What follows belongs to an exercise in optimizing a design on an open flow for small area; a production flow would make more cautious choices. RTL that was checked went through simulation tests only; none was proved equivalent to the original. Some runs may be left out. An edit can pass the tests and still lose a function that they never use. Only the layout flow was run in runs 4 and 5; the RTL was not checked for function there.

$ cat flow/run.sh
#!/bin/bash
# synth_recipe.tcl (not shown) runs the flow's synth.tcl, then flattens the netlist and writes it again
# the make line also repeats each setting of config.mk as NAME=value (left out here)
make -C /OpenROAD-flow-scripts/flow DESIGN_CONFIG=/design/flow/config.mk WORK_HOME=/design/flow/orfs CLKGATE_MAP_FILE= SYNTH_SCRIPT=/design/flow/synth_recipe.tcl finish
$ cat flow/config.mk
export PLATFORM = sky130hd
export DESIGN_NAME = calc_top
export DESIGN_NICKNAME = calc_top
export VERILOG_FILES = /design/flow/design.v
export SDC_FILE = /design/flow/constraint.sdc
export NUM_CORES = 4
export LEC_CHECK = 0
export CAP_MARGIN = 20
export CORE_MARGIN = 2
export CORE_UTILIZATION = 40
export SLEW_MARGIN = 20
$ cat flow/constraint.sdc
create_clock -name core_clock -period 12.0 [get_ports {clk}]
set_input_delay 2.4000 -clock core_clock [delete_from_list [all_inputs] [get_ports {clk}]]
set_output_delay 2.4000 -clock core_clock [all_outputs]
set_load 0.01 [all_outputs]
$ cat flow/design.v
module hex2seg (
   input [3:0] number,            
   output reg [6:0] pattern );    
   always @ (number)
      case(number)
         4'h0:  pattern = 7'b0000001;   
         4'h1:  pattern = 7'b1001111;   
         4'h2:  pattern = 7'b0010010;
         4'h3:  pattern = 7'b0000110;
         4'h4:  pattern = 7'b1001100;
         4'h5:  pattern = 7'b0100100;
         4'h6:  pattern = 7'b0100000;
         4'h7:  pattern = 7'b0001111;
         4'h8:  pattern = 7'b0000000;
         4'h9:  pattern = 7'b0000100;
         4'hA:  pattern = 7'b0001000;
         4'hB:  pattern = 7'b1100000;
         4'hC:  pattern = 7'b0110001;
         4'hD:  pattern = 7'b1000010;
         4'hE:  pattern = 7'b0110000;
         4'hF:  pattern = 7'b0111000;   
      endcase   
endmodule 
`timescale 1ns / 1ps
module DisplayInterface(
    input clock,
    input reset,
    input [15:0] value,
    input [3:0] points,
    output [7:0] segment,
    output reg [7:0] digit
    );
    wire [3:0] h0, h1, h2, h3;
    reg [9:0] count10;
    reg [1:0] count2;
    reg [3:0] hex_value;
    reg point_marker;
    wire [6:0] hex_pattern;
    assign h0 = value [3:0];
    assign h1 = value [7:4];
    assign h2 = value [11:8];
    assign h3 = value [15:12];
    always @ (posedge clock)
        begin
        if (reset) count10 <= 10'b0;
        else count10 <= (count10 + 10'b1);
        end
    always @ (posedge clock)
        begin
          if (reset) count2 <= 2'b0;
          else if (count10 == 10'b0) count2 <= (count2 + 2'b1);
        end
    always @ (h0, h1, h2, h3, count2)
        case (count2)
          2'b00: hex_value = h0;
          2'b01: hex_value = h1;
          2'b10: hex_value = h2;
          2'b11: hex_value = h3;
        endcase
    always @ (count2)
        case (count2)
          2'b00: digit = 8'b11111110;
          2'b01: digit = 8'b11111101;
          2'b10: digit = 8'b11111011;
          2'b11: digit = 8'b11110111;
        endcase
    always @ (points, count2)
        case (count2)
          2'b00: point_marker = points[0];
          2'b01: point_marker = points[1];
          2'b10: point_marker = points[2];
          2'b11: point_marker = points[3];
        endcase
    hex2seg part_seg(.number(hex_value), .pattern(hex_pattern));
    assign segment = {hex_pattern, ~(point_marker)};
endmodule
 `timescale 1ns / 1ps
module myCalc(
    input clk,
    input rst,
    input [4:0] keycode,
    input newkey,
    output [15:0] Xdisplay,
    output LED_NEG_digit,
    output LED_OVW
    );
    localparam[4:0] KEY_CE = 5'b01100,
                    KEY_CA = 5'b00100,
                    KEY_MULTI = 5'b01001,
                    KEY_SUB = 5'b01010,
                    KEY_ADD = 5'b01011,
                    KEY_SQR = 5'b00001,
                    KEY_CH_SIGN = 5'b00010,
                    KEY_EQUALS = 5'b00011;
    reg signed [16:0] X, nextX, Y, nextY, ANS;
    reg [1:0] OP, nextOP;
    wire ADD = (OP == KEY_ADD [1:0]);
    wire SUB = (OP == KEY_SUB [1:0]);
    wire MULTI = (OP == KEY_MULTI [1:0]);        
    wire OP_T2 = (newkey && (keycode[4:2] == 3'b010) );
    wire CA = (newkey && (keycode == KEY_CA) );             
    wire CE = (newkey && (keycode == KEY_CE) );
    wire digit = (newkey && (keycode[4] == 1'b1) );
    wire EQUALS = (newkey && (keycode == KEY_EQUALS) );
    wire SQR = (newkey && (keycode == KEY_SQR) );
    wire CH_SIGN = (newkey && (keycode == KEY_CH_SIGN) );
    wire [6:0] CONTROL = {CE, CA, OP_T2, digit, EQUALS, SQR, CH_SIGN};  
    wire signed [16:0] ANS_ADD, ANS_MULTI, ANS_SUB, ANS_SQR, ANS_CH_SIGN;
    wire OVW_ADD, OVW_SUB, OVW_MULTI, OVW_SQR;
    assign {OVW_ADD, ANS_ADD} = X+Y;
    assign {OVW_SUB, ANS_SUB} = Y-X;
    assign {OVW_MULTI, ANS_MULTI} = X*Y;
    assign {OVW_SQR, ANS_SQR} = X*X;
    assign ANS_CH_SIGN = X*-1;  
    assign OVW = ( (OVW_ADD && ADD)||(OVW_SUB && SUB)||(OVW_MULTI && MULTI)||(OVW_SQR && SQR) );
	assign LED_OVW = OVW; 
    assign Xdisplay = X[15:0];
    assign LED_NEG_digit = X[16];  
    always @ (ADD, MULTI, SUB, ANS_ADD, ANS_MULTI, ANS_SUB, X)
        case({ADD, SUB, MULTI})
            3'b100: ANS = ANS_ADD;
            3'b010: ANS = ANS_SUB;
            3'b001: ANS = ANS_MULTI;
            default: ANS = X;
        endcase   
    always @ (CONTROL, X, keycode, ANS, ANS_SQR, ANS_CH_SIGN)
        casez(CONTROL)
            7'b1000000: nextX = 17'b0;
            7'b?1?????: nextX = 17'b0;
            7'b0010000: nextX = 17'b0;
            7'b0001000: nextX = {X[12:0], keycode[3:0]};  
            7'b0000100: nextX = ANS;
            7'b0000010: nextX = ANS_SQR;
            7'b0000001: nextX = ANS_CH_SIGN;
            default: nextX = X;
        endcase
    always @ (posedge clk or posedge rst)
    begin
        if(rst) X <= 17'b0;
        else X <= nextX;
    end
    always @ (OP_T2, CA, Y, X)
        case({OP_T2, CA})
            2'b00: nextY = Y;
            2'b10: nextY = X;
            default: nextY = 16'b0;
        endcase
    always @ (posedge clk or posedge rst)
      begin
          if(rst) Y <= 17'b0;
          else Y <= nextY;
      end
    always @ (OP_T2, CA, keycode, OP)
        case({OP_T2, CA})
            2'b00: nextOP = OP;
            2'b10: nextOP = keycode[1:0];
            default: nextOP = 2'b0;
        endcase
    always @ (posedge clk or posedge rst)
      begin
          if(rst) OP <= 2'b0;
          else OP <= nextOP;
      end
    endmodule
module calc_top(
        input clk,               
        input rst,               
        input [4:0] keycode,     
        input newkey,            
        output [15:0] calcOut,   
        output [7:0] digit,      
        output [7:0] segment,    
        output NEG_LED,
        output OVW_LED
        );
	myCalc calculator (
        .clk (clk),
        .rst (rst),
        .keycode (keycode),
        .newkey (newkey),
        .Xdisplay (calcOut),
        .LED_NEG_digit(NEG_LED),
        .LED_OVW(OVW_LED)
        );
	DisplayInterface display (
	       .clock(clk),
	       .reset(rst),
	       .value(calcOut),
	       .points(4'b0000),
		   .digit(digit),
		   .segment(segment)
		   );
endmodule
==> results.yml, run 1 <==
clock_network:
  cts_buffers: 5
  cts_resized: 0
  clk_pin_slew_ps: 70
  cts.sinks: 48
  root_buffer: "clkbuf_16"
  hold_buffers: 0
  cts_setup_buffers: 0
  cts_buffer_depth: 2
  clk_latency_ps: 310
setup_path:
  ff2ff_setup_slack_ps: 5400
  path_delay_family: "adder cells"
  cp_common_cell: "fa_1"
  worstSetupEndpoint: "OVW_LED"
  crit_chain: "clkinv_1 > nor2_1 > fa_1 > inv_1 > fa_1 > inv_1 > fa_1 > fa_1 > inv_1 > fa_1 > fa_1 > inv_1 > ha_1 > a21oi_1 > nor2_1 > a311o_1 > a31oi_1 > xnor2_1 > nor2_1 > a2111o_1 > clkdlybuf4s50_1"
  critical_path.max_stage_delay_ps: 890
  worstSetupPathType: "register to primary output"
  reg2regPathDepth: 21
  cp.required_ps: 9600
global_route:
  top_usage_layer: "met2"
  globalRoute.totalOverflow: 0
  grtUsageMet3_pct: 1.38
  grt_use_met2_pct: 40.4
  grt_antenna_before_repair: 0
  use_met1_pct: 28.8
  grtUsageTotal_pct: 22.6
synthesis:
  ys_async_sr_fraction_pct: 75.0
  synth_top_family_by_area: "adder cells"
  synth_area_leaders: "fa_1, ha_1, inv_1, dfrtp_1, xnor2_1"
  syn_area_sq_um: 14300
  synth_compound_area_share_pct: 12.4
  synth_fa_ha_area_share_pct: 44.7
  yosysTopAreaCell: "fa_1"
  ys_types: 81
  synth_xor_area_share_pct: 6.17
  synth_edf_count: 0
  ys_warn_count: 4
  synthDominantCellAreaShare_pct: 28.9
  ys.flop_type: "dfrtp_1"
detailed_routing:
  wl_met1_um: 17300
  dr.pass1.iters: 7
  vias: 11600
  drtAntennaViolNets: 0
  drt_iter0_markers: 857
  drc_errors: 0
  wl_met2_um: 20600
  met3_length_um: 1910
place:
  dp_slack_ps: 2270
  dpl_cell_area_sq_um: 15100
  dpl.hpwl_um: 31500
finish:
  layout.cells.non_filler: 2162
  final_common_cell: "inv_1"
  final_nets: 2095
  drive_above_1_share_pct: 2.94
  fin_area_sq_um: 15300
hold_path:
  min_to: "display.count10[0]"
  hold_path_class: "register to register"
sta:
  rsz0062_at_grt: "no"
  hold_viol_final: 0
  tns_ps: 0
  timing.fmax_ghz: 0.0988
  skew_ps: 5.79
  tightest_slew_ps: 997
  maxSlewHeadroom_pct: 33.4
floorplan:
  initial_core_util_pct: 40.5
  ios: 42
  dieArea_sq_um: 37300
  die_height_um: 193
outcome:
  status: "timing/DRC/antenna clean"
-- run 1: cell type report --
cell class | instances | area, sq um
well taps | 461 | 577
repair buffers | 54 | 495
diodes | 1 | 2.50
clock buffers | 5 | 125
clock inverters | 3 | 68.8
inverters | 380 | 1430
flip-flops and latches | 48 | 1140
multi-input cells | 1210 | 11400
fillers | 3543 | 20100
-- run 1: flip-flops by register name (all words and copies together) (netlist names) --
signal           count
display.count2       2
calculator.X        17
calculator.OP        2
display.count10     10
calculator.Y        17
-- run 1: Yosys cell counts, types with 5 or more instances --
master,number
o21ai_1,8
clkinv_1,10
o21ai_0,42
a31oi_1,9
xor2_1,21
nand3_1,22
a222oi_1,6
clkbuf_1,59
buf_1,7
buf_4,5
and2_1,92
and3_1,11
a211oi_1,5
o211ai_1,6
ha_1,181
nand2_1,122
o22ai_1,8
a22o_1,23
nor2b_1,9
xnor2_1,80
a221o_1,6
nand2b_1,20
a21o_1,15
dfrtp_1,36
buf_2,11
nor2_1,117
inv_1,368
nor3_1,20
o21a_1,6
mux2i_1,6
nor4_1,7
dfxtp_1,12
a221oi_1,11
a22oi_1,7
a21oi_1,65
fa_1,207
Run 1, nets reached from selected ports:
The bar under the picture is 50 um long.
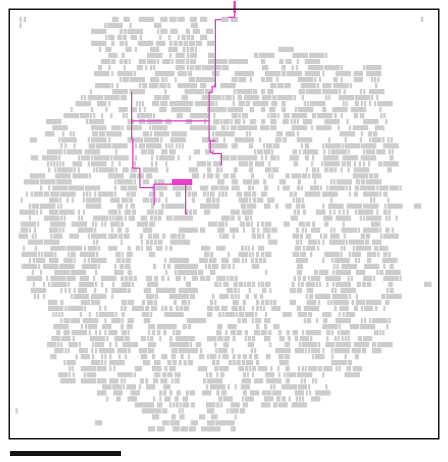
color	port	bits	direction	edge	end cells	buffers	wire
magenta	NEG_LED	1	output	north	1	1	214 um

Run 1, cell classes on the final placement:
The bar under the picture is 50 um long. Fill, decap, tap and diode cells in gray.
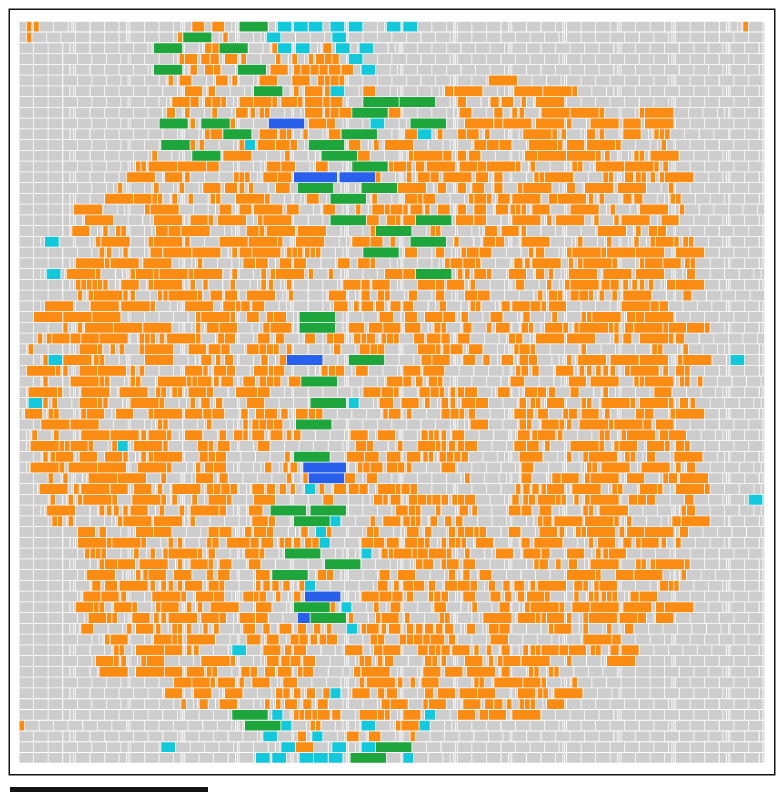
color	class	cells
blue	clock drivers and dummy loads	8
cyan	other buffers and delay cells	54
orange	all other logic	1590
green	flops	48

Run 1, cell sizes after repair:
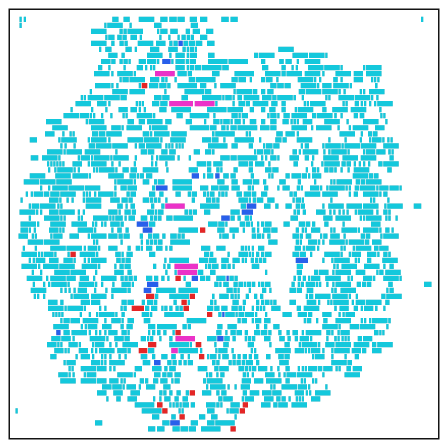
color	size	cells	share
red	drive 3 to 4	22	1.3%
cyan	drive 1 or less	1650	97%
magenta	drive 6 and up	8	0.47%
blue	drive 2	20	1.2%

==> run 2: a larger rewrite; changed files in full <==
==> flow/design.v <==
module hex2seg (
   input [3:0] number,            
   output reg [6:0] pattern );    
   always @ (number)
      case(number)
         4'h0:  pattern = 7'b0000001;   
         4'h1:  pattern = 7'b1001111;   
         4'h2:  pattern = 7'b0010010;
         4'h3:  pattern = 7'b0000110;
         4'h4:  pattern = 7'b1001100;
         4'h5:  pattern = 7'b0100100;
         4'h6:  pattern = 7'b0100000;
         4'h7:  pattern = 7'b0001111;
         4'h8:  pattern = 7'b0000000;
         4'h9:  pattern = 7'b0000100;
         4'hA:  pattern = 7'b0001000;
         4'hB:  pattern = 7'b1100000;
         4'hC:  pattern = 7'b0110001;
         4'hD:  pattern = 7'b1000010;
         4'hE:  pattern = 7'b0110000;
         4'hF:  pattern = 7'b0111000;   
      endcase   
endmodule 
`timescale 1ns / 1ps
module DisplayInterface(
    input clock,
    input reset,
    input [15:0] value,
    input [3:0] points,
    output [7:0] segment,
    output reg [7:0] digit
    );
    wire [3:0] h0, h1, h2, h3;
    reg [9:0] count10;
    reg [1:0] count2;
    reg [3:0] hex_value;
    reg point_marker;
    wire [6:0] hex_pattern;
    assign h0 = value [3:0];
    assign h1 = value [7:4];
    assign h2 = value [11:8];
    assign h3 = value [15:12];
    always @ (posedge clock)
        begin
        if (reset) count10 <= 10'b0;
        else count10 <= (count10 + 10'b1);
        end
    always @ (posedge clock)
        begin
          if (reset) count2 <= 2'b0;
          else if (count10 == 10'b0) count2 <= (count2 + 2'b1);
        end
    always @ (h0, h1, h2, h3, count2)
        case (count2)
          2'b00: hex_value = h0;
          2'b01: hex_value = h1;
          2'b10: hex_value = h2;
          2'b11: hex_value = h3;
        endcase
    always @ (count2)
        case (count2)
          2'b00: digit = 8'b11111110;
          2'b01: digit = 8'b11111101;
          2'b10: digit = 8'b11111011;
          2'b11: digit = 8'b11110111;
        endcase
    always @ (points, count2)
        case (count2)
          2'b00: point_marker = points[0];
          2'b01: point_marker = points[1];
          2'b10: point_marker = points[2];
          2'b11: point_marker = points[3];
        endcase
    hex2seg part_seg(.number(hex_value), .pattern(hex_pattern));
    assign segment = {hex_pattern, ~(point_marker)};
endmodule
module myCalc(
    input clk,
    input rst,
    input [4:0] keycode,
    input newkey,
    output [15:0] Xdisplay,
    output LED_NEG_digit,
    output LED_OVW
    );
    reg [16:0] X, Y;
    reg [1:0] OP;
    wire b1 = Y[0];
    wire b2 = Y[1] & ~Y[0];
    wire p3 = (X[0] & b1) ^ Y[1];
    wire p4 = ((X[1] & b1) | (X[0] & b2)) ^ Y[1];
    wire p5 = ((X[2] & b1) | (X[1] & b2)) ^ Y[1];
    wire p6 = ((X[3] & b1) | (X[2] & b2)) ^ Y[1];
    wire p7 = ((X[4] & b1) | (X[3] & b2)) ^ Y[1];
    wire p8 = ((X[5] & b1) | (X[4] & b2)) ^ Y[1];
    wire p9 = ((X[6] & b1) | (X[5] & b2)) ^ Y[1];
    wire p10 = ((X[7] & b1) | (X[6] & b2)) ^ Y[1];
    wire p11 = ((X[8] & b1) | (X[7] & b2)) ^ Y[1];
    wire p12 = ((X[9] & b1) | (X[8] & b2)) ^ Y[1];
    wire p13 = ((X[10] & b1) | (X[9] & b2)) ^ Y[1];
    wire p14 = ((X[11] & b1) | (X[10] & b2)) ^ Y[1];
    wire p15 = ((X[12] & b1) | (X[11] & b2)) ^ Y[1];
    wire p16 = ((X[13] & b1) | (X[12] & b2)) ^ Y[1];
    wire p17 = ((X[14] & b1) | (X[13] & b2)) ^ Y[1];
    wire p18 = ((X[15] & b1) | (X[14] & b2)) ^ Y[1];
    wire p19 = ((X[16] & b1) | (X[15] & b2)) ^ Y[1];
    wire p20 = ((X[16] & b1) | (X[16] & b2)) ^ Y[1];
    wire b21 = Y[2] ^ Y[1];
    wire b22 = (Y[3] & ~Y[2] & ~Y[1]) | (~Y[3] & Y[2] & Y[1]);
    wire p23 = (X[0] & b21) ^ Y[3];
    wire p24 = ((X[1] & b21) | (X[0] & b22)) ^ Y[3];
    wire p25 = ((X[2] & b21) | (X[1] & b22)) ^ Y[3];
    wire p26 = ((X[3] & b21) | (X[2] & b22)) ^ Y[3];
    wire p27 = ((X[4] & b21) | (X[3] & b22)) ^ Y[3];
    wire p28 = ((X[5] & b21) | (X[4] & b22)) ^ Y[3];
    wire p29 = ((X[6] & b21) | (X[5] & b22)) ^ Y[3];
    wire p30 = ((X[7] & b21) | (X[6] & b22)) ^ Y[3];
    wire p31 = ((X[8] & b21) | (X[7] & b22)) ^ Y[3];
    wire p32 = ((X[9] & b21) | (X[8] & b22)) ^ Y[3];
    wire p33 = ((X[10] & b21) | (X[9] & b22)) ^ Y[3];
    wire p34 = ((X[11] & b21) | (X[10] & b22)) ^ Y[3];
    wire p35 = ((X[12] & b21) | (X[11] & b22)) ^ Y[3];
    wire p36 = ((X[13] & b21) | (X[12] & b22)) ^ Y[3];
    wire p37 = ((X[14] & b21) | (X[13] & b22)) ^ Y[3];
    wire p38 = ((X[15] & b21) | (X[14] & b22)) ^ Y[3];
    wire b39 = Y[4] ^ Y[3];
    wire b40 = (Y[5] & ~Y[4] & ~Y[3]) | (~Y[5] & Y[4] & Y[3]);
    wire p41 = (X[0] & b39) ^ Y[5];
    wire p42 = ((X[1] & b39) | (X[0] & b40)) ^ Y[5];
    wire p43 = ((X[2] & b39) | (X[1] & b40)) ^ Y[5];
    wire p44 = ((X[3] & b39) | (X[2] & b40)) ^ Y[5];
    wire p45 = ((X[4] & b39) | (X[3] & b40)) ^ Y[5];
    wire p46 = ((X[5] & b39) | (X[4] & b40)) ^ Y[5];
    wire p47 = ((X[6] & b39) | (X[5] & b40)) ^ Y[5];
    wire p48 = ((X[7] & b39) | (X[6] & b40)) ^ Y[5];
    wire p49 = ((X[8] & b39) | (X[7] & b40)) ^ Y[5];
    wire p50 = ((X[9] & b39) | (X[8] & b40)) ^ Y[5];
    wire p51 = ((X[10] & b39) | (X[9] & b40)) ^ Y[5];
    wire p52 = ((X[11] & b39) | (X[10] & b40)) ^ Y[5];
    wire p53 = ((X[12] & b39) | (X[11] & b40)) ^ Y[5];
    wire p54 = ((X[13] & b39) | (X[12] & b40)) ^ Y[5];
    wire b55 = Y[6] ^ Y[5];
    wire b56 = (Y[7] & ~Y[6] & ~Y[5]) | (~Y[7] & Y[6] & Y[5]);
    wire p57 = (X[0] & b55) ^ Y[7];
    wire p58 = ((X[1] & b55) | (X[0] & b56)) ^ Y[7];
    wire p59 = ((X[2] & b55) | (X[1] & b56)) ^ Y[7];
    wire p60 = ((X[3] & b55) | (X[2] & b56)) ^ Y[7];
    wire p61 = ((X[4] & b55) | (X[3] & b56)) ^ Y[7];
    wire p62 = ((X[5] & b55) | (X[4] & b56)) ^ Y[7];
    wire p63 = ((X[6] & b55) | (X[5] & b56)) ^ Y[7];
    wire p64 = ((X[7] & b55) | (X[6] & b56)) ^ Y[7];
    wire p65 = ((X[8] & b55) | (X[7] & b56)) ^ Y[7];
    wire p66 = ((X[9] & b55) | (X[8] & b56)) ^ Y[7];
    wire p67 = ((X[10] & b55) | (X[9] & b56)) ^ Y[7];
    wire p68 = ((X[11] & b55) | (X[10] & b56)) ^ Y[7];
    wire b69 = Y[8] ^ Y[7];
    wire b70 = (Y[9] & ~Y[8] & ~Y[7]) | (~Y[9] & Y[8] & Y[7]);
    wire p71 = (X[0] & b69) ^ Y[9];
    wire p72 = ((X[1] & b69) | (X[0] & b70)) ^ Y[9];
    wire p73 = ((X[2] & b69) | (X[1] & b70)) ^ Y[9];
    wire p74 = ((X[3] & b69) | (X[2] & b70)) ^ Y[9];
    wire p75 = ((X[4] & b69) | (X[3] & b70)) ^ Y[9];
    wire p76 = ((X[5] & b69) | (X[4] & b70)) ^ Y[9];
    wire p77 = ((X[6] & b69) | (X[5] & b70)) ^ Y[9];
    wire p78 = ((X[7] & b69) | (X[6] & b70)) ^ Y[9];
    wire p79 = ((X[8] & b69) | (X[7] & b70)) ^ Y[9];
    wire p80 = ((X[9] & b69) | (X[8] & b70)) ^ Y[9];
    wire b81 = Y[10] ^ Y[9];
    wire b82 = (Y[11] & ~Y[10] & ~Y[9]) | (~Y[11] & Y[10] & Y[9]);
    wire p83 = (X[0] & b81) ^ Y[11];
    wire p84 = ((X[1] & b81) | (X[0] & b82)) ^ Y[11];
    wire p85 = ((X[2] & b81) | (X[1] & b82)) ^ Y[11];
    wire p86 = ((X[3] & b81) | (X[2] & b82)) ^ Y[11];
    wire p87 = ((X[4] & b81) | (X[3] & b82)) ^ Y[11];
    wire p88 = ((X[5] & b81) | (X[4] & b82)) ^ Y[11];
    wire p89 = ((X[6] & b81) | (X[5] & b82)) ^ Y[11];
    wire p90 = ((X[7] & b81) | (X[6] & b82)) ^ Y[11];
    wire b91 = Y[12] ^ Y[11];
    wire b92 = (Y[13] & ~Y[12] & ~Y[11]) | (~Y[13] & Y[12] & Y[11]);
    wire p93 = (X[0] & b91) ^ Y[13];
    wire p94 = ((X[1] & b91) | (X[0] & b92)) ^ Y[13];
    wire p95 = ((X[2] & b91) | (X[1] & b92)) ^ Y[13];
    wire p96 = ((X[3] & b91) | (X[2] & b92)) ^ Y[13];
    wire p97 = ((X[4] & b91) | (X[3] & b92)) ^ Y[13];
    wire p98 = ((X[5] & b91) | (X[4] & b92)) ^ Y[13];
    wire b99 = Y[14] ^ Y[13];
    wire b100 = (Y[15] & ~Y[14] & ~Y[13]) | (~Y[15] & Y[14] & Y[13]);
    wire p101 = (X[0] & b99) ^ Y[15];
    wire p102 = ((X[1] & b99) | (X[0] & b100)) ^ Y[15];
    wire p103 = ((X[2] & b99) | (X[1] & b100)) ^ Y[15];
    wire p104 = ((X[3] & b99) | (X[2] & b100)) ^ Y[15];
    wire b105 = Y[16] ^ Y[15];
    wire b106 = (Y[16] & ~Y[16] & ~Y[15]) | (~Y[16] & Y[16] & Y[15]);
    wire p107 = (X[0] & b105) ^ Y[16];
    wire p108 = ((X[1] & b105) | (X[0] & b106)) ^ Y[16];
    wire s109, c109;
    ha u109 (Y[1], p3, s109, c109);
    wire s110, c110;
    ha u110 (p4, c109, s110, c110);
    wire s111, c111;
    fa u111 (Y[3], p5, p23, s111, c111);
    wire s112, c112;
    ha u112 (c110, s111, s112, c112);
    wire s113, c113;
    fa u113 (p6, p24, c111, s113, c113);
    wire s114, c114;
    ha u114 (c112, s113, s114, c114);
    wire s115, c115;
    fa u115 (Y[5], p7, p25, s115, c115);
    wire s116, c116;
    fa u116 (p41, s115, c113, s116, c116);
    wire s117, c117;
    ha u117 (c114, s116, s117, c117);
    wire s118, c118;
    fa u118 (p8, p26, p42, s118, c118);
    wire s119, c119;
    fa u119 (c115, s118, c116, s119, c119);
    wire s120, c120;
    ha u120 (c117, s119, s120, c120);
    wire s121, c121;
    fa u121 (Y[7], p9, p27, s121, c121);
    wire s122, c122;
    fa u122 (p43, p57, c118, s122, c122);
    wire s123, c123;
    fa u123 (s121, s122, c119, s123, c123);
    wire s124, c124;
    ha u124 (c120, s123, s124, c124);
    wire s125, c125;
    fa u125 (p10, p28, p44, s125, c125);
    wire s126, c126;
    fa u126 (p58, c121, s125, s126, c126);
    wire s127, c127;
    fa u127 (c122, s126, c123, s127, c127);
    wire s128, c128;
    ha u128 (c124, s127, s128, c128);
    wire s129, c129;
    fa u129 (Y[9], p11, p29, s129, c129);
    wire s130, c130;
    fa u130 (p45, p59, p71, s130, c130);
    wire s131, c131;
    fa u131 (c125, s129, s130, s131, c131);
    wire s132, c132;
    fa u132 (c126, s131, c127, s132, c132);
    wire s133, c133;
    ha u133 (c128, s132, s133, c133);
    wire s134, c134;
    fa u134 (p12, p30, p46, s134, c134);
    wire s135, c135;
    fa u135 (p60, p72, c129, s135, c135);
    wire s136, c136;
    fa u136 (c130, s134, s135, s136, c136);
    wire s137, c137;
    fa u137 (c131, s136, c132, s137, c137);
    wire s138, c138;
    ha u138 (c133, s137, s138, c138);
    wire s139, c139;
    fa u139 (Y[11], p13, p31, s139, c139);
    wire s140, c140;
    fa u140 (p47, p61, p73, s140, c140);
    wire s141, c141;
    fa u141 (p83, c134, s139, s141, c141);
    wire s142, c142;
    fa u142 (s140, c135, s141, s142, c142);
    wire s143, c143;
    fa u143 (c136, s142, c137, s143, c143);
    wire s144, c144;
    ha u144 (c138, s143, s144, c144);
    wire s145, c145;
    fa u145 (p14, p32, p48, s145, c145);
    wire s146, c146;
    fa u146 (p62, p74, p84, s146, c146);
    wire s147, c147;
    fa u147 (c139, c140, s145, s147, c147);
    wire s148, c148;
    fa u148 (s146, c141, s147, s148, c148);
    wire s149, c149;
    fa u149 (c142, s148, c143, s149, c149);
    wire s150, c150;
    ha u150 (c144, s149, s150, c150);
    wire s151, c151;
    fa u151 (Y[13], p15, p33, s151, c151);
    wire s152, c152;
    fa u152 (p49, p63, p75, s152, c152);
    wire s153, c153;
    fa u153 (p85, p93, c145, s153, c153);
    wire s154, c154;
    fa u154 (c146, s151, s152, s154, c154);
    wire s155, c155;
    fa u155 (s153, c147, s154, s155, c155);
    wire s156, c156;
    fa u156 (c148, s155, c149, s156, c156);
    wire s157, c157;
    ha u157 (c150, s156, s157, c157);
    wire s158, c158;
    fa u158 (p16, p34, p50, s158, c158);
    wire s159, c159;
    fa u159 (p64, p76, p86, s159, c159);
    wire s160, c160;
    fa u160 (p94, c151, c152, s160, c160);
    wire s161, c161;
    fa u161 (s158, s159, c153, s161, c161);
    wire s162, c162;
    fa u162 (s160, c154, s161, s162, c162);
    wire s163, c163;
    fa u163 (c155, s162, c156, s163, c163);
    wire s164, c164;
    ha u164 (c157, s163, s164, c164);
    wire s165, c165;
    fa u165 (Y[15], p17, p35, s165, c165);
    wire s166, c166;
    fa u166 (p51, p65, p77, s166, c166);
    wire s167, c167;
    fa u167 (p87, p95, p101, s167, c167);
    wire s168, c168;
    fa u168 (c158, c159, s165, s168, c168);
    wire s169, c169;
    fa u169 (s166, s167, c160, s169, c169);
    wire s170, c170;
    fa u170 (s168, c161, s169, s170, c170);
    wire s171, c171;
    fa u171 (c162, s170, c163, s171, c171);
    wire s172, c172;
    ha u172 (c164, s171, s172, c172);
    wire s173, c173;
    fa u173 (p18, p36, p52, s173, c173);
    wire s174, c174;
    fa u174 (p66, p78, p88, s174, c174);
    wire s175, c175;
    fa u175 (p96, p102, c165, s175, c175);
    wire s176, c176;
    fa u176 (c166, c167, s173, s176, c176);
    wire s177, c177;
    fa u177 (s174, s175, c168, s177, c177);
    wire s178, c178;
    fa u178 (s176, c169, s177, s178, c178);
    wire s179, c179;
    fa u179 (c170, s178, c171, s179, c179);
    wire s180, c180;
    ha u180 (c172, s179, s180, c180);
    wire s181, c181;
    fa u181 (Y[16], p19, p37, s181, c181);
    wire s182, c182;
    fa u182 (p53, p67, p79, s182, c182);
    wire s183, c183;
    fa u183 (p89, p97, p103, s183, c183);
    wire s184, c184;
    fa u184 (p107, c173, c174, s184, c184);
    wire s185, c185;
    fa u185 (s181, s182, s183, s185, c185);
    wire s186, c186;
    fa u186 (c175, s184, c176, s186, c186);
    wire s187, c187;
    fa u187 (s185, c177, s186, s187, c187);
    wire s188, c188;
    fa u188 (c178, s187, c179, s188, c188);
    wire s189, c189;
    ha u189 (c180, s188, s189, c189);
    wire x190 = p20 ^ p38;
    wire x191 = p54 ^ p68;
    wire x192 = p80 ^ p90;
    wire x193 = p98 ^ p104;
    wire x194 = p108 ^ x190;
    wire x195 = x191 ^ x192;
    wire x196 = x193 ^ c181;
    wire x197 = c182 ^ c183;
    wire x198 = x194 ^ x195;
    wire x199 = x196 ^ x197;
    wire x200 = x198 ^ c184;
    wire x201 = c185 ^ x199;
    wire x202 = x200 ^ x201;
    wire x203 = c186 ^ x202;
    wire x204 = x203 ^ c187;
    wire x205 = x204 ^ c188;
    wire x206 = c189 ^ x205;
    wire q207 = X[0] & X[1];
    wire q208 = X[0] & X[2];
    wire q209 = X[0] & X[3];
    wire q210 = X[1] & X[2];
    wire q211 = X[0] & X[4];
    wire q212 = X[1] & X[3];
    wire q213 = X[0] & X[5];
    wire q214 = X[1] & X[4];
    wire q215 = X[2] & X[3];
    wire q216 = X[0] & X[6];
    wire q217 = X[1] & X[5];
    wire q218 = X[2] & X[4];
    wire q219 = X[0] & X[7];
    wire q220 = X[1] & X[6];
    wire q221 = X[2] & X[5];
    wire q222 = X[3] & X[4];
    wire q223 = X[0] & X[8];
    wire q224 = X[1] & X[7];
    wire q225 = X[2] & X[6];
    wire q226 = X[3] & X[5];
    wire q227 = X[0] & X[9];
    wire q228 = X[1] & X[8];
    wire q229 = X[2] & X[7];
    wire q230 = X[3] & X[6];
    wire q231 = X[4] & X[5];
    wire q232 = X[0] & X[10];
    wire q233 = X[1] & X[9];
    wire q234 = X[2] & X[8];
    wire q235 = X[3] & X[7];
    wire q236 = X[4] & X[6];
    wire q237 = X[0] & X[11];
    wire q238 = X[1] & X[10];
    wire q239 = X[2] & X[9];
    wire q240 = X[3] & X[8];
    wire q241 = X[4] & X[7];
    wire q242 = X[5] & X[6];
    wire q243 = X[0] & X[12];
    wire q244 = X[1] & X[11];
    wire q245 = X[2] & X[10];
    wire q246 = X[3] & X[9];
    wire q247 = X[4] & X[8];
    wire q248 = X[5] & X[7];
    wire q249 = X[0] & X[13];
    wire q250 = X[1] & X[12];
    wire q251 = X[2] & X[11];
    wire q252 = X[3] & X[10];
    wire q253 = X[4] & X[9];
    wire q254 = X[5] & X[8];
    wire q255 = X[6] & X[7];
    wire q256 = X[0] & X[14];
    wire q257 = X[1] & X[13];
    wire q258 = X[2] & X[12];
    wire q259 = X[3] & X[11];
    wire q260 = X[4] & X[10];
    wire q261 = X[5] & X[9];
    wire q262 = X[6] & X[8];
    wire q263 = X[0] & X[15];
    wire q264 = X[1] & X[14];
    wire q265 = X[2] & X[13];
    wire q266 = X[3] & X[12];
    wire q267 = X[4] & X[11];
    wire q268 = X[5] & X[10];
    wire q269 = X[6] & X[9];
    wire q270 = X[7] & X[8];
    wire q271 = X[0] & X[16];
    wire q272 = X[1] & X[15];
    wire q273 = X[2] & X[14];
    wire q274 = X[3] & X[13];
    wire q275 = X[4] & X[12];
    wire q276 = X[5] & X[11];
    wire q277 = X[6] & X[10];
    wire q278 = X[7] & X[9];
    wire s279, c279;
    ha u279 (X[1], q207, s279, c279);
    wire s280, c280;
    ha u280 (q208, c279, s280, c280);
    wire s281, c281;
    fa u281 (X[2], q209, q210, s281, c281);
    wire s282, c282;
    ha u282 (c280, s281, s282, c282);
    wire s283, c283;
    fa u283 (q211, q212, c281, s283, c283);
    wire s284, c284;
    ha u284 (c282, s283, s284, c284);
    wire s285, c285;
    fa u285 (X[3], q213, q214, s285, c285);
    wire s286, c286;
    fa u286 (q215, s285, c283, s286, c286);
    wire s287, c287;
    ha u287 (c284, s286, s287, c287);
    wire s288, c288;
    fa u288 (q216, q217, q218, s288, c288);
    wire s289, c289;
    fa u289 (c285, s288, c286, s289, c289);
    wire s290, c290;
    ha u290 (c287, s289, s290, c290);
    wire s291, c291;
    fa u291 (X[4], q219, q220, s291, c291);
    wire s292, c292;
    fa u292 (q221, q222, c288, s292, c292);
    wire s293, c293;
    fa u293 (s291, s292, c289, s293, c293);
    wire s294, c294;
    ha u294 (c290, s293, s294, c294);
    wire s295, c295;
    fa u295 (q223, q224, q225, s295, c295);
    wire s296, c296;
    fa u296 (q226, c291, s295, s296, c296);
    wire s297, c297;
    fa u297 (c292, s296, c293, s297, c297);
    wire s298, c298;
    ha u298 (c294, s297, s298, c298);
    wire s299, c299;
    fa u299 (X[5], q227, q228, s299, c299);
    wire s300, c300;
    fa u300 (q229, q230, q231, s300, c300);
    wire s301, c301;
    fa u301 (c295, s299, s300, s301, c301);
    wire s302, c302;
    fa u302 (c296, s301, c297, s302, c302);
    wire s303, c303;
    ha u303 (c298, s302, s303, c303);
    wire s304, c304;
    fa u304 (q232, q233, q234, s304, c304);
    wire s305, c305;
    fa u305 (q235, q236, c299, s305, c305);
    wire s306, c306;
    fa u306 (c300, s304, s305, s306, c306);
    wire s307, c307;
    fa u307 (c301, s306, c302, s307, c307);
    wire s308, c308;
    ha u308 (c303, s307, s308, c308);
    wire s309, c309;
    fa u309 (X[6], q237, q238, s309, c309);
    wire s310, c310;
    fa u310 (q239, q240, q241, s310, c310);
    wire s311, c311;
    fa u311 (q242, c304, s309, s311, c311);
    wire s312, c312;
    fa u312 (s310, c305, s311, s312, c312);
    wire s313, c313;
    fa u313 (c306, s312, c307, s313, c313);
    wire s314, c314;
    ha u314 (c308, s313, s314, c314);
    wire s315, c315;
    fa u315 (q243, q244, q245, s315, c315);
    wire s316, c316;
    fa u316 (q246, q247, q248, s316, c316);
    wire s317, c317;
    fa u317 (c309, c310, s315, s317, c317);
    wire s318, c318;
    fa u318 (s316, c311, s317, s318, c318);
    wire s319, c319;
    fa u319 (c312, s318, c313, s319, c319);
    wire s320, c320;
    ha u320 (c314, s319, s320, c320);
    wire s321, c321;
    fa u321 (X[7], q249, q250, s321, c321);
    wire s322, c322;
    fa u322 (q251, q252, q253, s322, c322);
    wire s323, c323;
    fa u323 (q254, q255, c315, s323, c323);
    wire s324, c324;
    fa u324 (c316, s321, s322, s324, c324);
    wire s325, c325;
    fa u325 (s323, c317, s324, s325, c325);
    wire s326, c326;
    fa u326 (c318, s325, c319, s326, c326);
    wire s327, c327;
    ha u327 (c320, s326, s327, c327);
    wire s328, c328;
    fa u328 (q256, q257, q258, s328, c328);
    wire s329, c329;
    fa u329 (q259, q260, q261, s329, c329);
    wire s330, c330;
    fa u330 (q262, c321, c322, s330, c330);
    wire s331, c331;
    fa u331 (s328, s329, c323, s331, c331);
    wire s332, c332;
    fa u332 (s330, c324, s331, s332, c332);
    wire s333, c333;
    fa u333 (c325, s332, c326, s333, c333);
    wire s334, c334;
    ha u334 (c327, s333, s334, c334);
    wire s335, c335;
    fa u335 (X[8], q263, q264, s335, c335);
    wire s336, c336;
    fa u336 (q265, q266, q267, s336, c336);
    wire s337, c337;
    fa u337 (q268, q269, q270, s337, c337);
    wire s338, c338;
    fa u338 (c328, c329, s335, s338, c338);
    wire s339, c339;
    fa u339 (s336, s337, c330, s339, c339);
    wire s340, c340;
    fa u340 (s338, c331, s339, s340, c340);
    wire s341, c341;
    fa u341 (c332, s340, c333, s341, c341);
    wire s342, c342;
    ha u342 (c334, s341, s342, c342);
    wire x343 = q271 ^ q272;
    wire x344 = q273 ^ q274;
    wire x345 = q275 ^ q276;
    wire x346 = q277 ^ q278;
    wire x347 = x343 ^ x344;
    wire x348 = x345 ^ x346;
    wire x349 = c335 ^ c336;
    wire x350 = c337 ^ x347;
    wire x351 = x348 ^ x349;
    wire x352 = x350 ^ c338;
    wire x353 = x351 ^ x352;
    wire x354 = c339 ^ x353;
    wire x355 = x354 ^ c340;
    wire x356 = x355 ^ c341;
    wire x357 = c342 ^ x356;
    wire a358 = X[0] ^ ~OP[0];
    wire a359 = X[1] ^ ~OP[0];
    wire a360 = X[2] ^ ~OP[0];
    wire a361 = X[3] ^ ~OP[0];
    wire a362 = X[4] ^ ~OP[0];
    wire a363 = X[5] ^ ~OP[0];
    wire a364 = X[6] ^ ~OP[0];
    wire a365 = X[7] ^ ~OP[0];
    wire a366 = X[8] ^ ~OP[0];
    wire a367 = X[9] ^ ~OP[0];
    wire a368 = X[10] ^ ~OP[0];
    wire a369 = X[11] ^ ~OP[0];
    wire a370 = X[12] ^ ~OP[0];
    wire a371 = X[13] ^ ~OP[0];
    wire a372 = X[14] ^ ~OP[0];
    wire a373 = X[15] ^ ~OP[0];
    wire a374 = X[16] ^ ~OP[0];
    wire a375 = X[16] ^ ~OP[0];
    wire s376, c376;
    fa u376 (Y[0], ~OP[0], a358, s376, c376);
    wire s377, c377;
    fa u377 (Y[1], a359, c376, s377, c377);
    wire s378, c378;
    fa u378 (Y[2], a360, c377, s378, c378);
    wire s379, c379;
    fa u379 (Y[3], a361, c378, s379, c379);
    wire s380, c380;
    fa u380 (Y[4], a362, c379, s380, c380);
    wire s381, c381;
    fa u381 (Y[5], a363, c380, s381, c381);
    wire s382, c382;
    fa u382 (Y[6], a364, c381, s382, c382);
    wire s383, c383;
    fa u383 (Y[7], a365, c382, s383, c383);
    wire s384, c384;
    fa u384 (Y[8], a366, c383, s384, c384);
    wire s385, c385;
    fa u385 (Y[9], a367, c384, s385, c385);
    wire s386, c386;
    fa u386 (Y[10], a368, c385, s386, c386);
    wire s387, c387;
    fa u387 (Y[11], a369, c386, s387, c387);
    wire s388, c388;
    fa u388 (Y[12], a370, c387, s388, c388);
    wire s389, c389;
    fa u389 (Y[13], a371, c388, s389, c389);
    wire s390, c390;
    fa u390 (Y[14], a372, c389, s390, c390);
    wire s391, c391;
    fa u391 (Y[15], a373, c390, s391, c391);
    wire s392, c392;
    fa u392 (Y[16], a374, c391, s392, c392);
    wire x393 = Y[16] ^ a375;
    wire x394 = x393 ^ c392;
    wire g395 = X[1] ^ X[0];
    wire o396 = X[0] | X[1];
    wire g397 = X[2] ^ o396;
    wire o398 = o396 | X[2];
    wire g399 = X[3] ^ o398;
    wire o400 = o398 | X[3];
    wire g401 = X[4] ^ o400;
    wire o402 = o400 | X[4];
    wire g403 = X[5] ^ o402;
    wire o404 = o402 | X[5];
    wire g405 = X[6] ^ o404;
    wire o406 = o404 | X[6];
    wire g407 = X[7] ^ o406;
    wire o408 = o406 | X[7];
    wire g409 = X[8] ^ o408;
    wire o410 = o408 | X[8];
    wire g411 = X[9] ^ o410;
    wire o412 = o410 | X[9];
    wire g413 = X[10] ^ o412;
    wire o414 = o412 | X[10];
    wire g415 = X[11] ^ o414;
    wire o416 = o414 | X[11];
    wire g417 = X[12] ^ o416;
    wire o418 = o416 | X[12];
    wire g419 = X[13] ^ o418;
    wire o420 = o418 | X[13];
    wire g421 = X[14] ^ o420;
    wire o422 = o420 | X[14];
    wire g423 = X[15] ^ o422;
    wire o424 = o422 | X[15];
    wire g425 = X[16] ^ o424;
    wire [17:0] P = {x206, s189, s180, s172, s164, s157, s150, s144, s138, s133, s128, s124, s120, s117, s114, s112, s110, s109};    
    wire [17:0] S = {x357, s342, s334, s327, s320, s314, s308, s303, s298, s294, s290, s287, s284, s282, s280, s279, 1'b0, X[0]};    
    wire [17:0] A = {x394, s392, s391, s390, s389, s388, s387, s386, s385, s384, s383, s382, s381, s380, s379, s378, s377, s376};    
    wire [16:0] N = {g425, g423, g421, g419, g417, g415, g413, g411, g409, g407, g405, g403, g401, g399, g397, g395, X[0]};    
    wire k_digit = newkey & keycode[4];
    wire k_op    = newkey & (keycode[4:2] == 3'b010);
    wire k_ce    = newkey & (keycode == 5'b01100);
    wire k_ca    = newkey & (keycode == 5'b00100);
    wire k_eq    = newkey & (keycode == 5'b00011);
    wire k_sqr   = newkey & (keycode == 5'b00001);
    wire k_neg   = newkey & (keycode == 5'b00010);
    wire op_mul = (OP == 2'b01);
    reg [16:0] nextX;
    always @* begin
        if (k_digit)                  nextX = {X[12:0], keycode[3:0]};
        else if (k_op | k_ce | k_ca)  nextX = 17'b0;
        else if (k_eq & OP[1])        nextX = A[16:0];
        else if (k_eq & op_mul)       nextX = P[16:0];
        else if (k_sqr)               nextX = S[16:0];
        else if (k_neg)               nextX = N;
        else                          nextX = X;
    end
    always @(posedge clk or posedge rst)
        if (rst) X <= 17'b0;
        else X <= nextX;
    always @(posedge clk or posedge rst)
        if (rst) begin
            Y <= 17'b0;
            OP <= 2'b0;
        end else if (k_op) begin
            Y <= X;
            OP <= keycode[1:0];
        end else if (k_ca) begin
            Y <= 17'b0;
            OP <= 2'b0;
        end
    assign Xdisplay = X[15:0];
    assign LED_NEG_digit = X[16];
    assign LED_OVW = (OP[1] & A[17]) | (op_mul & P[17]) | (k_sqr & S[17]);
endmodule
module fa(input a, input b, input c, output s, output co);
    assign s = a ^ b ^ c;
    assign co = (a & b) | (a & c) | (b & c);
endmodule
module ha(input a, input b, output s, output co);
    assign s = a ^ b;
    assign co = a & b;
endmodule
module calc_top(
        input clk,               
        input rst,               
        input [4:0] keycode,     
        input newkey,            
        output [15:0] calcOut,   
        output [7:0] digit,      
        output [7:0] segment,    
        output NEG_LED,
        output OVW_LED
        );
	myCalc calculator (
        .clk (clk),
        .rst (rst),
        .keycode (keycode),
        .newkey (newkey),
        .Xdisplay (calcOut),
        .LED_NEG_digit(NEG_LED),
        .LED_OVW(OVW_LED)
        );
	DisplayInterface display (
	       .clock(clk),
	       .reset(rst),
	       .value(calcOut),
	       .points(4'b0000),
		   .digit(digit),
		   .segment(segment)
		   );
endmodule
==> flow/config.mk <==
export PLATFORM = sky130hd
export DESIGN_NAME = calc_top
export DESIGN_NICKNAME = calc_top
export VERILOG_FILES = /design/flow/design.v
export SDC_FILE = /design/flow/constraint.sdc
export NUM_CORES = 4
export LEC_CHECK = 0
export ABC_AREA = 1
export CAP_MARGIN = 20
export CORE_MARGIN = 2
export CORE_UTILIZATION = 65
export SLEW_MARGIN = 20
export SYNTH_HIERARCHICAL = 1
Run 2, register map, names as in the netlist:
Other sequential cells in the stronger gray, the rest of the logic in the fainter gray.
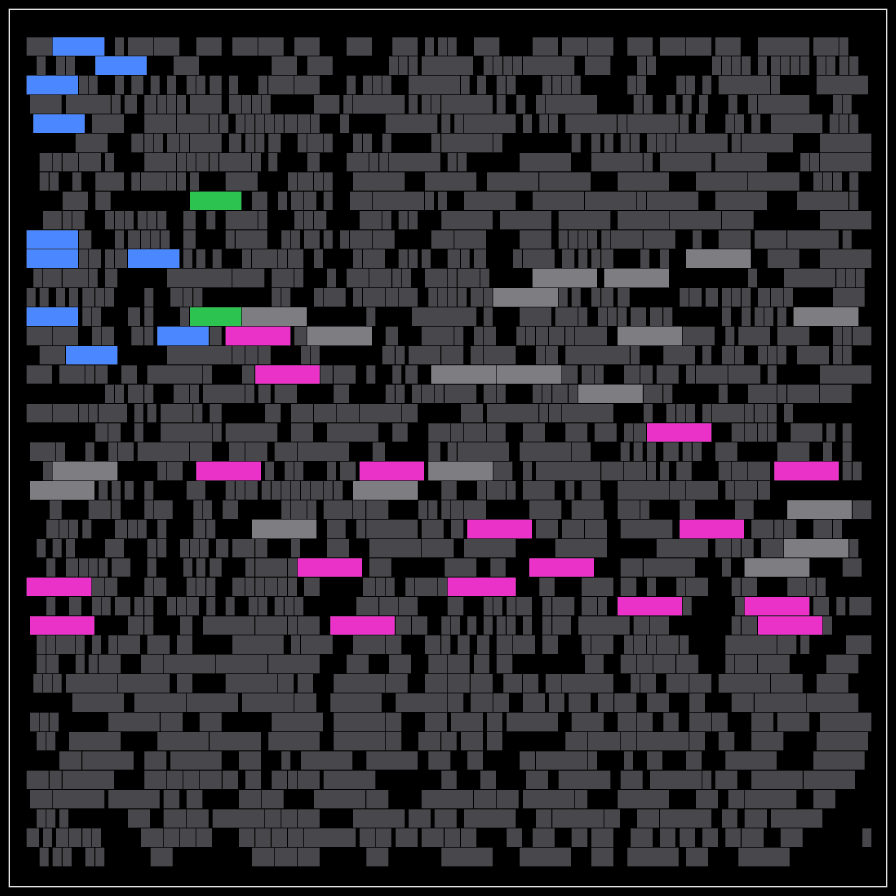
color	netlist name	placed flops
magenta	calculator.Y	17
blue	display.count10	10
green	display.count2	2
not colored	19

Run 2, cell classes on the final placement:
The bar under the picture is 20 um long. Fill, decap, tap and diode cells in gray.
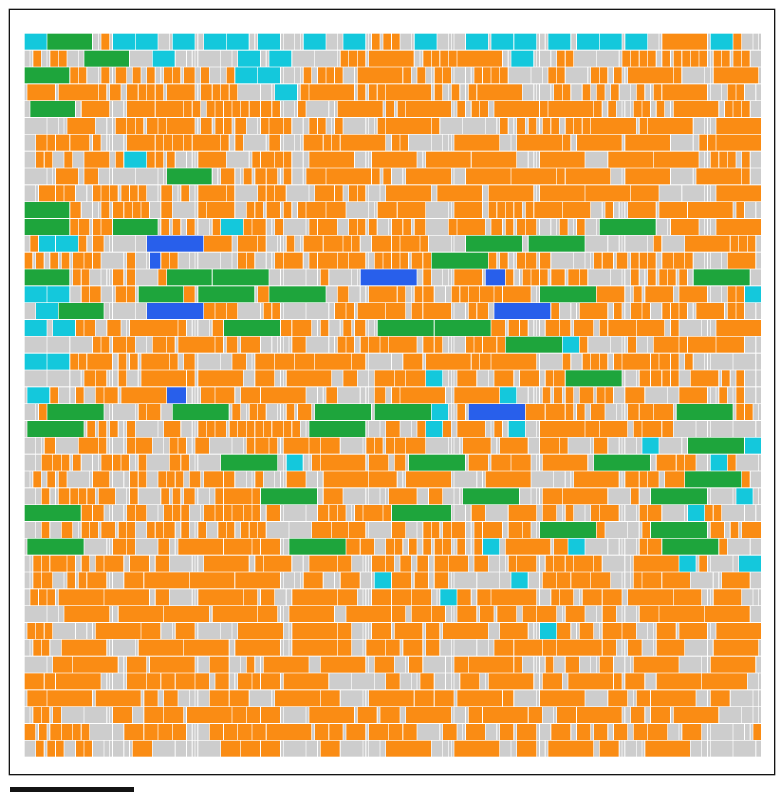
color	class	cells
blue	clock drivers and dummy loads	8
green	flops	48
orange	all other logic	1064
cyan	other buffers and delay cells	58

==> run 2 against run 1 <==
Clock-buffer cell count unchanged. Wire length fell by 37%. Cell count fell by 37%. Final area fell by 35%. Highest routed layer unchanged. Critical path type unchanged. Register-to-register slack worse by 1800 ps.
==> results.yml, run 2 <==
detailed_routing:
  vias: 8159
  dr.pass1.iters: 5
  met3_length_um: 2960
  wl_met1_um: 10900
synthesis:
  synth.most_common_cell: "nand2_1"
  synth_fa_ha_area_share_pct: 36.3
  yosysTopAreaCell: "fa_1"
  synth_xor_area_share_pct: 11.0
  ys.flop_type: "dfrtp_1"
  syn_area_sq_um: 9280
  synth_compound_area_share_pct: 12.0
  synth_edf_count: 0
  ys_async_sr_fraction_pct: 75.0
  synthDominantCellAreaShare_pct: 28.1
sta:
  timing.fmax_ghz: 0.0868
  tns_ps: 0
  hold_viol_final: 0
  rsz0062_at_grt: "no"
  maxSlewHeadroom_pct: 37.5
  skew_ps: 14.9
hold_path:
  hold_path_class: "register to register"
  min_to: "display.count10[0]"
finish:
  bufAreaShareNonClock_pct: 5.33
  multi_input_gates: 902
  reg_top3: "calculator.X x17, calculator.Y x17, display.count10 x10"
  nNonClkBuffers: 58
  clkbuf_count: 5
  multiInputGateArea_sq_um: 7240
  seq_cell_count: 48
  nFillCells: 1173
  antennaDiodeCount: 0
place:
  dp_slack_ps: 669
  dpl_cell_area_sq_um: 9730
floorplan:
  dieArea_sq_um: 15200
  ios: 42
  tap_cells: 180
outcome:
  status: "timing/DRC/antenna clean"
setup_path:
  ff2ff_setup_slack_ps: 3630
  worstSetupEndpoint: "OVW_LED"
  reg2regPathDepth: 24
  critical_path.max_stage_delay_ps: 540
clock_network:
  clk_latency_ps: 310
  hold_buffers: 0
  cts.sinks: 48
Run 2, full-chip view from the flow's report step:
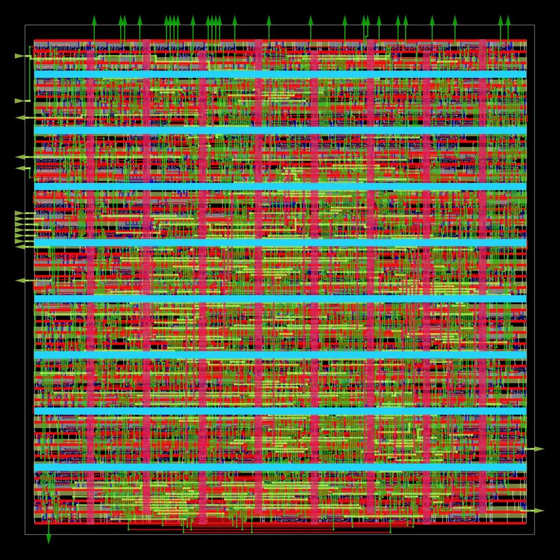
row cnt: 43
die height: 123 um
Layout Cells excl Fill: 1358
post-route design area: 9900 sq um

Run 2, cell sizes after repair:
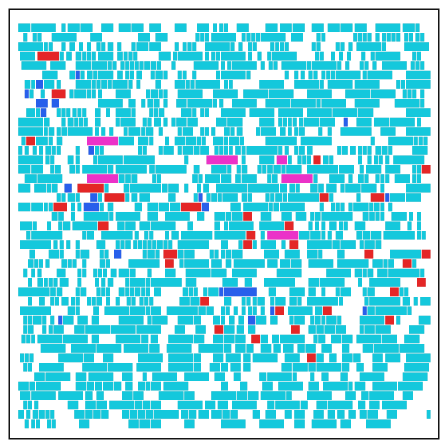
color	size	cells	share
cyan	drive 1 or less	1119	95%
blue	drive 2	21	1.8%
red	drive 3 to 4	32	2.7%
magenta	drive 6 and up	6	0.51%

## run 2: critical path: cells and delay by family (launching register included)
family	cells	cell delay, ps
flops	1	540
fa+ha+maj	14	5690
compound gates	1	140
buf+inv	6	1180
xor+xnor	1	210
simple gates	14	1050
## run 2: per-module statistics from Yosys (local to each module, per instance)
module | area [sq um] | copies in the design | flip-flops and latches | cells inside
ha | 12.5 | 32 | 0 | 1
calc_top | 3.75 | 1 | 0 | 1
fa | 20.0 | 130 | 0 | 1
myCalc | 5200 | 1 | 36 | 840
hex2seg | 280 | 1 | 0 | 52
DisplayInterface | 791 | 1 | 12 | 119
## run 2: kinds of logic (layout without fill, tap and decap cells)
| kind of cell | count (synthesis) | count (layout) |
|---|---|---|
| fa+ha+maj | 191 | 191 |
| compound gates | 182 | 182 |
| flops | 48 | 48 |
| simple gates | 405 | 405 |
| xor+xnor | 116 | 116 |
| buf+inv | 230 | 228 |
| other cells | 2 | 8 |
--- run 3 (diff from run 2) ---
==> flow/flow/run.sh (new file) <==
#!/bin/bash
# Standard synthesis, then the combinational logic re-mapped for area
# (flow/post.ys), then the standard layout from floorplan to finish.
set -euo pipefail
W=$(pwd)
R=$W/orfs/results/$FLOW_PLATFORM/calc_top/base
LIB=$FLOW_HOME/platforms/$FLOW_PLATFORM/lib/sky130_fd_sc_hd__tt_025C_1v80.lib
bash standard.sh synth > $W/synth.log 2>&1
cp $R/1_2_yosys.v $W/std_synth.v
sed -e "s#@LIB@#$LIB#g" -e "s#@IN@#$W/std_synth.v#" -e "s#@OUT@#$R/1_2_yosys.v#" -e "s#@W@#$W#" \
    flow/post.ys > $W/post_run.ys
yosys -s $W/post_run.ys > $W/post_yosys.log 2>&1
bash standard.sh > $W/layout.log 2>&1
==> flow/flow/post.ys (new file) <==
# Re-map the standard synthesis netlist: every combinational cell except the
# full adders is turned back into logic and mapped again by ABC for area, as
# one flat netlist. Registers, full adders and tie cells are kept as they are.
read_liberty -ignore_miss_func -ignore_miss_dir @LIB@
read_verilog @IN@
hierarchy -top calc_top
setattr -mod -set keep_hierarchy 1 sky130_fd_sc_hd__fa_* sky130_fd_sc_hd__df* sky130_fd_sc_hd__conb_1
flatten
select -module calc_top
opt -fast
abc -liberty @LIB@ -dont_use sky130_fd_sc_hd__lpflow_bleeder_1 -dont_use sky130_fd_sc_hd__lpflow_clkbufkapwr_1 -dont_use sky130_fd_sc_hd__lpflow_clkbufkapwr_16 -dont_use sky130_fd_sc_hd__lpflow_clkbufkapwr_2 -dont_use sky130_fd_sc_hd__lpflow_clkbufkapwr_4 -dont_use sky130_fd_sc_hd__lpflow_clkbufkapwr_8 -dont_use sky130_fd_sc_hd__lpflow_clkinvkapwr_1 -dont_use sky130_fd_sc_hd__lpflow_clkinvkapwr_16 -dont_use sky130_fd_sc_hd__lpflow_clkinvkapwr_2 -dont_use sky130_fd_sc_hd__lpflow_clkinvkapwr_4 -dont_use sky130_fd_sc_hd__lpflow_clkinvkapwr_8 -dont_use sky130_fd_sc_hd__lpflow_decapkapwr_12 -dont_use sky130_fd_sc_hd__lpflow_decapkapwr_3 -dont_use sky130_fd_sc_hd__lpflow_decapkapwr_4 -dont_use sky130_fd_sc_hd__lpflow_decapkapwr_6 -dont_use sky130_fd_sc_hd__lpflow_decapkapwr_8 -dont_use sky130_fd_sc_hd__lpflow_inputiso0n_1 -dont_use sky130_fd_sc_hd__lpflow_inputiso0p_1 -dont_use sky130_fd_sc_hd__lpflow_inputiso1n_1 -dont_use sky130_fd_sc_hd__lpflow_inputiso1p_1 -dont_use sky130_fd_sc_hd__lpflow_inputisolatch_1 -dont_use sky130_fd_sc_hd__lpflow_isobufsrc_1 -dont_use sky130_fd_sc_hd__lpflow_isobufsrc_16 -dont_use sky130_fd_sc_hd__lpflow_isobufsrc_2 -dont_use sky130_fd_sc_hd__lpflow_isobufsrc_4 -dont_use sky130_fd_sc_hd__lpflow_isobufsrc_8 -dont_use sky130_fd_sc_hd__lpflow_isobufsrckapwr_16 -dont_use sky130_fd_sc_hd__lpflow_lsbuf_lh_hl_isowell_tap_1 -dont_use sky130_fd_sc_hd__lpflow_lsbuf_lh_hl_isowell_tap_2 -dont_use sky130_fd_sc_hd__lpflow_lsbuf_lh_hl_isowell_tap_4 -dont_use sky130_fd_sc_hd__lpflow_lsbuf_lh_isowell_4 -dont_use sky130_fd_sc_hd__lpflow_lsbuf_lh_isowell_tap_1 -dont_use sky130_fd_sc_hd__lpflow_lsbuf_lh_isowell_tap_2 -dont_use sky130_fd_sc_hd__lpflow_lsbuf_lh_isowell_tap_4 -dont_use sky130_fd_sc_hd__probe_p_8 -dont_use sky130_fd_sc_hd__probec_p_8  -script "+strash; dch -f; amap; topo"
opt_clean -purge
hilomap -singleton -hicell sky130_fd_sc_hd__conb_1 HI -locell sky130_fd_sc_hd__conb_1 LO
splitnets
opt_clean -purge
select -clear
tee -o @W@/post_stat.txt stat -liberty @LIB@
select calc_top
write_verilog -noattr -noexpr -nohex -nodec -selected @OUT@
==> flow/standard.sh (new file) <==
#!/bin/bash
# synth_recipe.tcl (not shown) runs the flow's synth.tcl, then flattens the netlist and writes it again
# the make line also repeats each setting of config.mk as NAME=value (left out here)
make -C /OpenROAD-flow-scripts/flow DESIGN_CONFIG=/design/flow/config.mk WORK_HOME=/design/flow/orfs CLKGATE_MAP_FILE= SYNTH_SCRIPT=/design/flow/synth_recipe.tcl "${@:-finish}"
removed: flow/run.sh
Run 3, nets reached from selected ports:
The bar under the picture is 20 um long.
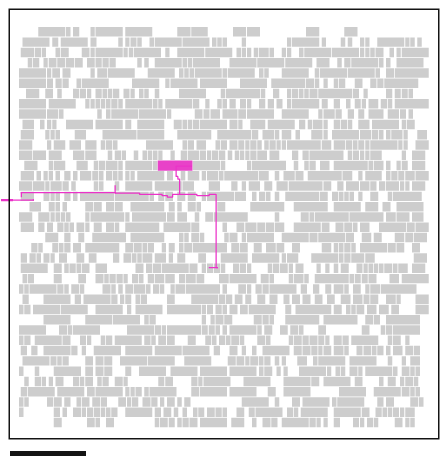
color	port	bits	direction	edge	end cells	buffers	wire
magenta	NEG_LED	1	output	west	1	1	97.7 um

Run 3, cell classes on the final placement:
The bar under the picture is 20 um long. Fill, decap, tap and diode cells in gray.
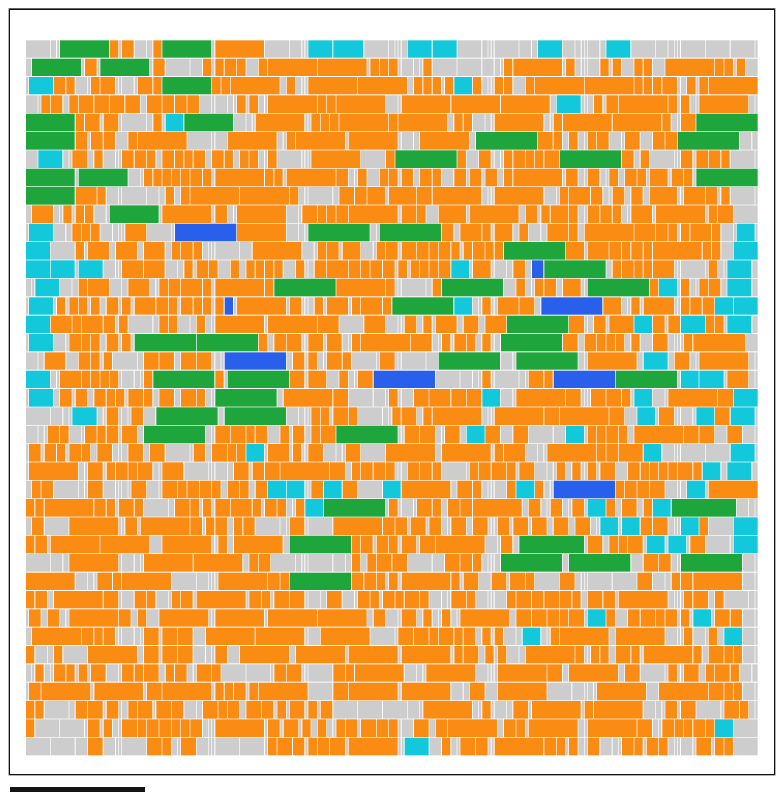
color	class	cells
orange	all other logic	943
cyan	other buffers and delay cells	73
blue	clock drivers and dummy loads	8
green	flops	48

==> run 3 against run 2 <==
Sequential share of layout area increased by 1.5 points. Still clean. Die area is 16% lower. Critical path type unchanged. First-iteration DRC count up 32%. Critical endpoint unchanged. Area after synthesis down 16%. Clock skew is 11 ps lower. Critical path depth fell by 9. Sequential cell count unchanged. Final area is 11% lower. Global-route usage rose by 5.0 points.
==> results.yml, run 3 <==
finish:
  seq_share_pct: 13.0
  bufAreaShareNonClock_pct: 7.30
  seq_cell_count: 48
  antennaDiodeCount: 0
  multiInputGateArea_sq_um: 6420
  nNonClkBuffers: 73
  final_cell_mix: "nor2_1, o22ai_1, fa_1, nand2_1, o21ai_0"
  fin_util_pct: 76.2
  regArea_sq_um: 1140
  nFillCells: 870
  reg_top3: "calculator.X x17, calculator.Y x17, display.count10 x10"
  clock_tree_area_fraction_pct: 1.81
  largest_cell_class: "multi-input gates"
  multi_input_area_share_pct: 73.2
  clkbuf_count: 7
  final_nets: 1209
  syn2layout_area_growth_pct: 13.2
  inverters: 62
  multi_input_gates: 881
  final_common_cell: "nor2_1"
detailed_routing:
  drt_iter0_markers: 1037
  dr.pass1.iters: 17
  wl_per_cell_um: 21.5
  vias: 8495
  drc_errors: 0
  drtAntennaViolNets: 0
  avgViaCountPerCell: 6.99
sta:
  finalCritPeriodShare_pct: 95.9
  rsz0062_at_grt: "no"
  skew_ps: 3.73
  timing.fmax_ghz: 0.0869
  maxSlewHeadroom_pct: 30.1
  holdWs_ps: 452
  hold_viol_final: 0
  min_period_ps: 11510
  tightest_slew_ps: 1040
  drv_slew: 0
  tns_ps: 0
  setup_violations: 0
synthesis:
  syn_area_sq_um: 7750
  ys_warn_count: 9
  syn_avg_cell_area_sq_um: 7.85
setup_path:
  ff2ff_setup_slack_ps: 3260
  reg2regPathDepth: 25
  crit_path_end_kind: "primary output"
  path_delay_family: "adder cells"
  critical_path.max_stage_delay_ps: 420
  r2r_end: "calculator.X[16]"
  cp-start-kind: "register"
  rr_startpoint: "calculator.X[0]"
  worstSetupPathType: "register to primary output"
  cp_max_fo: 20
  critPathArrivalTime_ps: 9110
  cp_common_cell: "fa_1"
  cp.required_ps: 9600
  slowest_stage: "fa_1"
  path_buf_inv: 4
floorplan:
  die_w_um: 113
  core_sq_um: 11500
  die_height_um: 113
  initial_core_util_pct: 67.3
  tap_cells: 143
  dieArea_sq_um: 12800
  rows: 39
clock_network:
  clk_pin_slew_ps: 70
  cts_tree: "yes"
  cts_buffers: 5
  cts_setup_buffers: 0
  root_buffer: "clkbuf_16"
  cts_buffer_depth: 2
  cts.sinks: 48
  h-tree-depth: 2
  clk_latency_ps: 290
  hold_buffers: 0
hold_path:
  hold_path_depth: 1
  min_to: "display.count10[0]"
  hold_start: "display.count10[0]"
  hold_path_class: "register to register"
global_route:
  grt_max_degree: 37
  grt_antenna_before_repair: 0
  globalRoute.totalOverflow: 0
  grtUsageTotal_pct: 41.7
place:
  finalWeightedCongestion: 0.969
  dpl.hpwl_um: 18800
  numPortBuffers: 36
outcome:
  status: "timing/DRC/antenna clean"
job:
  maxCapViolations: 0
Run 3, register map, names as in the netlist:
Other sequential cells in the stronger gray, the rest of the logic in the fainter gray.
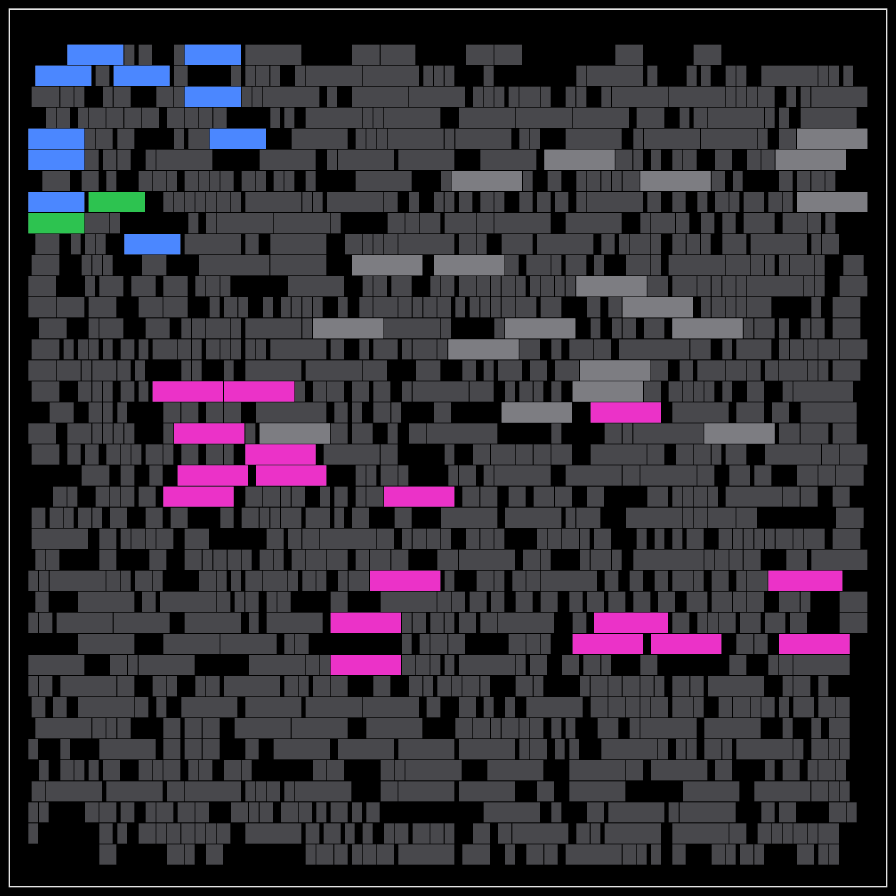
color	netlist name	placed flops
blue	display.count10	10
green	display.count2	2
magenta	calculator.Y	17

Run 3, full-chip view from the flow's report step:
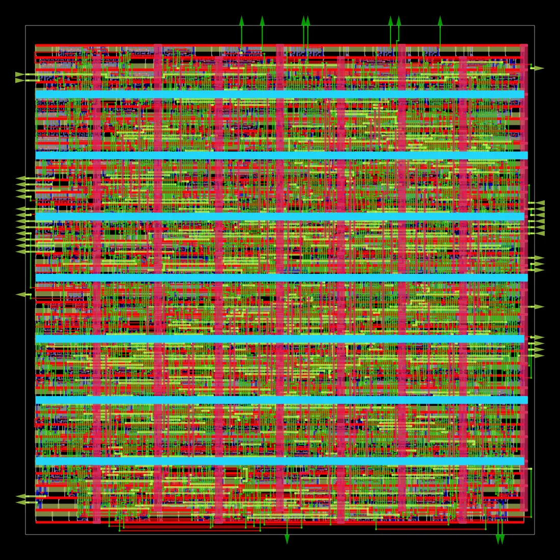
Layout Cells excl Fill: 1215
total I/O pin count: 42
Total Wirelength: 26100 um

run 3: cell types whose count changed in the layout (fill, tap and decap cells not counted), sizes merged, moves of 61 or more:
cell and delta:
xor2 -85, nand2 -160, nor2 +128, inv -156
ha -61
run 3: metal layers:
layer,vias to the layer above,part of all wire (%),track usage [%]
met3,153,12,6.37
met5,-,0,0
met1,3928,36,56.4
li1,3762,-,-
met2,652,46,66.1
met4,0,5.7,21.1
run 3: worst max-delay path by stage:
stage | from | endpoint | cells past startpoint
2_1_floorplan | calculator.Y[1] | OVW_LED | 31
3_3_place_gp | calculator.Y[1] | OVW_LED | 30
3_5_place_dp | calculator.Y[1] | OVW_LED | 30
4_1_cts | calculator.Y[1] | OVW_LED | 30
5_1_grt | calculator.Y[3] | OVW_LED | 31
6_report | calculator.X[0] | OVW_LED | 27
run 3: per-stage QoR:
| stage | area, sq um | setup WS (ps) | cells |
|---|---|---|---|
| global route | 8770 | 164 | 1215 |
| detailed placement | 8610 | 431 | 1207 |
| CTS | 8770 | 99.1 | 1215 |
| finish | 8770 | 493 | 1215 |
| global placement | 8610 | 581 | 1207 |
| floorplan | 7760 | 331 | 991 |
## Run 4: large edit since run 3, in outline
flow/design.v: 751 -> 733 lines; modules unchanged: 3
  DisplayInterface: edited, 52 -> 26 lines
  myCalc: edited, 638 -> 598 lines
  prefix_or: new, 7 lines
  xor2m: new, 3 lines
  nor2m: new, 3 lines
  xnor2m: new, 3 lines
  or2m: new, 3 lines
  ornm: new, 3 lines
  andnm: new, 3 lines
  calc_top: edited, 29 -> 53 lines
==> module xor2m as of run 4 <==
module xor2m(input a, input b, output y);
    assign y = a ^ b;
endmodule
==> module ornm as of run 4 <==
module ornm(input a, input b, output y);
    assign y = a | ~b;
endmodule
==> module andnm as of run 4 <==
module andnm(input a, input b, output y);
    assign y = a & ~b;
endmodule
==> module prefix_or as of run 4 <==
module prefix_or(input [15:0] x, output [15:0] y);
    genvar k;
    assign y[0] = x[0];
    generate for (k = 1; k < 16; k = k + 1) begin : chain
        assign y[k] = y[k-1] | x[k];
    end endgenerate
endmodule
==> module calc_top as of run 4 <==
module calc_top(
        input clk,               
        input rst,               
        input [4:0] keycode,     
        input newkey,            
        output [15:0] calcOut,   
        output [7:0] digit,      
        output [7:0] segment,    
        output NEG_LED,
        output OVW_LED
        );
    reg [16:0] X, Y;         
    reg [1:0] OP;            
    reg [9:0] count10;       
    reg [1:0] count2;        
    wire [16:0] nextX;
    wire loadY, clearY;
    myCalc calculator (
        .X(X), .Y(Y), .OP(OP),
        .keycode(keycode), .newkey(newkey),
        .nextX(nextX), .loadY(loadY), .clearY(clearY),
        .OVW(OVW_LED)
        );
    always @(posedge clk or posedge rst)
        if (rst) X <= 17'b0;
        else X <= nextX;
    always @(posedge clk or posedge rst)
        if (rst) begin
            Y <= 17'b0;
            OP <= 2'b0;
        end else if (loadY) begin
            Y <= X;
            OP <= keycode[1:0];
        end else if (clearY) begin
            Y <= 17'b0;
            OP <= 2'b0;
        end
    assign calcOut = X[15:0];
    assign NEG_LED = X[16];
    wire [9:0] next10;
    wire at_zero;
    DisplayInterface display (
        .value(X[15:0]), .count10(count10), .count2(count2),
        .next10(next10), .at_zero(at_zero),
        .digit(digit), .segment(segment)
        );
    always @(posedge clk or posedge rst)
        if (rst) count10 <= 10'b0;
        else count10 <= next10;
    always @(posedge clk or posedge rst)
        if (rst) count2 <= 2'b0;
        else if (at_zero) count2 <= count2 + 2'b1;
endmodule
==> module DisplayInterface as of run 4 <==
module DisplayInterface(
    input [15:0] value,
    input [9:0] count10,
    input [1:0] count2,
    output [9:0] next10,
    output at_zero,
    output [7:0] digit,
    output [7:0] segment
    );
    wire low_zero = ~|count10[8:0];
    assign at_zero = low_zero & ~count10[9];
    assign next10 = {count10[8:0], count10[9] ^ count10[6] ^ low_zero};
    reg [3:0] hex_value;
    always @*
        case (count2)
          2'b00: hex_value = value[3:0];
          2'b01: hex_value = value[7:4];
          2'b10: hex_value = value[11:8];
          2'b11: hex_value = value[15:12];
        endcase
    assign digit = {4'b1111, ~(count2 == 2'b11), ~(count2 == 2'b10),
                    ~(count2 == 2'b01), ~(count2 == 2'b00)};
    wire [6:0] hex_pattern;
    hex2seg part_seg(.number(hex_value), .pattern(hex_pattern));
    assign segment = {hex_pattern, 1'b1};
endmodule
==> module xnor2m as of run 4 <==
module xnor2m(input a, input b, output y);
    assign y = ~(a ^ b);
endmodule
==> module or2m as of run 4 <==
module or2m(input a, input b, output y);
    assign y = a | b;
endmodule
==> module nor2m as of run 4 <==
module nor2m(input a, input b, output y);
    assign y = ~(a | b);
endmodule
--- a/flow/flow/run.sh
+++ b/flow/flow/run.sh
@@ -11,3 +11,3 @@
     flow/post.ys > $W/post_run.ys
 yosys -s $W/post_run.ys > $W/post_yosys.log 2>&1
-bash standard.sh > $W/layout.log 2>&1
+bash standard.sh BUFFER_PORTS_ARGS="-buffer_cell sky130_fd_sc_hd__buf_1" finish > $W/layout.log 2>&1
--- a/flow/config.mk
+++ b/flow/config.mk
@@ -9,5 +9,6 @@
 export CAP_MARGIN = 20
 export CORE_MARGIN = 2
-export CORE_UTILIZATION = 65
+export CORE_UTILIZATION = 75
+export CTS_BUF_LIST = sky130_fd_sc_hd__clkbuf_8
 export SLEW_MARGIN = 20
 export SYNTH_HIERARCHICAL = 1
Run 4, full-chip view from the flow's report step:
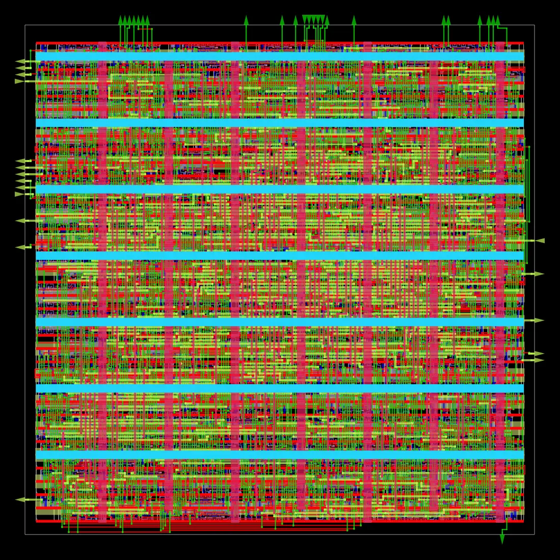
Final Core Density: 83.4%
DIE WIDTH: 104 um
Layout Cells excl Fill: 1147

Run 4, cell classes on the final placement:
The bar under the picture is 20 um long. Fill, decap, tap and diode cells in gray.
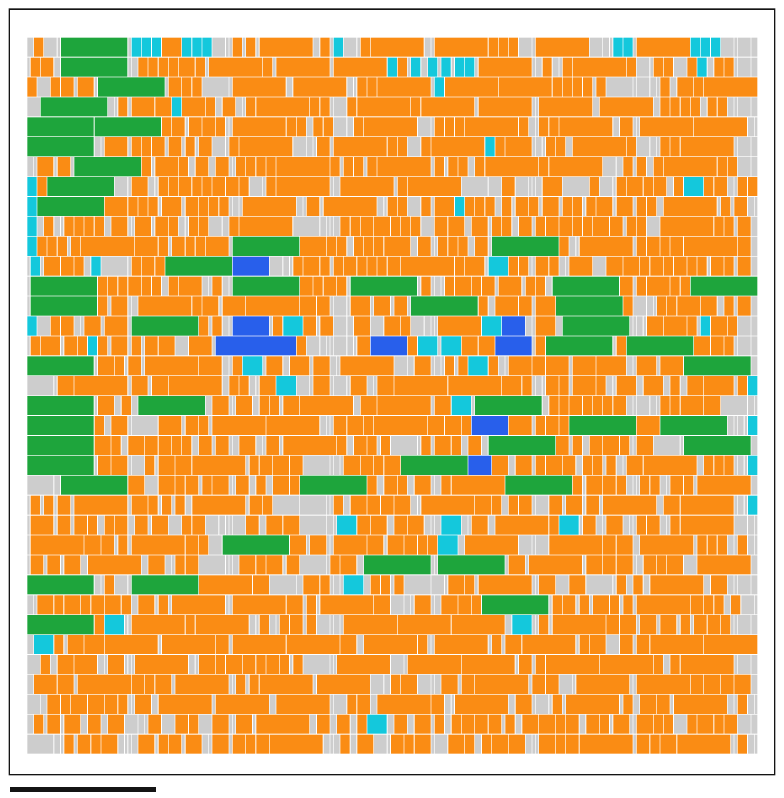
color	class	cells
cyan	other buffers and delay cells	55
blue	clock drivers and dummy loads	8
green	flops	48
orange	all other logic	903

==> run 4 against run 3 <==
Still clean. Clock-buffer cell count is 2 lower. Critical path depth is 4 lower. Wire length is 1.6% higher. Sequential share of layout area is 1.7 points higher. First-iteration DRC count is 33% higher. Register-to-register slack better by 170 ps. Critical endpoint unchanged.
==> results.yml, run 4 <==
clock_network:
  hold_buffers: 0
  cts_buffers: 5
  cts_buffer_depth: 2
  cts.sinks: 48
  cts_tree: "yes"
  cts_setup_buffers: 0
  h-tree-depth: 2
  root_buffer: "clkbuf_8"
  clk_latency_ps: 320
synthesis:
  ys_warn_count: 10
  syn_avg_cell_area_sq_um: 7.98
  syn_area_sq_um: 7550
setup_path:
  worstSetupPathType: "register to primary output"
  cp-start-kind: "register"
  slowest_stage: "dfrtp_1"
  cp_max_fo: 20
  cp.required_ps: 9600
  crit_path_end_kind: "primary output"
  cp_common_cell: "fa_1"
  critical_path.max_stage_delay_ps: 860
  path_delay_family: "adder cells"
  path_buf_inv: 1
finish:
  final_nets: 1151
  fin_area_sq_um: 8150
  final_cell_mix: "nand2_1, o22ai_1, fa_1, nor2_1, o21ai_0"
  reg_top3: "X x17, Y x17, count10 x10"
  antennaDiodeCount: 0
  drive_above_1_share_pct: 3.06
  syn2layout_area_growth_pct: 7.88
  final_common_cell: "nand2_1"
place:
  placed_cells: 1139
  dp_slack_ps: 1210
  dpl.hpwl_um: 18300
  dpl_cell_area_sq_um: 8030
  numPortBuffers: 36
  finalWeightedCongestion: 1.03
floorplan:
  ios: 42
  dieArea_sq_um: 10900
  rows: 36
  core_sq_um: 9770
outcome:
  status: "timing/DRC/antenna clean"
sta:
  rsz0062_at_grt: "no"
  skew_ps: 12.8
  hold_viol_final: 0
  drv_slew: 0
  finalCritPeriodShare_pct: 94.3
  tns_ps: 0
  timing.fmax_ghz: 0.0884
  maxSlewHeadroom_pct: 34.9
  holdWs_ps: 390
  min_period_ps: 11310
  setup_violations: 0
  tightest_slew_ps: 974
  setup_slack_ps: 686
hold_path:
  hold_path_class: "register to register"
global_route:
  grtUsageTotal_pct: 50.2
  globalRoute.totalOverflow: 0
  grt_antenna_before_repair: 0
  grt_max_degree: 49
detailed_routing:
  drtAntennaViolNets: 0
  wl_per_cell_um: 23.1
  dr.pass1.iters: 8
  routed_wl_um: 26500
  drc_errors: 0
  drt_iter0_markers: 1377
  avgViaCountPerCell: 7.54
job:
  maxCapViolations: 0
Run 4, register map, names as in the netlist:
Other sequential cells in the stronger gray, the rest of the logic in the fainter gray.
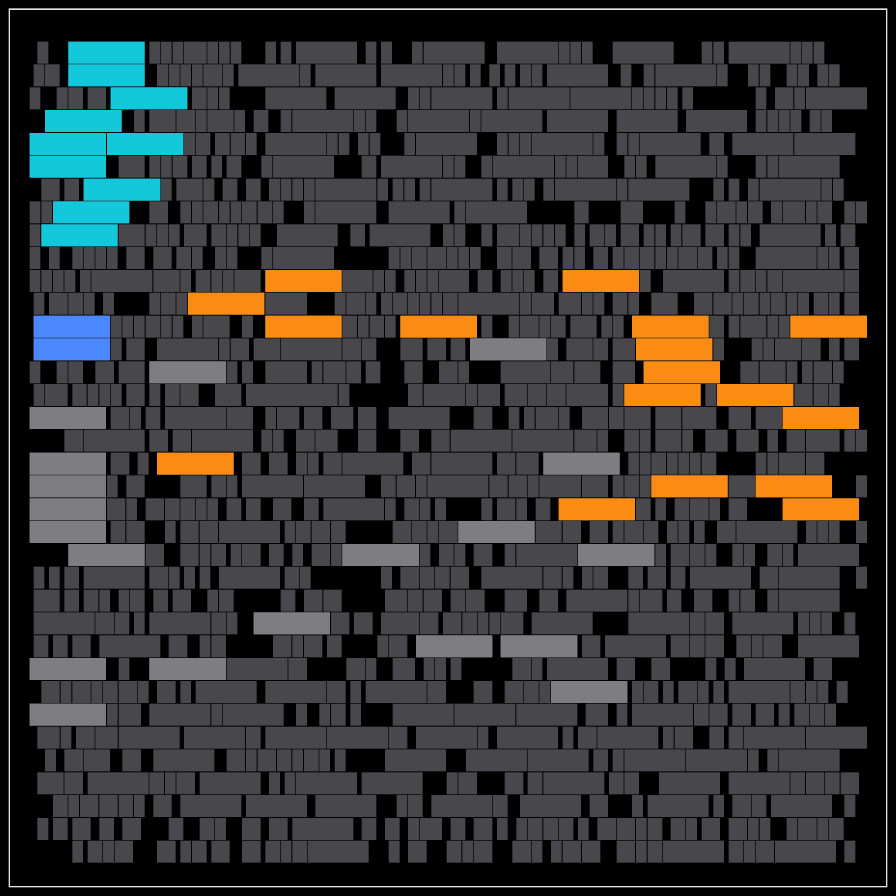
color	netlist name	placed flops
blue	count2	2
orange	X	17
cyan	count10	10

Run 4, cell sizes after repair:
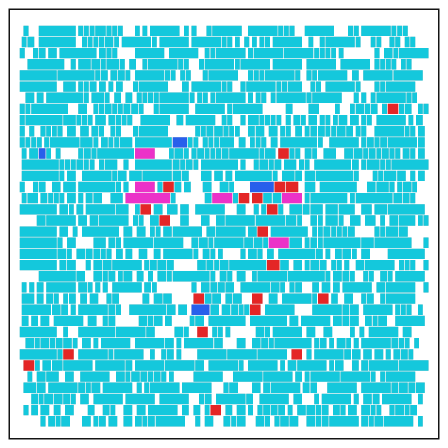
color	size	cells	share
cyan	drive 1 or less	983	97%
magenta	drive 6 and up	6	0.59%
red	drive 3 to 4	21	2.1%
blue	drive 2	4	0.39%

## run 4: area by class of cell
| cell class | count | area (sq um) |
|---|---|---|
| repair buffers | 55 | 278 |
| multi-input cells | 819 | 6070 |
| fillers | 641 | 1630 |
| flip-flops and latches | 48 | 1200 |
| clock inverters | 3 | 47.5 |
| well taps | 133 | 166 |
| clock buffers | 5 | 68.8 |
| inverters | 84 | 317 |
## run 4: path summary, 6_finish.rpt
path	startpoint	to	slack [ps]	cells after the start
setup / recovery	X[0]	OVW_LED	690	23
hold / removal	count10[0]	count10[1]	390	0
setup reg to reg	X[0]	X[16]	3430	20
hold reg to reg	count10[0]	count10[1]	390	0
max in group asynchronous	rst	Y[1]	9250	2
min in group asynchronous	rst	Y[16]	2210	2
## run 4: routing by layer
metal / share of wire (%) / vias to the layer above / wire length [um] / track usage, %
li1: - / 3537 / - / -
met1: 33 / 4000 / 8720 / 63.7
met2: 44 / 849 / 11700 / 75.6
met3: 15 / 261 / 4010 / 15.8
met4: 7.9 / 0 / 2080 / 30.5
met5: 0 / - / 0 / 0
--- run 5 (diff from run 4) ---
--- a/flow/config.mk
+++ b/flow/config.mk
@@ -10,4 +10,5 @@
 export CORE_MARGIN = 2
-export CORE_UTILIZATION = 75
+export CORE_UTILIZATION = 55
 export CTS_BUF_LIST = sky130_fd_sc_hd__clkbuf_8
+export GPL_TIMING_DRIVEN = 0
 export SLEW_MARGIN = 20
Run 5, register map, names as in the netlist:
Other sequential cells in the stronger gray, the rest of the logic in the fainter gray.
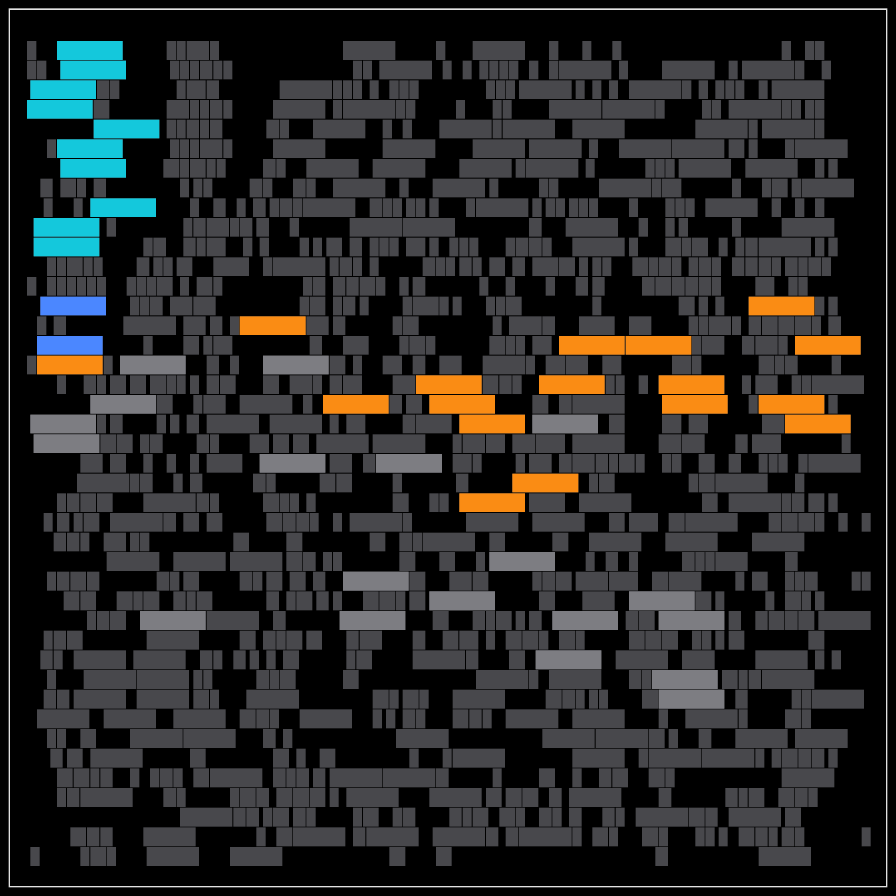
color	netlist name	placed flops
blue	count2	2
cyan	count10	10
orange	X	17
not colored	19

Run 5, full-chip view from the flow's report step:
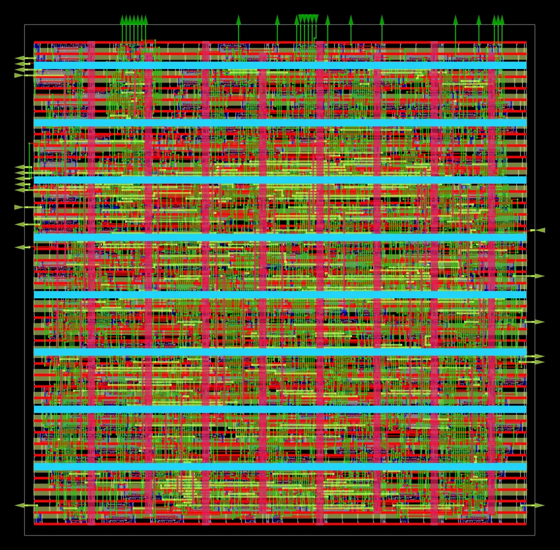
die height: 121 um
DIE AREA: 14700 sq um
Layout Cells excl Fill: 1180
row cnt: 42
Final Core Density: 61.0%

==> run 5 against run 4 <==
Utilization fell by 22 points. Critical endpoint unchanged. Wire length fell by 3.4%. Highest routed layer unchanged. Clock skew fell by 0.98 ps. Largest cell class unchanged. Cell count rose by 2.9%. Fmax fell by 1.9%. Via count fell by 7.9%. Critical path depth rose by 1. Area after synthesis did not move.
==> results.yml, run 5 <==
outcome:
  status: "timing/DRC/antenna clean"
global_route:
  grt_max_degree: 37
  top_usage_layer: "met2"
  globalRoute.totalOverflow: 0
  grt_use_met2_pct: 59.4
floorplan:
  ios: 42
  die_w_um: 121
finish:
  regArea_sq_um: 1200
  drive_above_1_share_pct: 2.69
  reg_top3: "X x17, Y x17, count10 x10"
  nNonClkBuffers: 44
  syn2layout_area_growth_pct: 7.82
  seq_cell_count: 48
  inverters: 86
  multi_input_gates: 819
  largest_cell_class: "multi-input gates"
  bufAreaShareNonClock_pct: 2.58
setup_path:
  r2r_end: "X[16]"
  cp-start-kind: "register"
  path_delay_family: "adder cells"
  rr_startpoint: "X[0]"
  ff2ff_setup_slack_ps: 3150
  crit_path_end_kind: "primary output"
  reg2regPathDepth: 21
  path_buf_inv: 2
  worstSetupPathType: "register to primary output"
  cp_max_fo: 21
job:
  maxCapViolations: 0
place:
  dpl.hpwl_um: 18200
  dpl_cell_area_sq_um: 8040
  finalWeightedCongestion: 0.918
synthesis:
  syn_avg_cell_area_sq_um: 7.98
  syn_area_sq_um: 7550
hold_path:
  min_to: "count10[8]"
  hold_path_class: "register to register"
  hold_start: "count10[7]"
detailed_routing:
  drc_errors: 0
  dr.pass1.iters: 6
  routed_wl_um: 25600
  avgViaCountPerCell: 6.75
sta:
  hold_viol_final: 0
  min_period_ps: 11530
  rsz0062_at_grt: "no"
  drv_slew: 0
clock_network:
  cts_setup_buffers: 0
  clk_latency_ps: 320
  h-tree-depth: 2
  root_buffer: "clkbuf_8"
Run 5, nets reached from selected ports:
The bar under the picture is 20 um long.
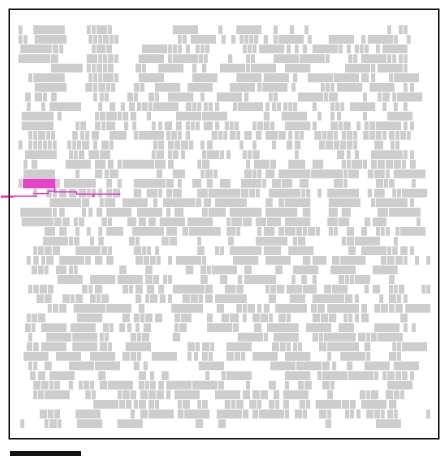
color	port	bits	direction	edge	end cells	buffers	wire
magenta	NEG_LED	1	output	west	1	1	35.7 um

Run 5, cell classes on the final placement:
The bar under the picture is 20 um long. Fill, decap, tap and diode cells in gray.
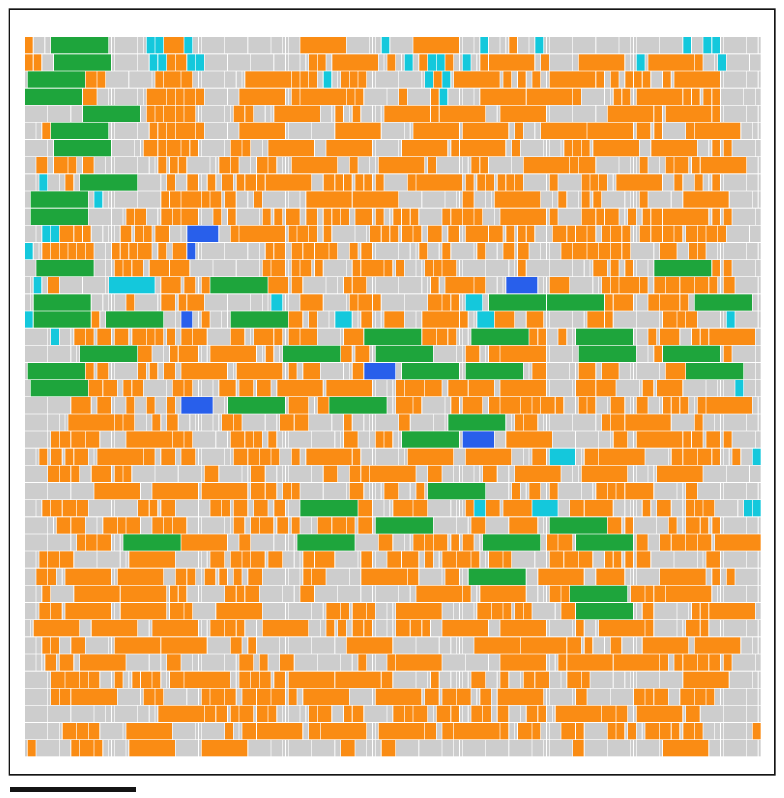
color	class	cells
blue	clock drivers and dummy loads	7
orange	all other logic	905
green	flops	48
cyan	other buffers and delay cells	44

[run 5: cell types whose count changed in the layout (fill, tap and decap cells not counted), moves of 2 or more]
cell	previous run	this run
a31oi_1	17	15
buf_2	0	2
buf_4	19	3
o22ai_2	0	2
buf_6	0	2
clkinvlp_2	0	2
clkinvlp_4	0	2
clkinv_1	83	81
o22ai_1	141	139
a31oi_2	1	3
clkinv_4	2	0
[run 5: worst reg2reg max path, cell delays in order (launching register included)]
cell and delay, ps:
dfrtp_1 750, clkinvlp_4 510, o22ai_1 160, fa_1 440, fa_1 410, fa_1 430
fa_1 410, fa_1 390, fa_1 390, fa_1 390, fa_1 390, fa_1 390
fa_1 380, fa_1 400, fa_1 400, fa_1 410, fa_1 390, fa_1 390
fa_1 380, fa_1 500, nor2_1 50, o32ai_1 390
[run 5: timing repair]
action                                  CTS  global route
gates resized for setup                   0             2
endpoints found under the setup margin    0             1
hold buffers                              0             0
## Run 6: large edit since run 5, in outline
flow/design.v: 733 -> 744 lines; modules unchanged: 11
  myCalc: edited, 598 -> 616 lines
  removed: prefix_or
Run 6, cell sizes after repair:
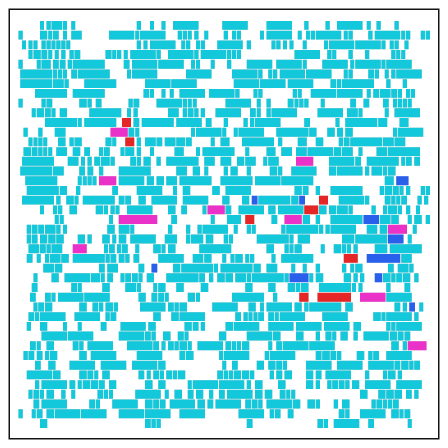
color	size	cells	share
magenta	drive 6 and up	10	1.0%
red	drive 3 to 4	8	0.84%
blue	drive 2	10	1.0%
cyan	drive 1 or less	928	97%

Run 6, nets reached from selected ports:
The bar under the picture is 20 um long.
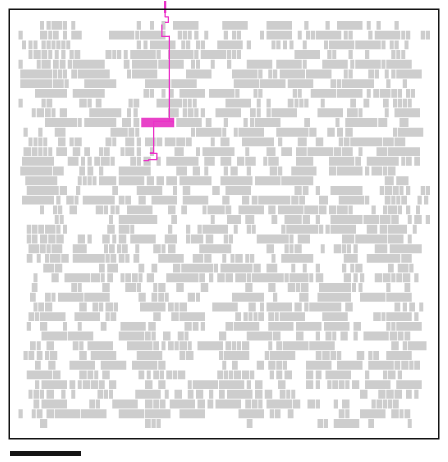
color	port	bits	direction	edge	end cells	buffers	wire
magenta	NEG_LED	1	output	north	1	1	57.7 um

==> run 6 against run 5 <==
Still clean. Register-to-register slack better by 40 ps. Critical path depth unchanged. First-iteration DRC count down 19%. Clock-buffer cell count unchanged. Sequential cell count unchanged. Fmax down 2.0%. Hold slack better by 6.1 ps. Via count down 5.6%. Final area down 1.5%. Critical path type unchanged. Highest routed layer unchanged.
==> results.yml, run 6 <==
global_route:
  grt_max_degree: 41
  globalRoute.totalOverflow: 0
  grtUsageTotal_pct: 35.8
  grt_antenna_before_repair: 0
  grt_pass1_wl_um: 40000
setup_path:
  worstSetupPathType: "register to primary output"
  critPathLaunch: "X[0]"
  critical_path.max_stage_delay_ps: 770
  r2r_end: "X[16]"
  path_buf_inv: 2
  cp.required_ps: 9600
  ff2ff_setup_slack_ps: 3190
  path_delay_family: "adder cells"
  crit_path_end_kind: "primary output"
  path_depth: 24
  rr_startpoint: "X[0]"
  cp_common_cell: "fa_1"
  slowest_stage: "dfrtp_1"
  reg2regPathDepth: 21
  cp_max_fo: 22
  cp-start-kind: "register"
  crit_chain: "clkinvlp_4 > o22ai_1 > fa_1 > fa_1 > fa_1 > fa_1 > fa_1 > fa_1 > fa_1 > fa_1 > fa_1 > fa_1 > fa_1 > fa_1 > fa_1 > fa_1 > fa_1 > fa_1 > fa_1 > a21oi_1 > a21oi_1 > o21ai_0 > o311ai_0 > buf_1"
  worstSetupEndpoint: "OVW_LED"
finish:
  fin_util_pct: 60.8
  syn2layout_area_growth_pct: 8.52
  nFillCells: 1232
  antennaDiodeCount: 0
  final_common_cell: "nand2_1"
  final_nets: 1093
  layout.cells.non_filler: 1132
  final_cell_mix: "nand2_1, o22ai_1, fa_1, nor2_1, o21ai_0"
  fin_area_sq_um: 8020
  reg_top3: "X x17, Y x17, count10 x10"
  drive_above_1_share_pct: 2.93
sta:
  setup_violations: 0
  drv_slew: 0
  tns_ps: 0
  skew_ps: 10.8
  maxSlewHeadroom_pct: 22.6
  finalCritPeriodShare_pct: 98.0
  setup_slack_ps: 236
  holdWs_ps: 390
  min_period_ps: 11760
  hold_viol_final: 0
  rsz0062_at_grt: "no"
  timing.fmax_ghz: 0.0850
synthesis:
  syn_avg_cell_area_sq_um: 8.19
  synthCells: 902
  syn_area_sq_um: 7390
  ys_warn_count: 10
floorplan:
  core_sq_um: 13200
  die_w_um: 120
  initial_core_util_pct: 56.0
  die_height_um: 120
  rows: 42
  ios: 42
detailed_routing:
  dr.pass1.iters: 5
  wl_per_cell_um: 21.8
  avgViaCountPerCell: 6.64
  drtAntennaViolNets: 0
  drc_errors: 0
  vias: 7520
  drt_iter0_markers: 754
clock_network:
  cts_buffers: 5
  cts_buffer_depth: 2
  cts_tree: "yes"
  clk_pin_slew_ps: 100
  cts.sinks: 48
  clk_latency_ps: 320
  h-tree-depth: 2
  root_buffer: "clkbuf_8"
hold_path:
  hold_start: "count10[3]"
  hold_path_class: "register to register"
  hold_path_depth: 0
job:
  maxCapViolations: 0
place:
  dpl.hpwl_um: 17100
  numPortBuffers: 36
  finalWeightedCongestion: 0.908
  dpl_cell_area_sq_um: 7850
  placed_cells: 1121
  dp_slack_ps: -1710
outcome:
  status: "timing/DRC/antenna clean"
Run 6, full-chip view from the flow's report step:
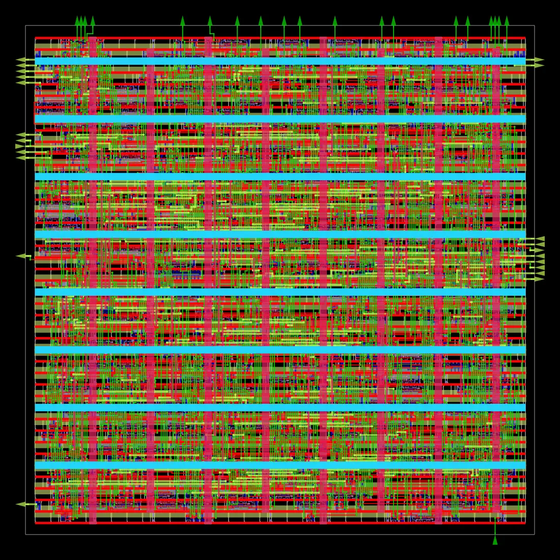
Total Wirelength: 24700 um
DIE AREA: 14400 sq um

Run 6, cell classes on the final placement:
The bar under the picture is 20 um long. Fill, decap, tap and diode cells in gray.
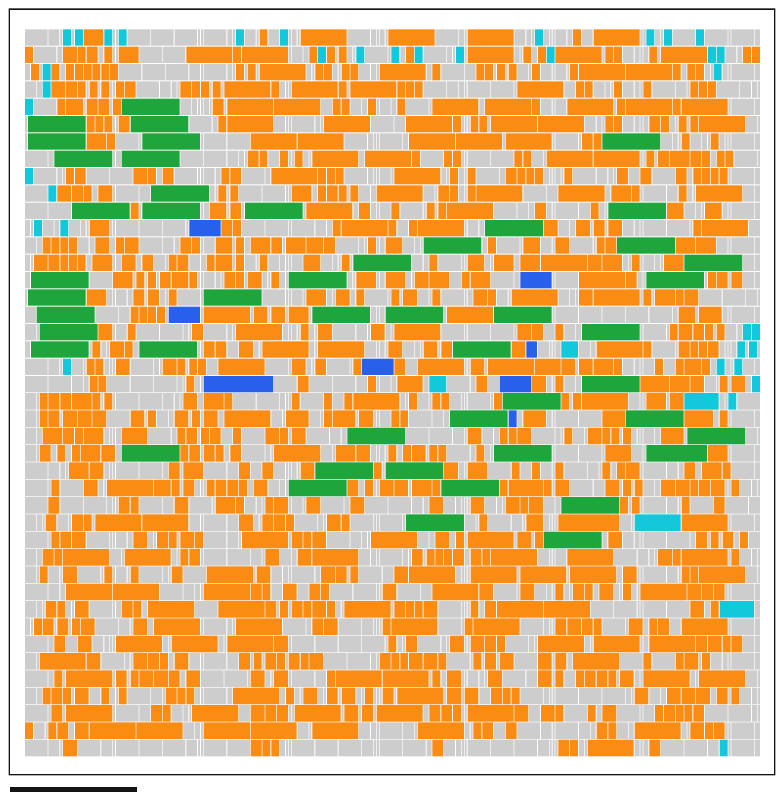
color	class	cells
cyan	other buffers and delay cells	41
blue	clock drivers and dummy loads	8
green	flops	48
orange	all other logic	859

## run 6: worst min path at each step
stage                 endpoint  slack (ps)
finish              count10[4]         390
global route        count10[4]         400
CTS                 count10[4]         390
detailed placement  count10[3]         370
global placement    count10[1]         360
floorplan           count10[1]         350
## run 6: layer usage
layer	wire, um	vias to the layer above	track usage [%]
met5	0	-	0
met3	2270	75	6.65
met2	11800	466	58.5
met1	9800	3631	48.4
met4	818	0	11.8
li1	-	3348	-
## run 6: repair_timing
item / CTS / global route
gates cloned: 0 / 1
setup buffers: 0 / 2
gates resized for setup: 6 / 6
pin swaps: 0 / 1
hold buffers: 0 / 0
endpoints found under the setup margin: 1 / 1
endpoints found under the hold margin: 0 / 0
## run 6: final cells by class
| type | count | area [sq um] | share of cell area (%) |
|---|---|---|---|
| Multi-Input combinational cell | 786 | 5990 | 74.7 |
| Sequential cell | 48 | 1200 | 15.0 |
| Inverter | 72 | 292 | 3.63 |
| Tap cell | 176 | 220 | 2.75 |
| Timing Repair Buffer | 41 | 200 | 2.50 |
| Clock buffer | 5 | 68.8 | 0.858 |
| Clock inverter | 3 | 38.8 | 0.484 |
| Timing Repair inverter | 1 | 5.00 | 0.0624 |
--- run 7 (diff from run 6) ---
--- a/flow/design.v
+++ b/flow/design.v
@@ -651,12 +651,15 @@
     wire op_mul = (OP == 2'b01);
-    always @* begin
-        if (k_digit)                  nextX = {X[12:0], keycode[3:0]};
-        else if (k_op | k_ce | k_ca)  nextX = 17'b0;
-        else if ((k_eq & OP[1]) | (k_neg & ~OP[1]))
-                                      nextX = A[16:0];
-        else if ((k_eq & op_mul) | (k_neg & OP[1]))
-                                      nextX = P[16:0];
-        else if (k_sqr)               nextX = S[16:0];
-        else                          nextX = X;
-    end
+    wire sel_shift = k_digit;
+    wire sel_a = (k_eq & OP[1]) | (k_neg & ~OP[1]);
+    wire sel_p = (k_eq & op_mul) | (k_neg & OP[1]);
+    wire sel_s = k_sqr;
+    wire sel_x = ~(k_digit | k_op | k_ce | k_ca | k_sqr | k_neg | (k_eq & (OP != 2'b00)));
+    wire [16:0] shifted = {X[12:0], keycode[3:0]};
+    wire [16:0] pick3_n, pick2_n;
+    genvar b;
+    generate for (b = 0; b < 17; b = b + 1) begin : pick
+        ao222_n p3 (sel_shift, shifted[b], sel_a, A[b], sel_p, P[b], pick3_n[b]);
+        ao22_n p2 (sel_s, S[b], sel_x, X[b], pick2_n[b]);
+    end endgenerate
+    always @* nextX = ~(pick3_n & pick2_n);
     assign loadY = k_op;
@@ -691,2 +694,8 @@
 endmodule
+module ao222_n(input a1, input b1, input a2, input b2, input a3, input b3, output y);
+    assign y = ~((a1 & b1) | (a2 & b2) | (a3 & b3));
+endmodule
+module ao22_n(input a1, input b1, input a2, input b2, output y);
+    assign y = ~((a1 & b1) | (a2 & b2));
+endmodule
 module calc_top(
==> flow/flow/run.sh (replaced) <==
#!/bin/bash
# The standard synthesis (kept as std_synth.v for reference), the same
# synthesis without its final flatten (hier/), the combinational logic mapped
# again for area by flow/post.ys, a check that the registers are the standard
# synthesis's, then the standard layout from floorplan to finish.
set -euo pipefail
W=$(pwd)
P=$FLOW_PLATFORM
R=$W/orfs/results/$P/calc_top/base
H=$W/hier/results/$P/calc_top/base
LIB=$FLOW_HOME/platforms/$P/lib/sky130_fd_sc_hd__tt_025C_1v80.lib
bash standard.sh synth > $W/synth.log 2>&1
cp $R/1_2_yosys.v $W/std_synth.v
sed -e "s#WORK_HOME=[^ ]*#WORK_HOME=$W/hier#" -e "s#SYNTH_SCRIPT=[^ ]*#SYNTH_SCRIPT=$W/flow/hier_synth.tcl#" \
    -e '/^if \[\[/,$d' standard.sh > $W/hier.sh
bash $W/hier.sh $H/1_2_yosys.v > $W/hier_synth.log 2>&1
sed -e "s#@LIB@#$LIB#g" -e "s#@IN@#$H/1_2_yosys.v#" -e "s#@OUT@#$R/1_2_yosys.v#" -e "s#@W@#$W#" \
    -e "s#@CELLS@#$W/flow/cells.v#" flow/post.ys > $W/post_run.ys
yosys -s $W/post_run.ys > $W/post_yosys.log 2>&1
python3 flow/check_regs.py $W/std_synth.v $R/1_2_yosys.v > $W/check_regs.log 2>&1
bash standard.sh BUFFER_PORTS_ARGS="-buffer_cell sky130_fd_sc_hd__buf_1" finish > $W/layout.log 2>&1
==> flow/flow/cells.v (new file) <==
// The design's ao222_n and ao22_n modules, each as the one library cell
// with that function.
module ao222_n(input a1, input b1, input a2, input b2, input a3, input b3, output y);
    (* keep_hierarchy *) sky130_fd_sc_hd__a222oi_1 cell (.A1(a1), .A2(b1), .B1(a2), .B2(b2), .C1(a3), .C2(b3), .Y(y));
endmodule

module ao22_n(input a1, input b1, input a2, input b2, output y);
    (* keep_hierarchy *) sky130_fd_sc_hd__a22oi_1 cell (.A1(a1), .A2(b1), .B1(a2), .B2(b2), .Y(y));
endmodule
==> flow/flow/check_regs.py (new file) <==
#!/usr/bin/env python3
"""Checks that two netlists have the same registers: the same instance names,
each in the same cell type (drive strength aside)."""
import re, sys

def regs(path):
    t = open(path).read()
    out = {}
    for typ, name in re.findall(r'\b(sky130_fd_sc_hd__(?:df|edf|sdf|dl)\w*?)_\d+\s+(\S+)\s*\(', t):
        out[name.lstrip('\\')] = typ
    return out

a, b = regs(sys.argv[1]), regs(sys.argv[2])
print(f'{len(a)} registers in {sys.argv[1]}, {len(b)} in {sys.argv[2]}')
bad = sorted(set(a) ^ set(b)) + sorted(n for n in set(a) & set(b) if a[n] != b[n])
for n in bad:
    print('mismatch:', n, a.get(n), b.get(n))
sys.exit(1 if bad else 0)
==> flow/flow/hier_synth.tcl (new file) <==
# synth_recipe.tcl (the standard synthesis) without its final flatten: the
# netlist keeps the design's modules, so post.ys can map some of them itself.
proc synth {args} { yosys synth -nofsm -noshare {*}$args }
source $::env(SCRIPTS_DIR)/synth.tcl
# left out here: clear keep_hierarchy, clean up, hide names made inside functions, write 1_2_yosys.v
--- a/flow/flow/post.ys
+++ b/flow/flow/post.ys
@@ -1,10 +1,15 @@
-# Re-map the standard synthesis netlist: every combinational cell except the
-# full adders is turned back into logic and mapped again by ABC for area, as
-# one flat netlist. Registers, full adders and tie cells are kept as they are.
+# Re-map the synthesis netlist (the standard synthesis without its final
+# flatten). The modules ao222_n and ao22_n become their library cells
+# (flow/cells.v); registers, full adders and tie cells are kept as they are;
+# every other cell is turned back into logic and mapped again by ABC for
+# area, as one flat netlist.
 read_liberty -ignore_miss_func -ignore_miss_dir @LIB@
 read_verilog @IN@
+delete ao222_n ao22_n
+read_verilog @CELLS@
 hierarchy -top calc_top
-setattr -mod -set keep_hierarchy 1 sky130_fd_sc_hd__fa_* sky130_fd_sc_hd__df* sky130_fd_sc_hd__conb_1
+setattr -mod -set keep_hierarchy 1 sky130_fd_sc_hd__fa_* sky130_fd_sc_hd__df* sky130_fd_sc_hd__edf* sky130_fd_sc_hd__sdf* sky130_fd_sc_hd__dl* sky130_fd_sc_hd__conb_1
 flatten
 select -module calc_top
+techmap
 opt -fast
--- a/flow/config.mk
+++ b/flow/config.mk
@@ -8,8 +8,10 @@
 export ABC_AREA = 1
-export CAP_MARGIN = 20
+export CAP_MARGIN = 5
 export CORE_MARGIN = 2
 export CORE_UTILIZATION = 55
-export CTS_BUF_LIST = sky130_fd_sc_hd__clkbuf_8
+export CTS_BUF_LIST = sky130_fd_sc_hd__clkbuf_16
+export CTS_CLUSTER_DIAMETER = 200
+export CTS_CLUSTER_SIZE = 50
 export GPL_TIMING_DRIVEN = 0
-export SLEW_MARGIN = 20
+export SLEW_MARGIN = 5
 export SYNTH_HIERARCHICAL = 1
Run 7, nets reached from selected ports:
The bar under the picture is 20 um long.
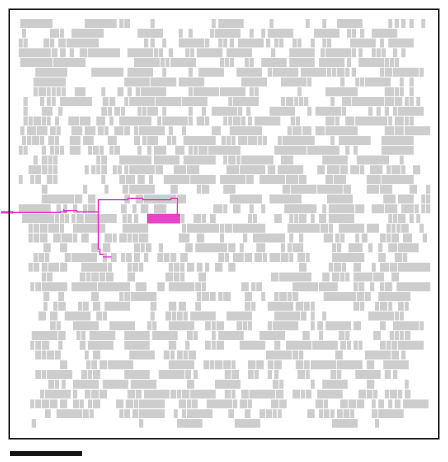
color	port	bits	direction	edge	end cells	buffers	wire
magenta	NEG_LED	1	output	west	1	1	73.2 um

Run 7, cell classes on the final placement:
The bar under the picture is 20 um long. Fill, decap, tap and diode cells in gray.
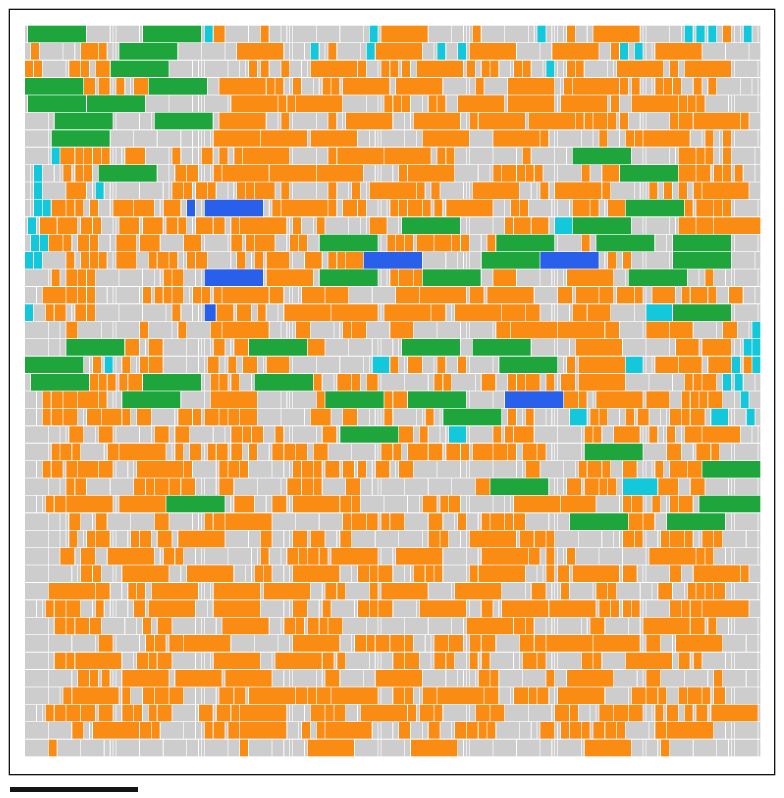
color	class	cells
orange	all other logic	846
cyan	other buffers and delay cells	44
green	flops	48
blue	clock drivers and dummy loads	7

==> run 7 against run 6 <==
Still clean. Fmax increased by 1.4%. Register-to-register slack improved by 50 ps. Via count shrank 1.9%. Worst setup slack improved by 160 ps. Cell count fell by 0.97%. Hold slack got worse by 14 ps. Global-route usage shrank 2.1 points. Non-clock buffer count is 3 higher. Largest cell class unchanged. Highest routed layer unchanged.
==> results.yml, run 7 <==
finish:
  antennaDiodeCount: 0
  final_cell_mix: "nand2_1, fa_1, o22ai_1, nor2_1, o21ai_0"
  syn2layout_area_growth_pct: 8.62
  nFillCells: 1216
  regArea_sq_um: 1200
  nNonClkBuffers: 44
  reg_top3: "X x17, Y x17, count10 x10"
  multi_input_gates: 759
  inverters: 87
  multi_input_area_share_pct: 73.6
  final_nets: 1083
  drive_above_1_share_pct: 2.86
  clock_tree_area_fraction_pct: 1.68
  clkbuf_count: 5
  multiInputGateArea_sq_um: 5850
  bufAreaShareNonClock_pct: 2.60
  seq_cell_count: 48
  final_common_cell: "nand2_1"
  largest_cell_class: "multi-input gates"
  seq_share_pct: 15.1
hold_path:
  hold_path_class: "register to register"
  min_to: "count10[9]"
  hold_path_depth: 0
  hold_start: "count10[8]"
sta:
  tns_ps: 0
  finalCritPeriodShare_pct: 96.7
  tightest_slew_ps: 1380
  hold_viol_final: 0
  timing.fmax_ghz: 0.0862
  setup_slack_ps: 395
  min_period_ps: 11600
  skew_ps: 4.27
  drv_slew: 0
  holdWs_ps: 376
  setup_violations: 0
  rsz0062_at_grt: "no"
  maxSlewHeadroom_pct: 7.82
place:
  dpl.hpwl_um: 16200
  dp_slack_ps: -1560
  finalWeightedCongestion: 0.879
  numPortBuffers: 36
  dpl_cell_area_sq_um: 7770
  placed_cells: 1111
detailed_routing:
  drtAntennaViolNets: 0
  routed_wl_um: 23300
  avgViaCountPerCell: 6.58
  wl_per_cell_um: 20.8
  dr.pass1.iters: 9
  vias: 7377
  drc_errors: 0
  drt_iter0_markers: 971
setup_path:
  worstSetupPathType: "register to primary output"
  cp_max_fo: 32
  crit_path_end_kind: "primary output"
  critPathLaunch: "OP[1]"
  worstSetupEndpoint: "OVW_LED"
  critPathArrivalTime_ps: 9200
  r2r_end: "X[16]"
  cp-start-kind: "register"
  ff2ff_setup_slack_ps: 3240
  rr_startpoint: "OP[1]"
  cp.required_ps: 9600
  reg2regPathDepth: 22
synthesis:
  ys_warn_count: 10
  syn_area_sq_um: 7320
  syn_avg_cell_area_sq_um: 8.23
  synthCells: 889
clock_network:
  clk_pin_slew_ps: 70
  cts.sinks: 48
  h-tree-depth: 2
  clk_latency_ps: 290
  cts_buffer_depth: 2
  cts_tree: "yes"
  root_buffer: "clkbuf_16"
  cts_buffers: 5
floorplan:
  rows: 42
  core_sq_um: 13100
  tap_cells: 176
  ios: 42
  initial_core_util_pct: 55.7
global_route:
  grtUsageTotal_pct: 33.7
  grt_pass1_vias: 7296
  grt_antenna_before_repair: 0
  grt_pass1_wl_um: 37900
  globalRoute.totalOverflow: 0
  grt_max_degree: 49
job:
  maxCapViolations: 0
outcome:
  status: "timing/DRC/antenna clean"
Run 7, cell sizes after repair:
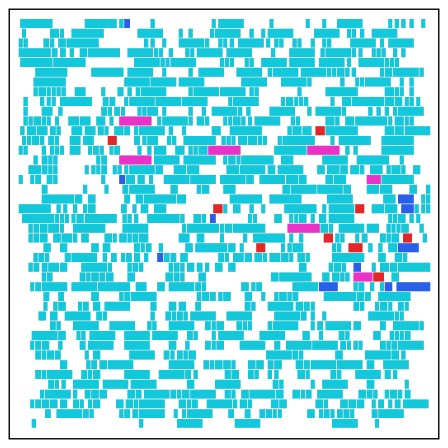
color	size	cells	share
magenta	drive 6 and up	7	0.74%
cyan	drive 1 or less	918	97%
blue	drive 2	11	1.2%
red	drive 3 to 4	9	0.95%

Run 7, full-chip view from the flow's report step:
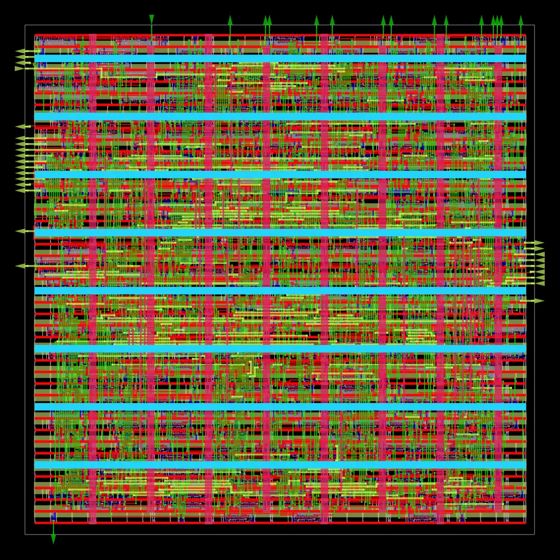
Layout Cells excl Fill: 1121
DIE WIDTH: 119 um
post-route design area: 7950 sq um
Final Core Density: 60.5%
DIE AREA: 14200 sq um

-- run 7: repair_timing --
| action | 4_1_cts | 5_1_grt |
|---|---|---|
| endpoints found under the setup margin | 1 | 1 |
| gates cloned | 0 | 1 |
| hold buffers | 0 | 0 |
| resized for setup | 5 | 2 |
| pin swaps | 1 | 0 |
| setup buffers | 2 | 0 |
-- run 7: metal layers --
metal	wire length, um	part of all wire, %	track usage (%)
met5	0	0	0
met4	619	2.7	9.56
met3	2250	9.7	6.42
met2	11200	48	55.7
met1	9220	40	45.6
-- run 7: critical path, cell delays in order (launching register included) --
cell      delay [ps]
dfrtp_2          570
clkinv_4         300
nor2_4           210
clkinv_2         270
fa_1             510
fa_1             390
fa_1             390
fa_1             390
fa_1             400
fa_1             400
fa_1             390
fa_1             390
fa_1             390
fa_1             400
fa_1             390
fa_1             380
fa_1             390
fa_1             390
fa_1             400
fa_1             400
fa_1             390
nand2_1           80
o21ai_0           90
a21oi_1          150
o21ai_0          100
o211ai_1         150
buf_1            180
--- run 8 (diff from run 7) ---
==> flow/config.mk (replaced) <==
export PLATFORM = sky130hd
export DESIGN_NAME = calc_top
export DESIGN_NICKNAME = calc_top
export VERILOG_FILES = /design/flow/design.v
export SDC_FILE = /design/flow/constraint.sdc
export NUM_CORES = 4
export LEC_CHECK = 0
export ABC_AREA = 1
export CAP_MARGIN = 20
export CORE_MARGIN = 2
export CORE_UTILIZATION = 55
export CTS_BUF_LIST = sky130_fd_sc_hd__clkbuf_8
export GPL_TIMING_DRIVEN = 0
export SLEW_MARGIN = 20
export SYNTH_HIERARCHICAL = 1
Run 8, cell sizes after repair:
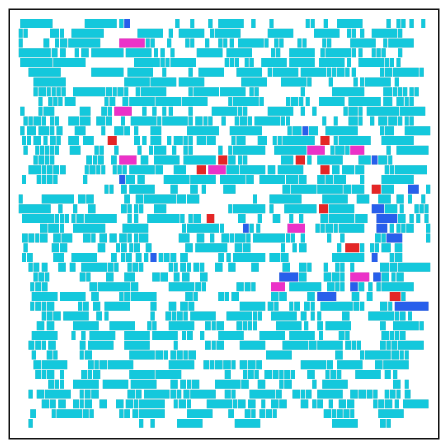
color	size	cells	share
red	drive 3 to 4	11	1.2%
blue	drive 2	17	1.8%
magenta	drive 6 and up	9	0.95%
cyan	drive 1 or less	915	96%

Run 8, nets reached from selected ports:
The bar under the picture is 20 um long.
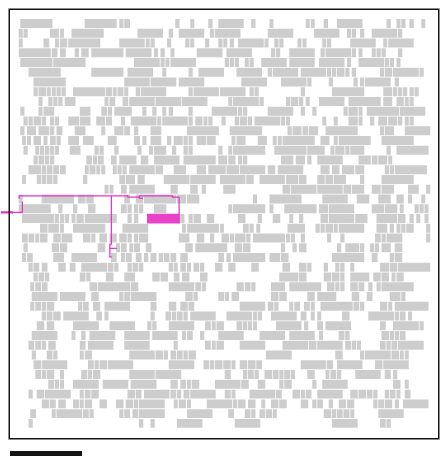
color	port	bits	direction	edge	end cells	buffers	wire
magenta	NEG_LED	1	output	west	1	1	78.3 um

==> run 8 against run 7 <==
Die area unchanged. Sequential share of layout area about the same. Clock-buffer cell count is the same. Global-route usage is 0.15 points lower. Hold slack improved by 8.1 ps. Area after synthesis did not move. Sequential cell count is the same.
==> results.yml, run 8 <==
detailed_routing:
  wl_per_cell_um: 20.5
  drc_errors: 0
  avgViaCountPerCell: 6.44
  vias: 7263
  drt_iter0_markers: 732
  drtAntennaViolNets: 0
  dr.pass1.iters: 7
  routed_wl_um: 23200
place:
  dp_slack_ps: -1580
  finalWeightedCongestion: 0.879
  dpl_cell_area_sq_um: 7810
  dpl.hpwl_um: 16300
  placed_cells: 1114
  numPortBuffers: 36
floorplan:
  dieArea_sq_um: 14200
  rows: 42
  die_w_um: 119
  core_sq_um: 13100
  initial_core_util_pct: 55.7
  ios: 42
hold_path:
  hold_path_class: "register to register"
  hold_start: "count10[2]"
  hold_path_depth: 0
  min_to: "count10[3]"
sta:
  tightest_slew_ps: 1140
  setup_slack_ps: 329
  skew_ps: 9.51
  hold_viol_final: 0
  timing.fmax_ghz: 0.0857
  drv_slew: 0
  min_period_ps: 11670
  setup_violations: 0
  tns_ps: 0
  maxSlewHeadroom_pct: 24.1
  finalCritPeriodShare_pct: 97.3
  holdWs_ps: 384
setup_path:
  reg2regPathDepth: 23
  cp-start-kind: "register"
  path_delay_family: "adder cells"
  slowest_stage: "dfrtp_2"
  critPathLaunch: "OP[1]"
  cp_common_cell: "fa_1"
  r2r_end: "X[16]"
  critPathArrivalTime_ps: 9270
  rr_startpoint: "OP[1]"
  worstSetupPathType: "register to primary output"
  crit_path_end_kind: "primary output"
  path_buf_inv: 3
  cp.required_ps: 9600
  ff2ff_setup_slack_ps: 3180
  cp_max_fo: 32
  critical_path.max_stage_delay_ps: 570
synthesis:
  syn_avg_cell_area_sq_um: 8.23
  synthCells: 889
  syn_area_sq_um: 7320
  ys_warn_count: 10
global_route:
  grt_pass1_wl_um: 37600
  grtUsageTotal_pct: 33.5
  grt_antenna_before_repair: 0
  grt_pass1_vias: 7261
  globalRoute.totalOverflow: 0
  grt_max_degree: 37
clock_network:
  cts.sinks: 48
  cts_resized: 6
  hold_buffers: 0
  cts_tree: "yes"
  cts_setup_buffers: 0
  root_buffer: "clkbuf_8"
  h-tree-depth: 2
  clk_latency_ps: 320
  clk_pin_slew_ps: 100
  cts_buffer_depth: 2
  cts_buffers: 5
outcome:
  status: "timing/DRC/antenna clean"
finish:
  syn2layout_area_growth_pct: 8.84
  multiInputGateArea_sq_um: 5860
  nFillCells: 1212
  fin_util_pct: 60.6
  final_common_cell: "nand2_1"
  antennaDiodeCount: 0
  final_nets: 1090
  final_cell_mix: "nand2_1, fa_1, o22ai_1, nor2_1, o21ai_0"
  drive_above_1_share_pct: 3.89
  reg_top3: "X x17, Y x17, count10 x10"
  regArea_sq_um: 1200
job:
  maxCapViolations: 0
Run 8, full-chip view from the flow's report step:
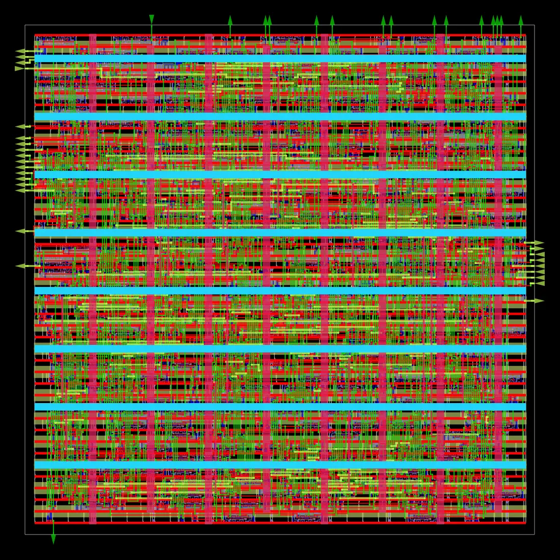
Layout Cells excl Fill: 1128
post-route design area: 7970 sq um
die height: 119 um

Run 8, register map, names as in the netlist:
Other sequential cells in the stronger gray, the rest of the logic in the fainter gray.
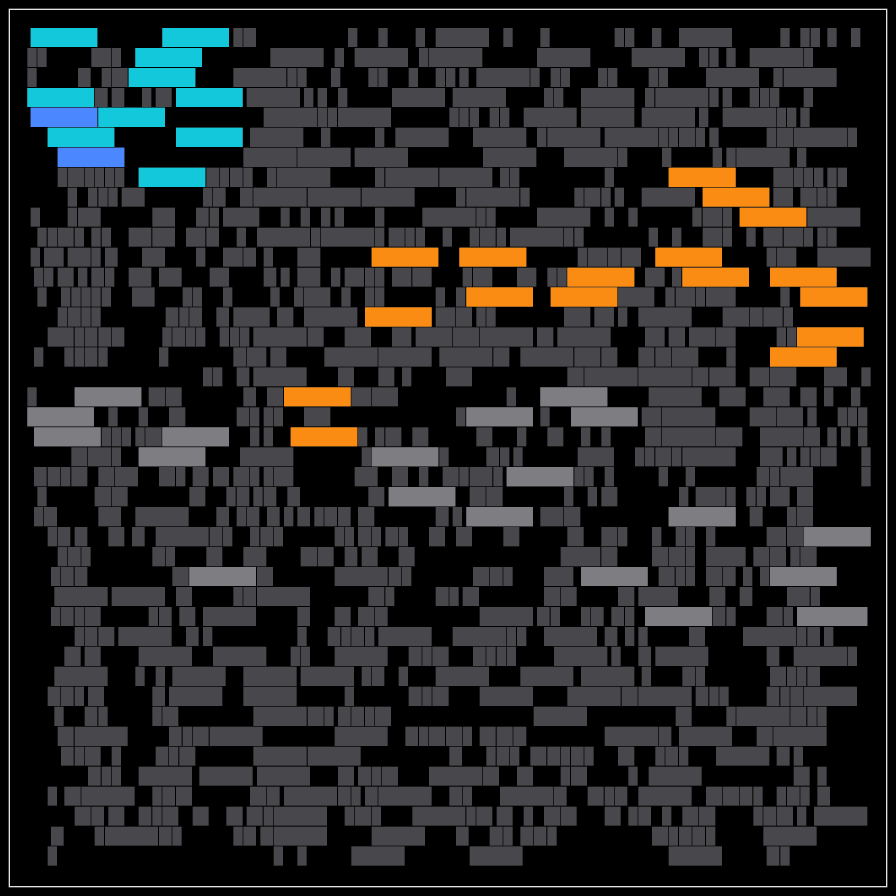
color	netlist name	placed flops
blue	count2	2
orange	X	17
cyan	count10	10
not colored	19

==> run 8: cell types whose count changed in the layout (fill, tap and decap cells not counted), sizes merged <==
cell / before / now
inv: 1 / 2
clkinv: 86 / 85
buf: 44 / 51
==> run 8: layout make-up <==
class / instances / share of cell area [%]
Multi-Input combinational cell: 759 / 73.6
Sequential cell: 48 / 15.1
Inverter: 86 / 4.21
Timing Repair Buffer: 51 / 3.33
Tap cell: 176 / 2.76
Clock buffer: 5 / 0.864
Clock inverter: 2 / 0.110
Timing Repair inverter: 1 / 0.0628
==> run 8: worst max path at each step <==
stage / to / cells after the start / slack [ps]
final: OVW_LED / 27 / 330
after global routing: OVW_LED / 27 / -7
after CTS: OVW_LED / 26 / 130
after detailed placement: OVW_LED / 26 / -1580
after floorplan: OVW_LED / 25 / 110
after global placement: OVW_LED / 26 / -1250
==> run 8: metal layers <==
metal | GRT usage, % | wire (um)
met1 | 45.7 | 9490
met4 | 9.56 | 547
met2 | 55.1 | 11200
met3 | 6.37 | 1940
met5 | 0 | 0

-- what the ideal ports hide --
The flow's constraints put no driver on any port. The routed layouts listed below were extracted and timed again, unchanged, in two steps. Step 1 (the two cells are an assumption about what drives the block):
set clk [get_ports {clk}]
set_driving_cell -lib_cell sky130_fd_sc_hd__clkbuf_16 $clk
set_driving_cell -lib_cell sky130_fd_sc_hd__buf_2 [delete_from_list [all_inputs] $clk]
Step 2 also shifts input and output timing later by t, the mid clock arrival at the registers, as if the neighbouring blocks saw the same clock. a / b / c = ideal ports / drivers / drivers and shift; a / b = the first two.
run | shift t [ns] | setup WS [ns] | worst setup path at the end | worst register clock-pin slew, ns | worst data-port slew with drivers (ns)
run 1 | 0.348 | 1.880 / 1.834 / 2.183 | register to output | 0.07 / 0.07 | 0.03
run 2 | 0.340 | 0.485 / 0.445 / 0.784 | register to output | 0.08 / 0.08 | 0.03
run 3 | 0.334 | 0.493 / 0.451 / 0.785 | register to output | 0.07 / 0.07 | 0.03
run 4 | 0.347 | 0.686 / 0.651 / 0.997 | register to output | 0.11 / 0.11 | 0.05
run 5 | 0.353 | 0.470 / 0.433 / 0.786 | register to output | 0.10 / 0.10 | 0.03
run 6 | 0.347 | 0.236 / 0.202 / 0.548 | register to output | 0.10 / 0.10 | 0.03
run 7 | 0.326 | 0.395 / 0.357 / 0.682 | register to output | 0.07 / 0.07 | 0.03
run 8 | 0.349 | 0.329 / 0.293 / 0.642 | register to output | 0.10 / 0.10 | 0.03
After both steps every run listed still meets setup and hold.
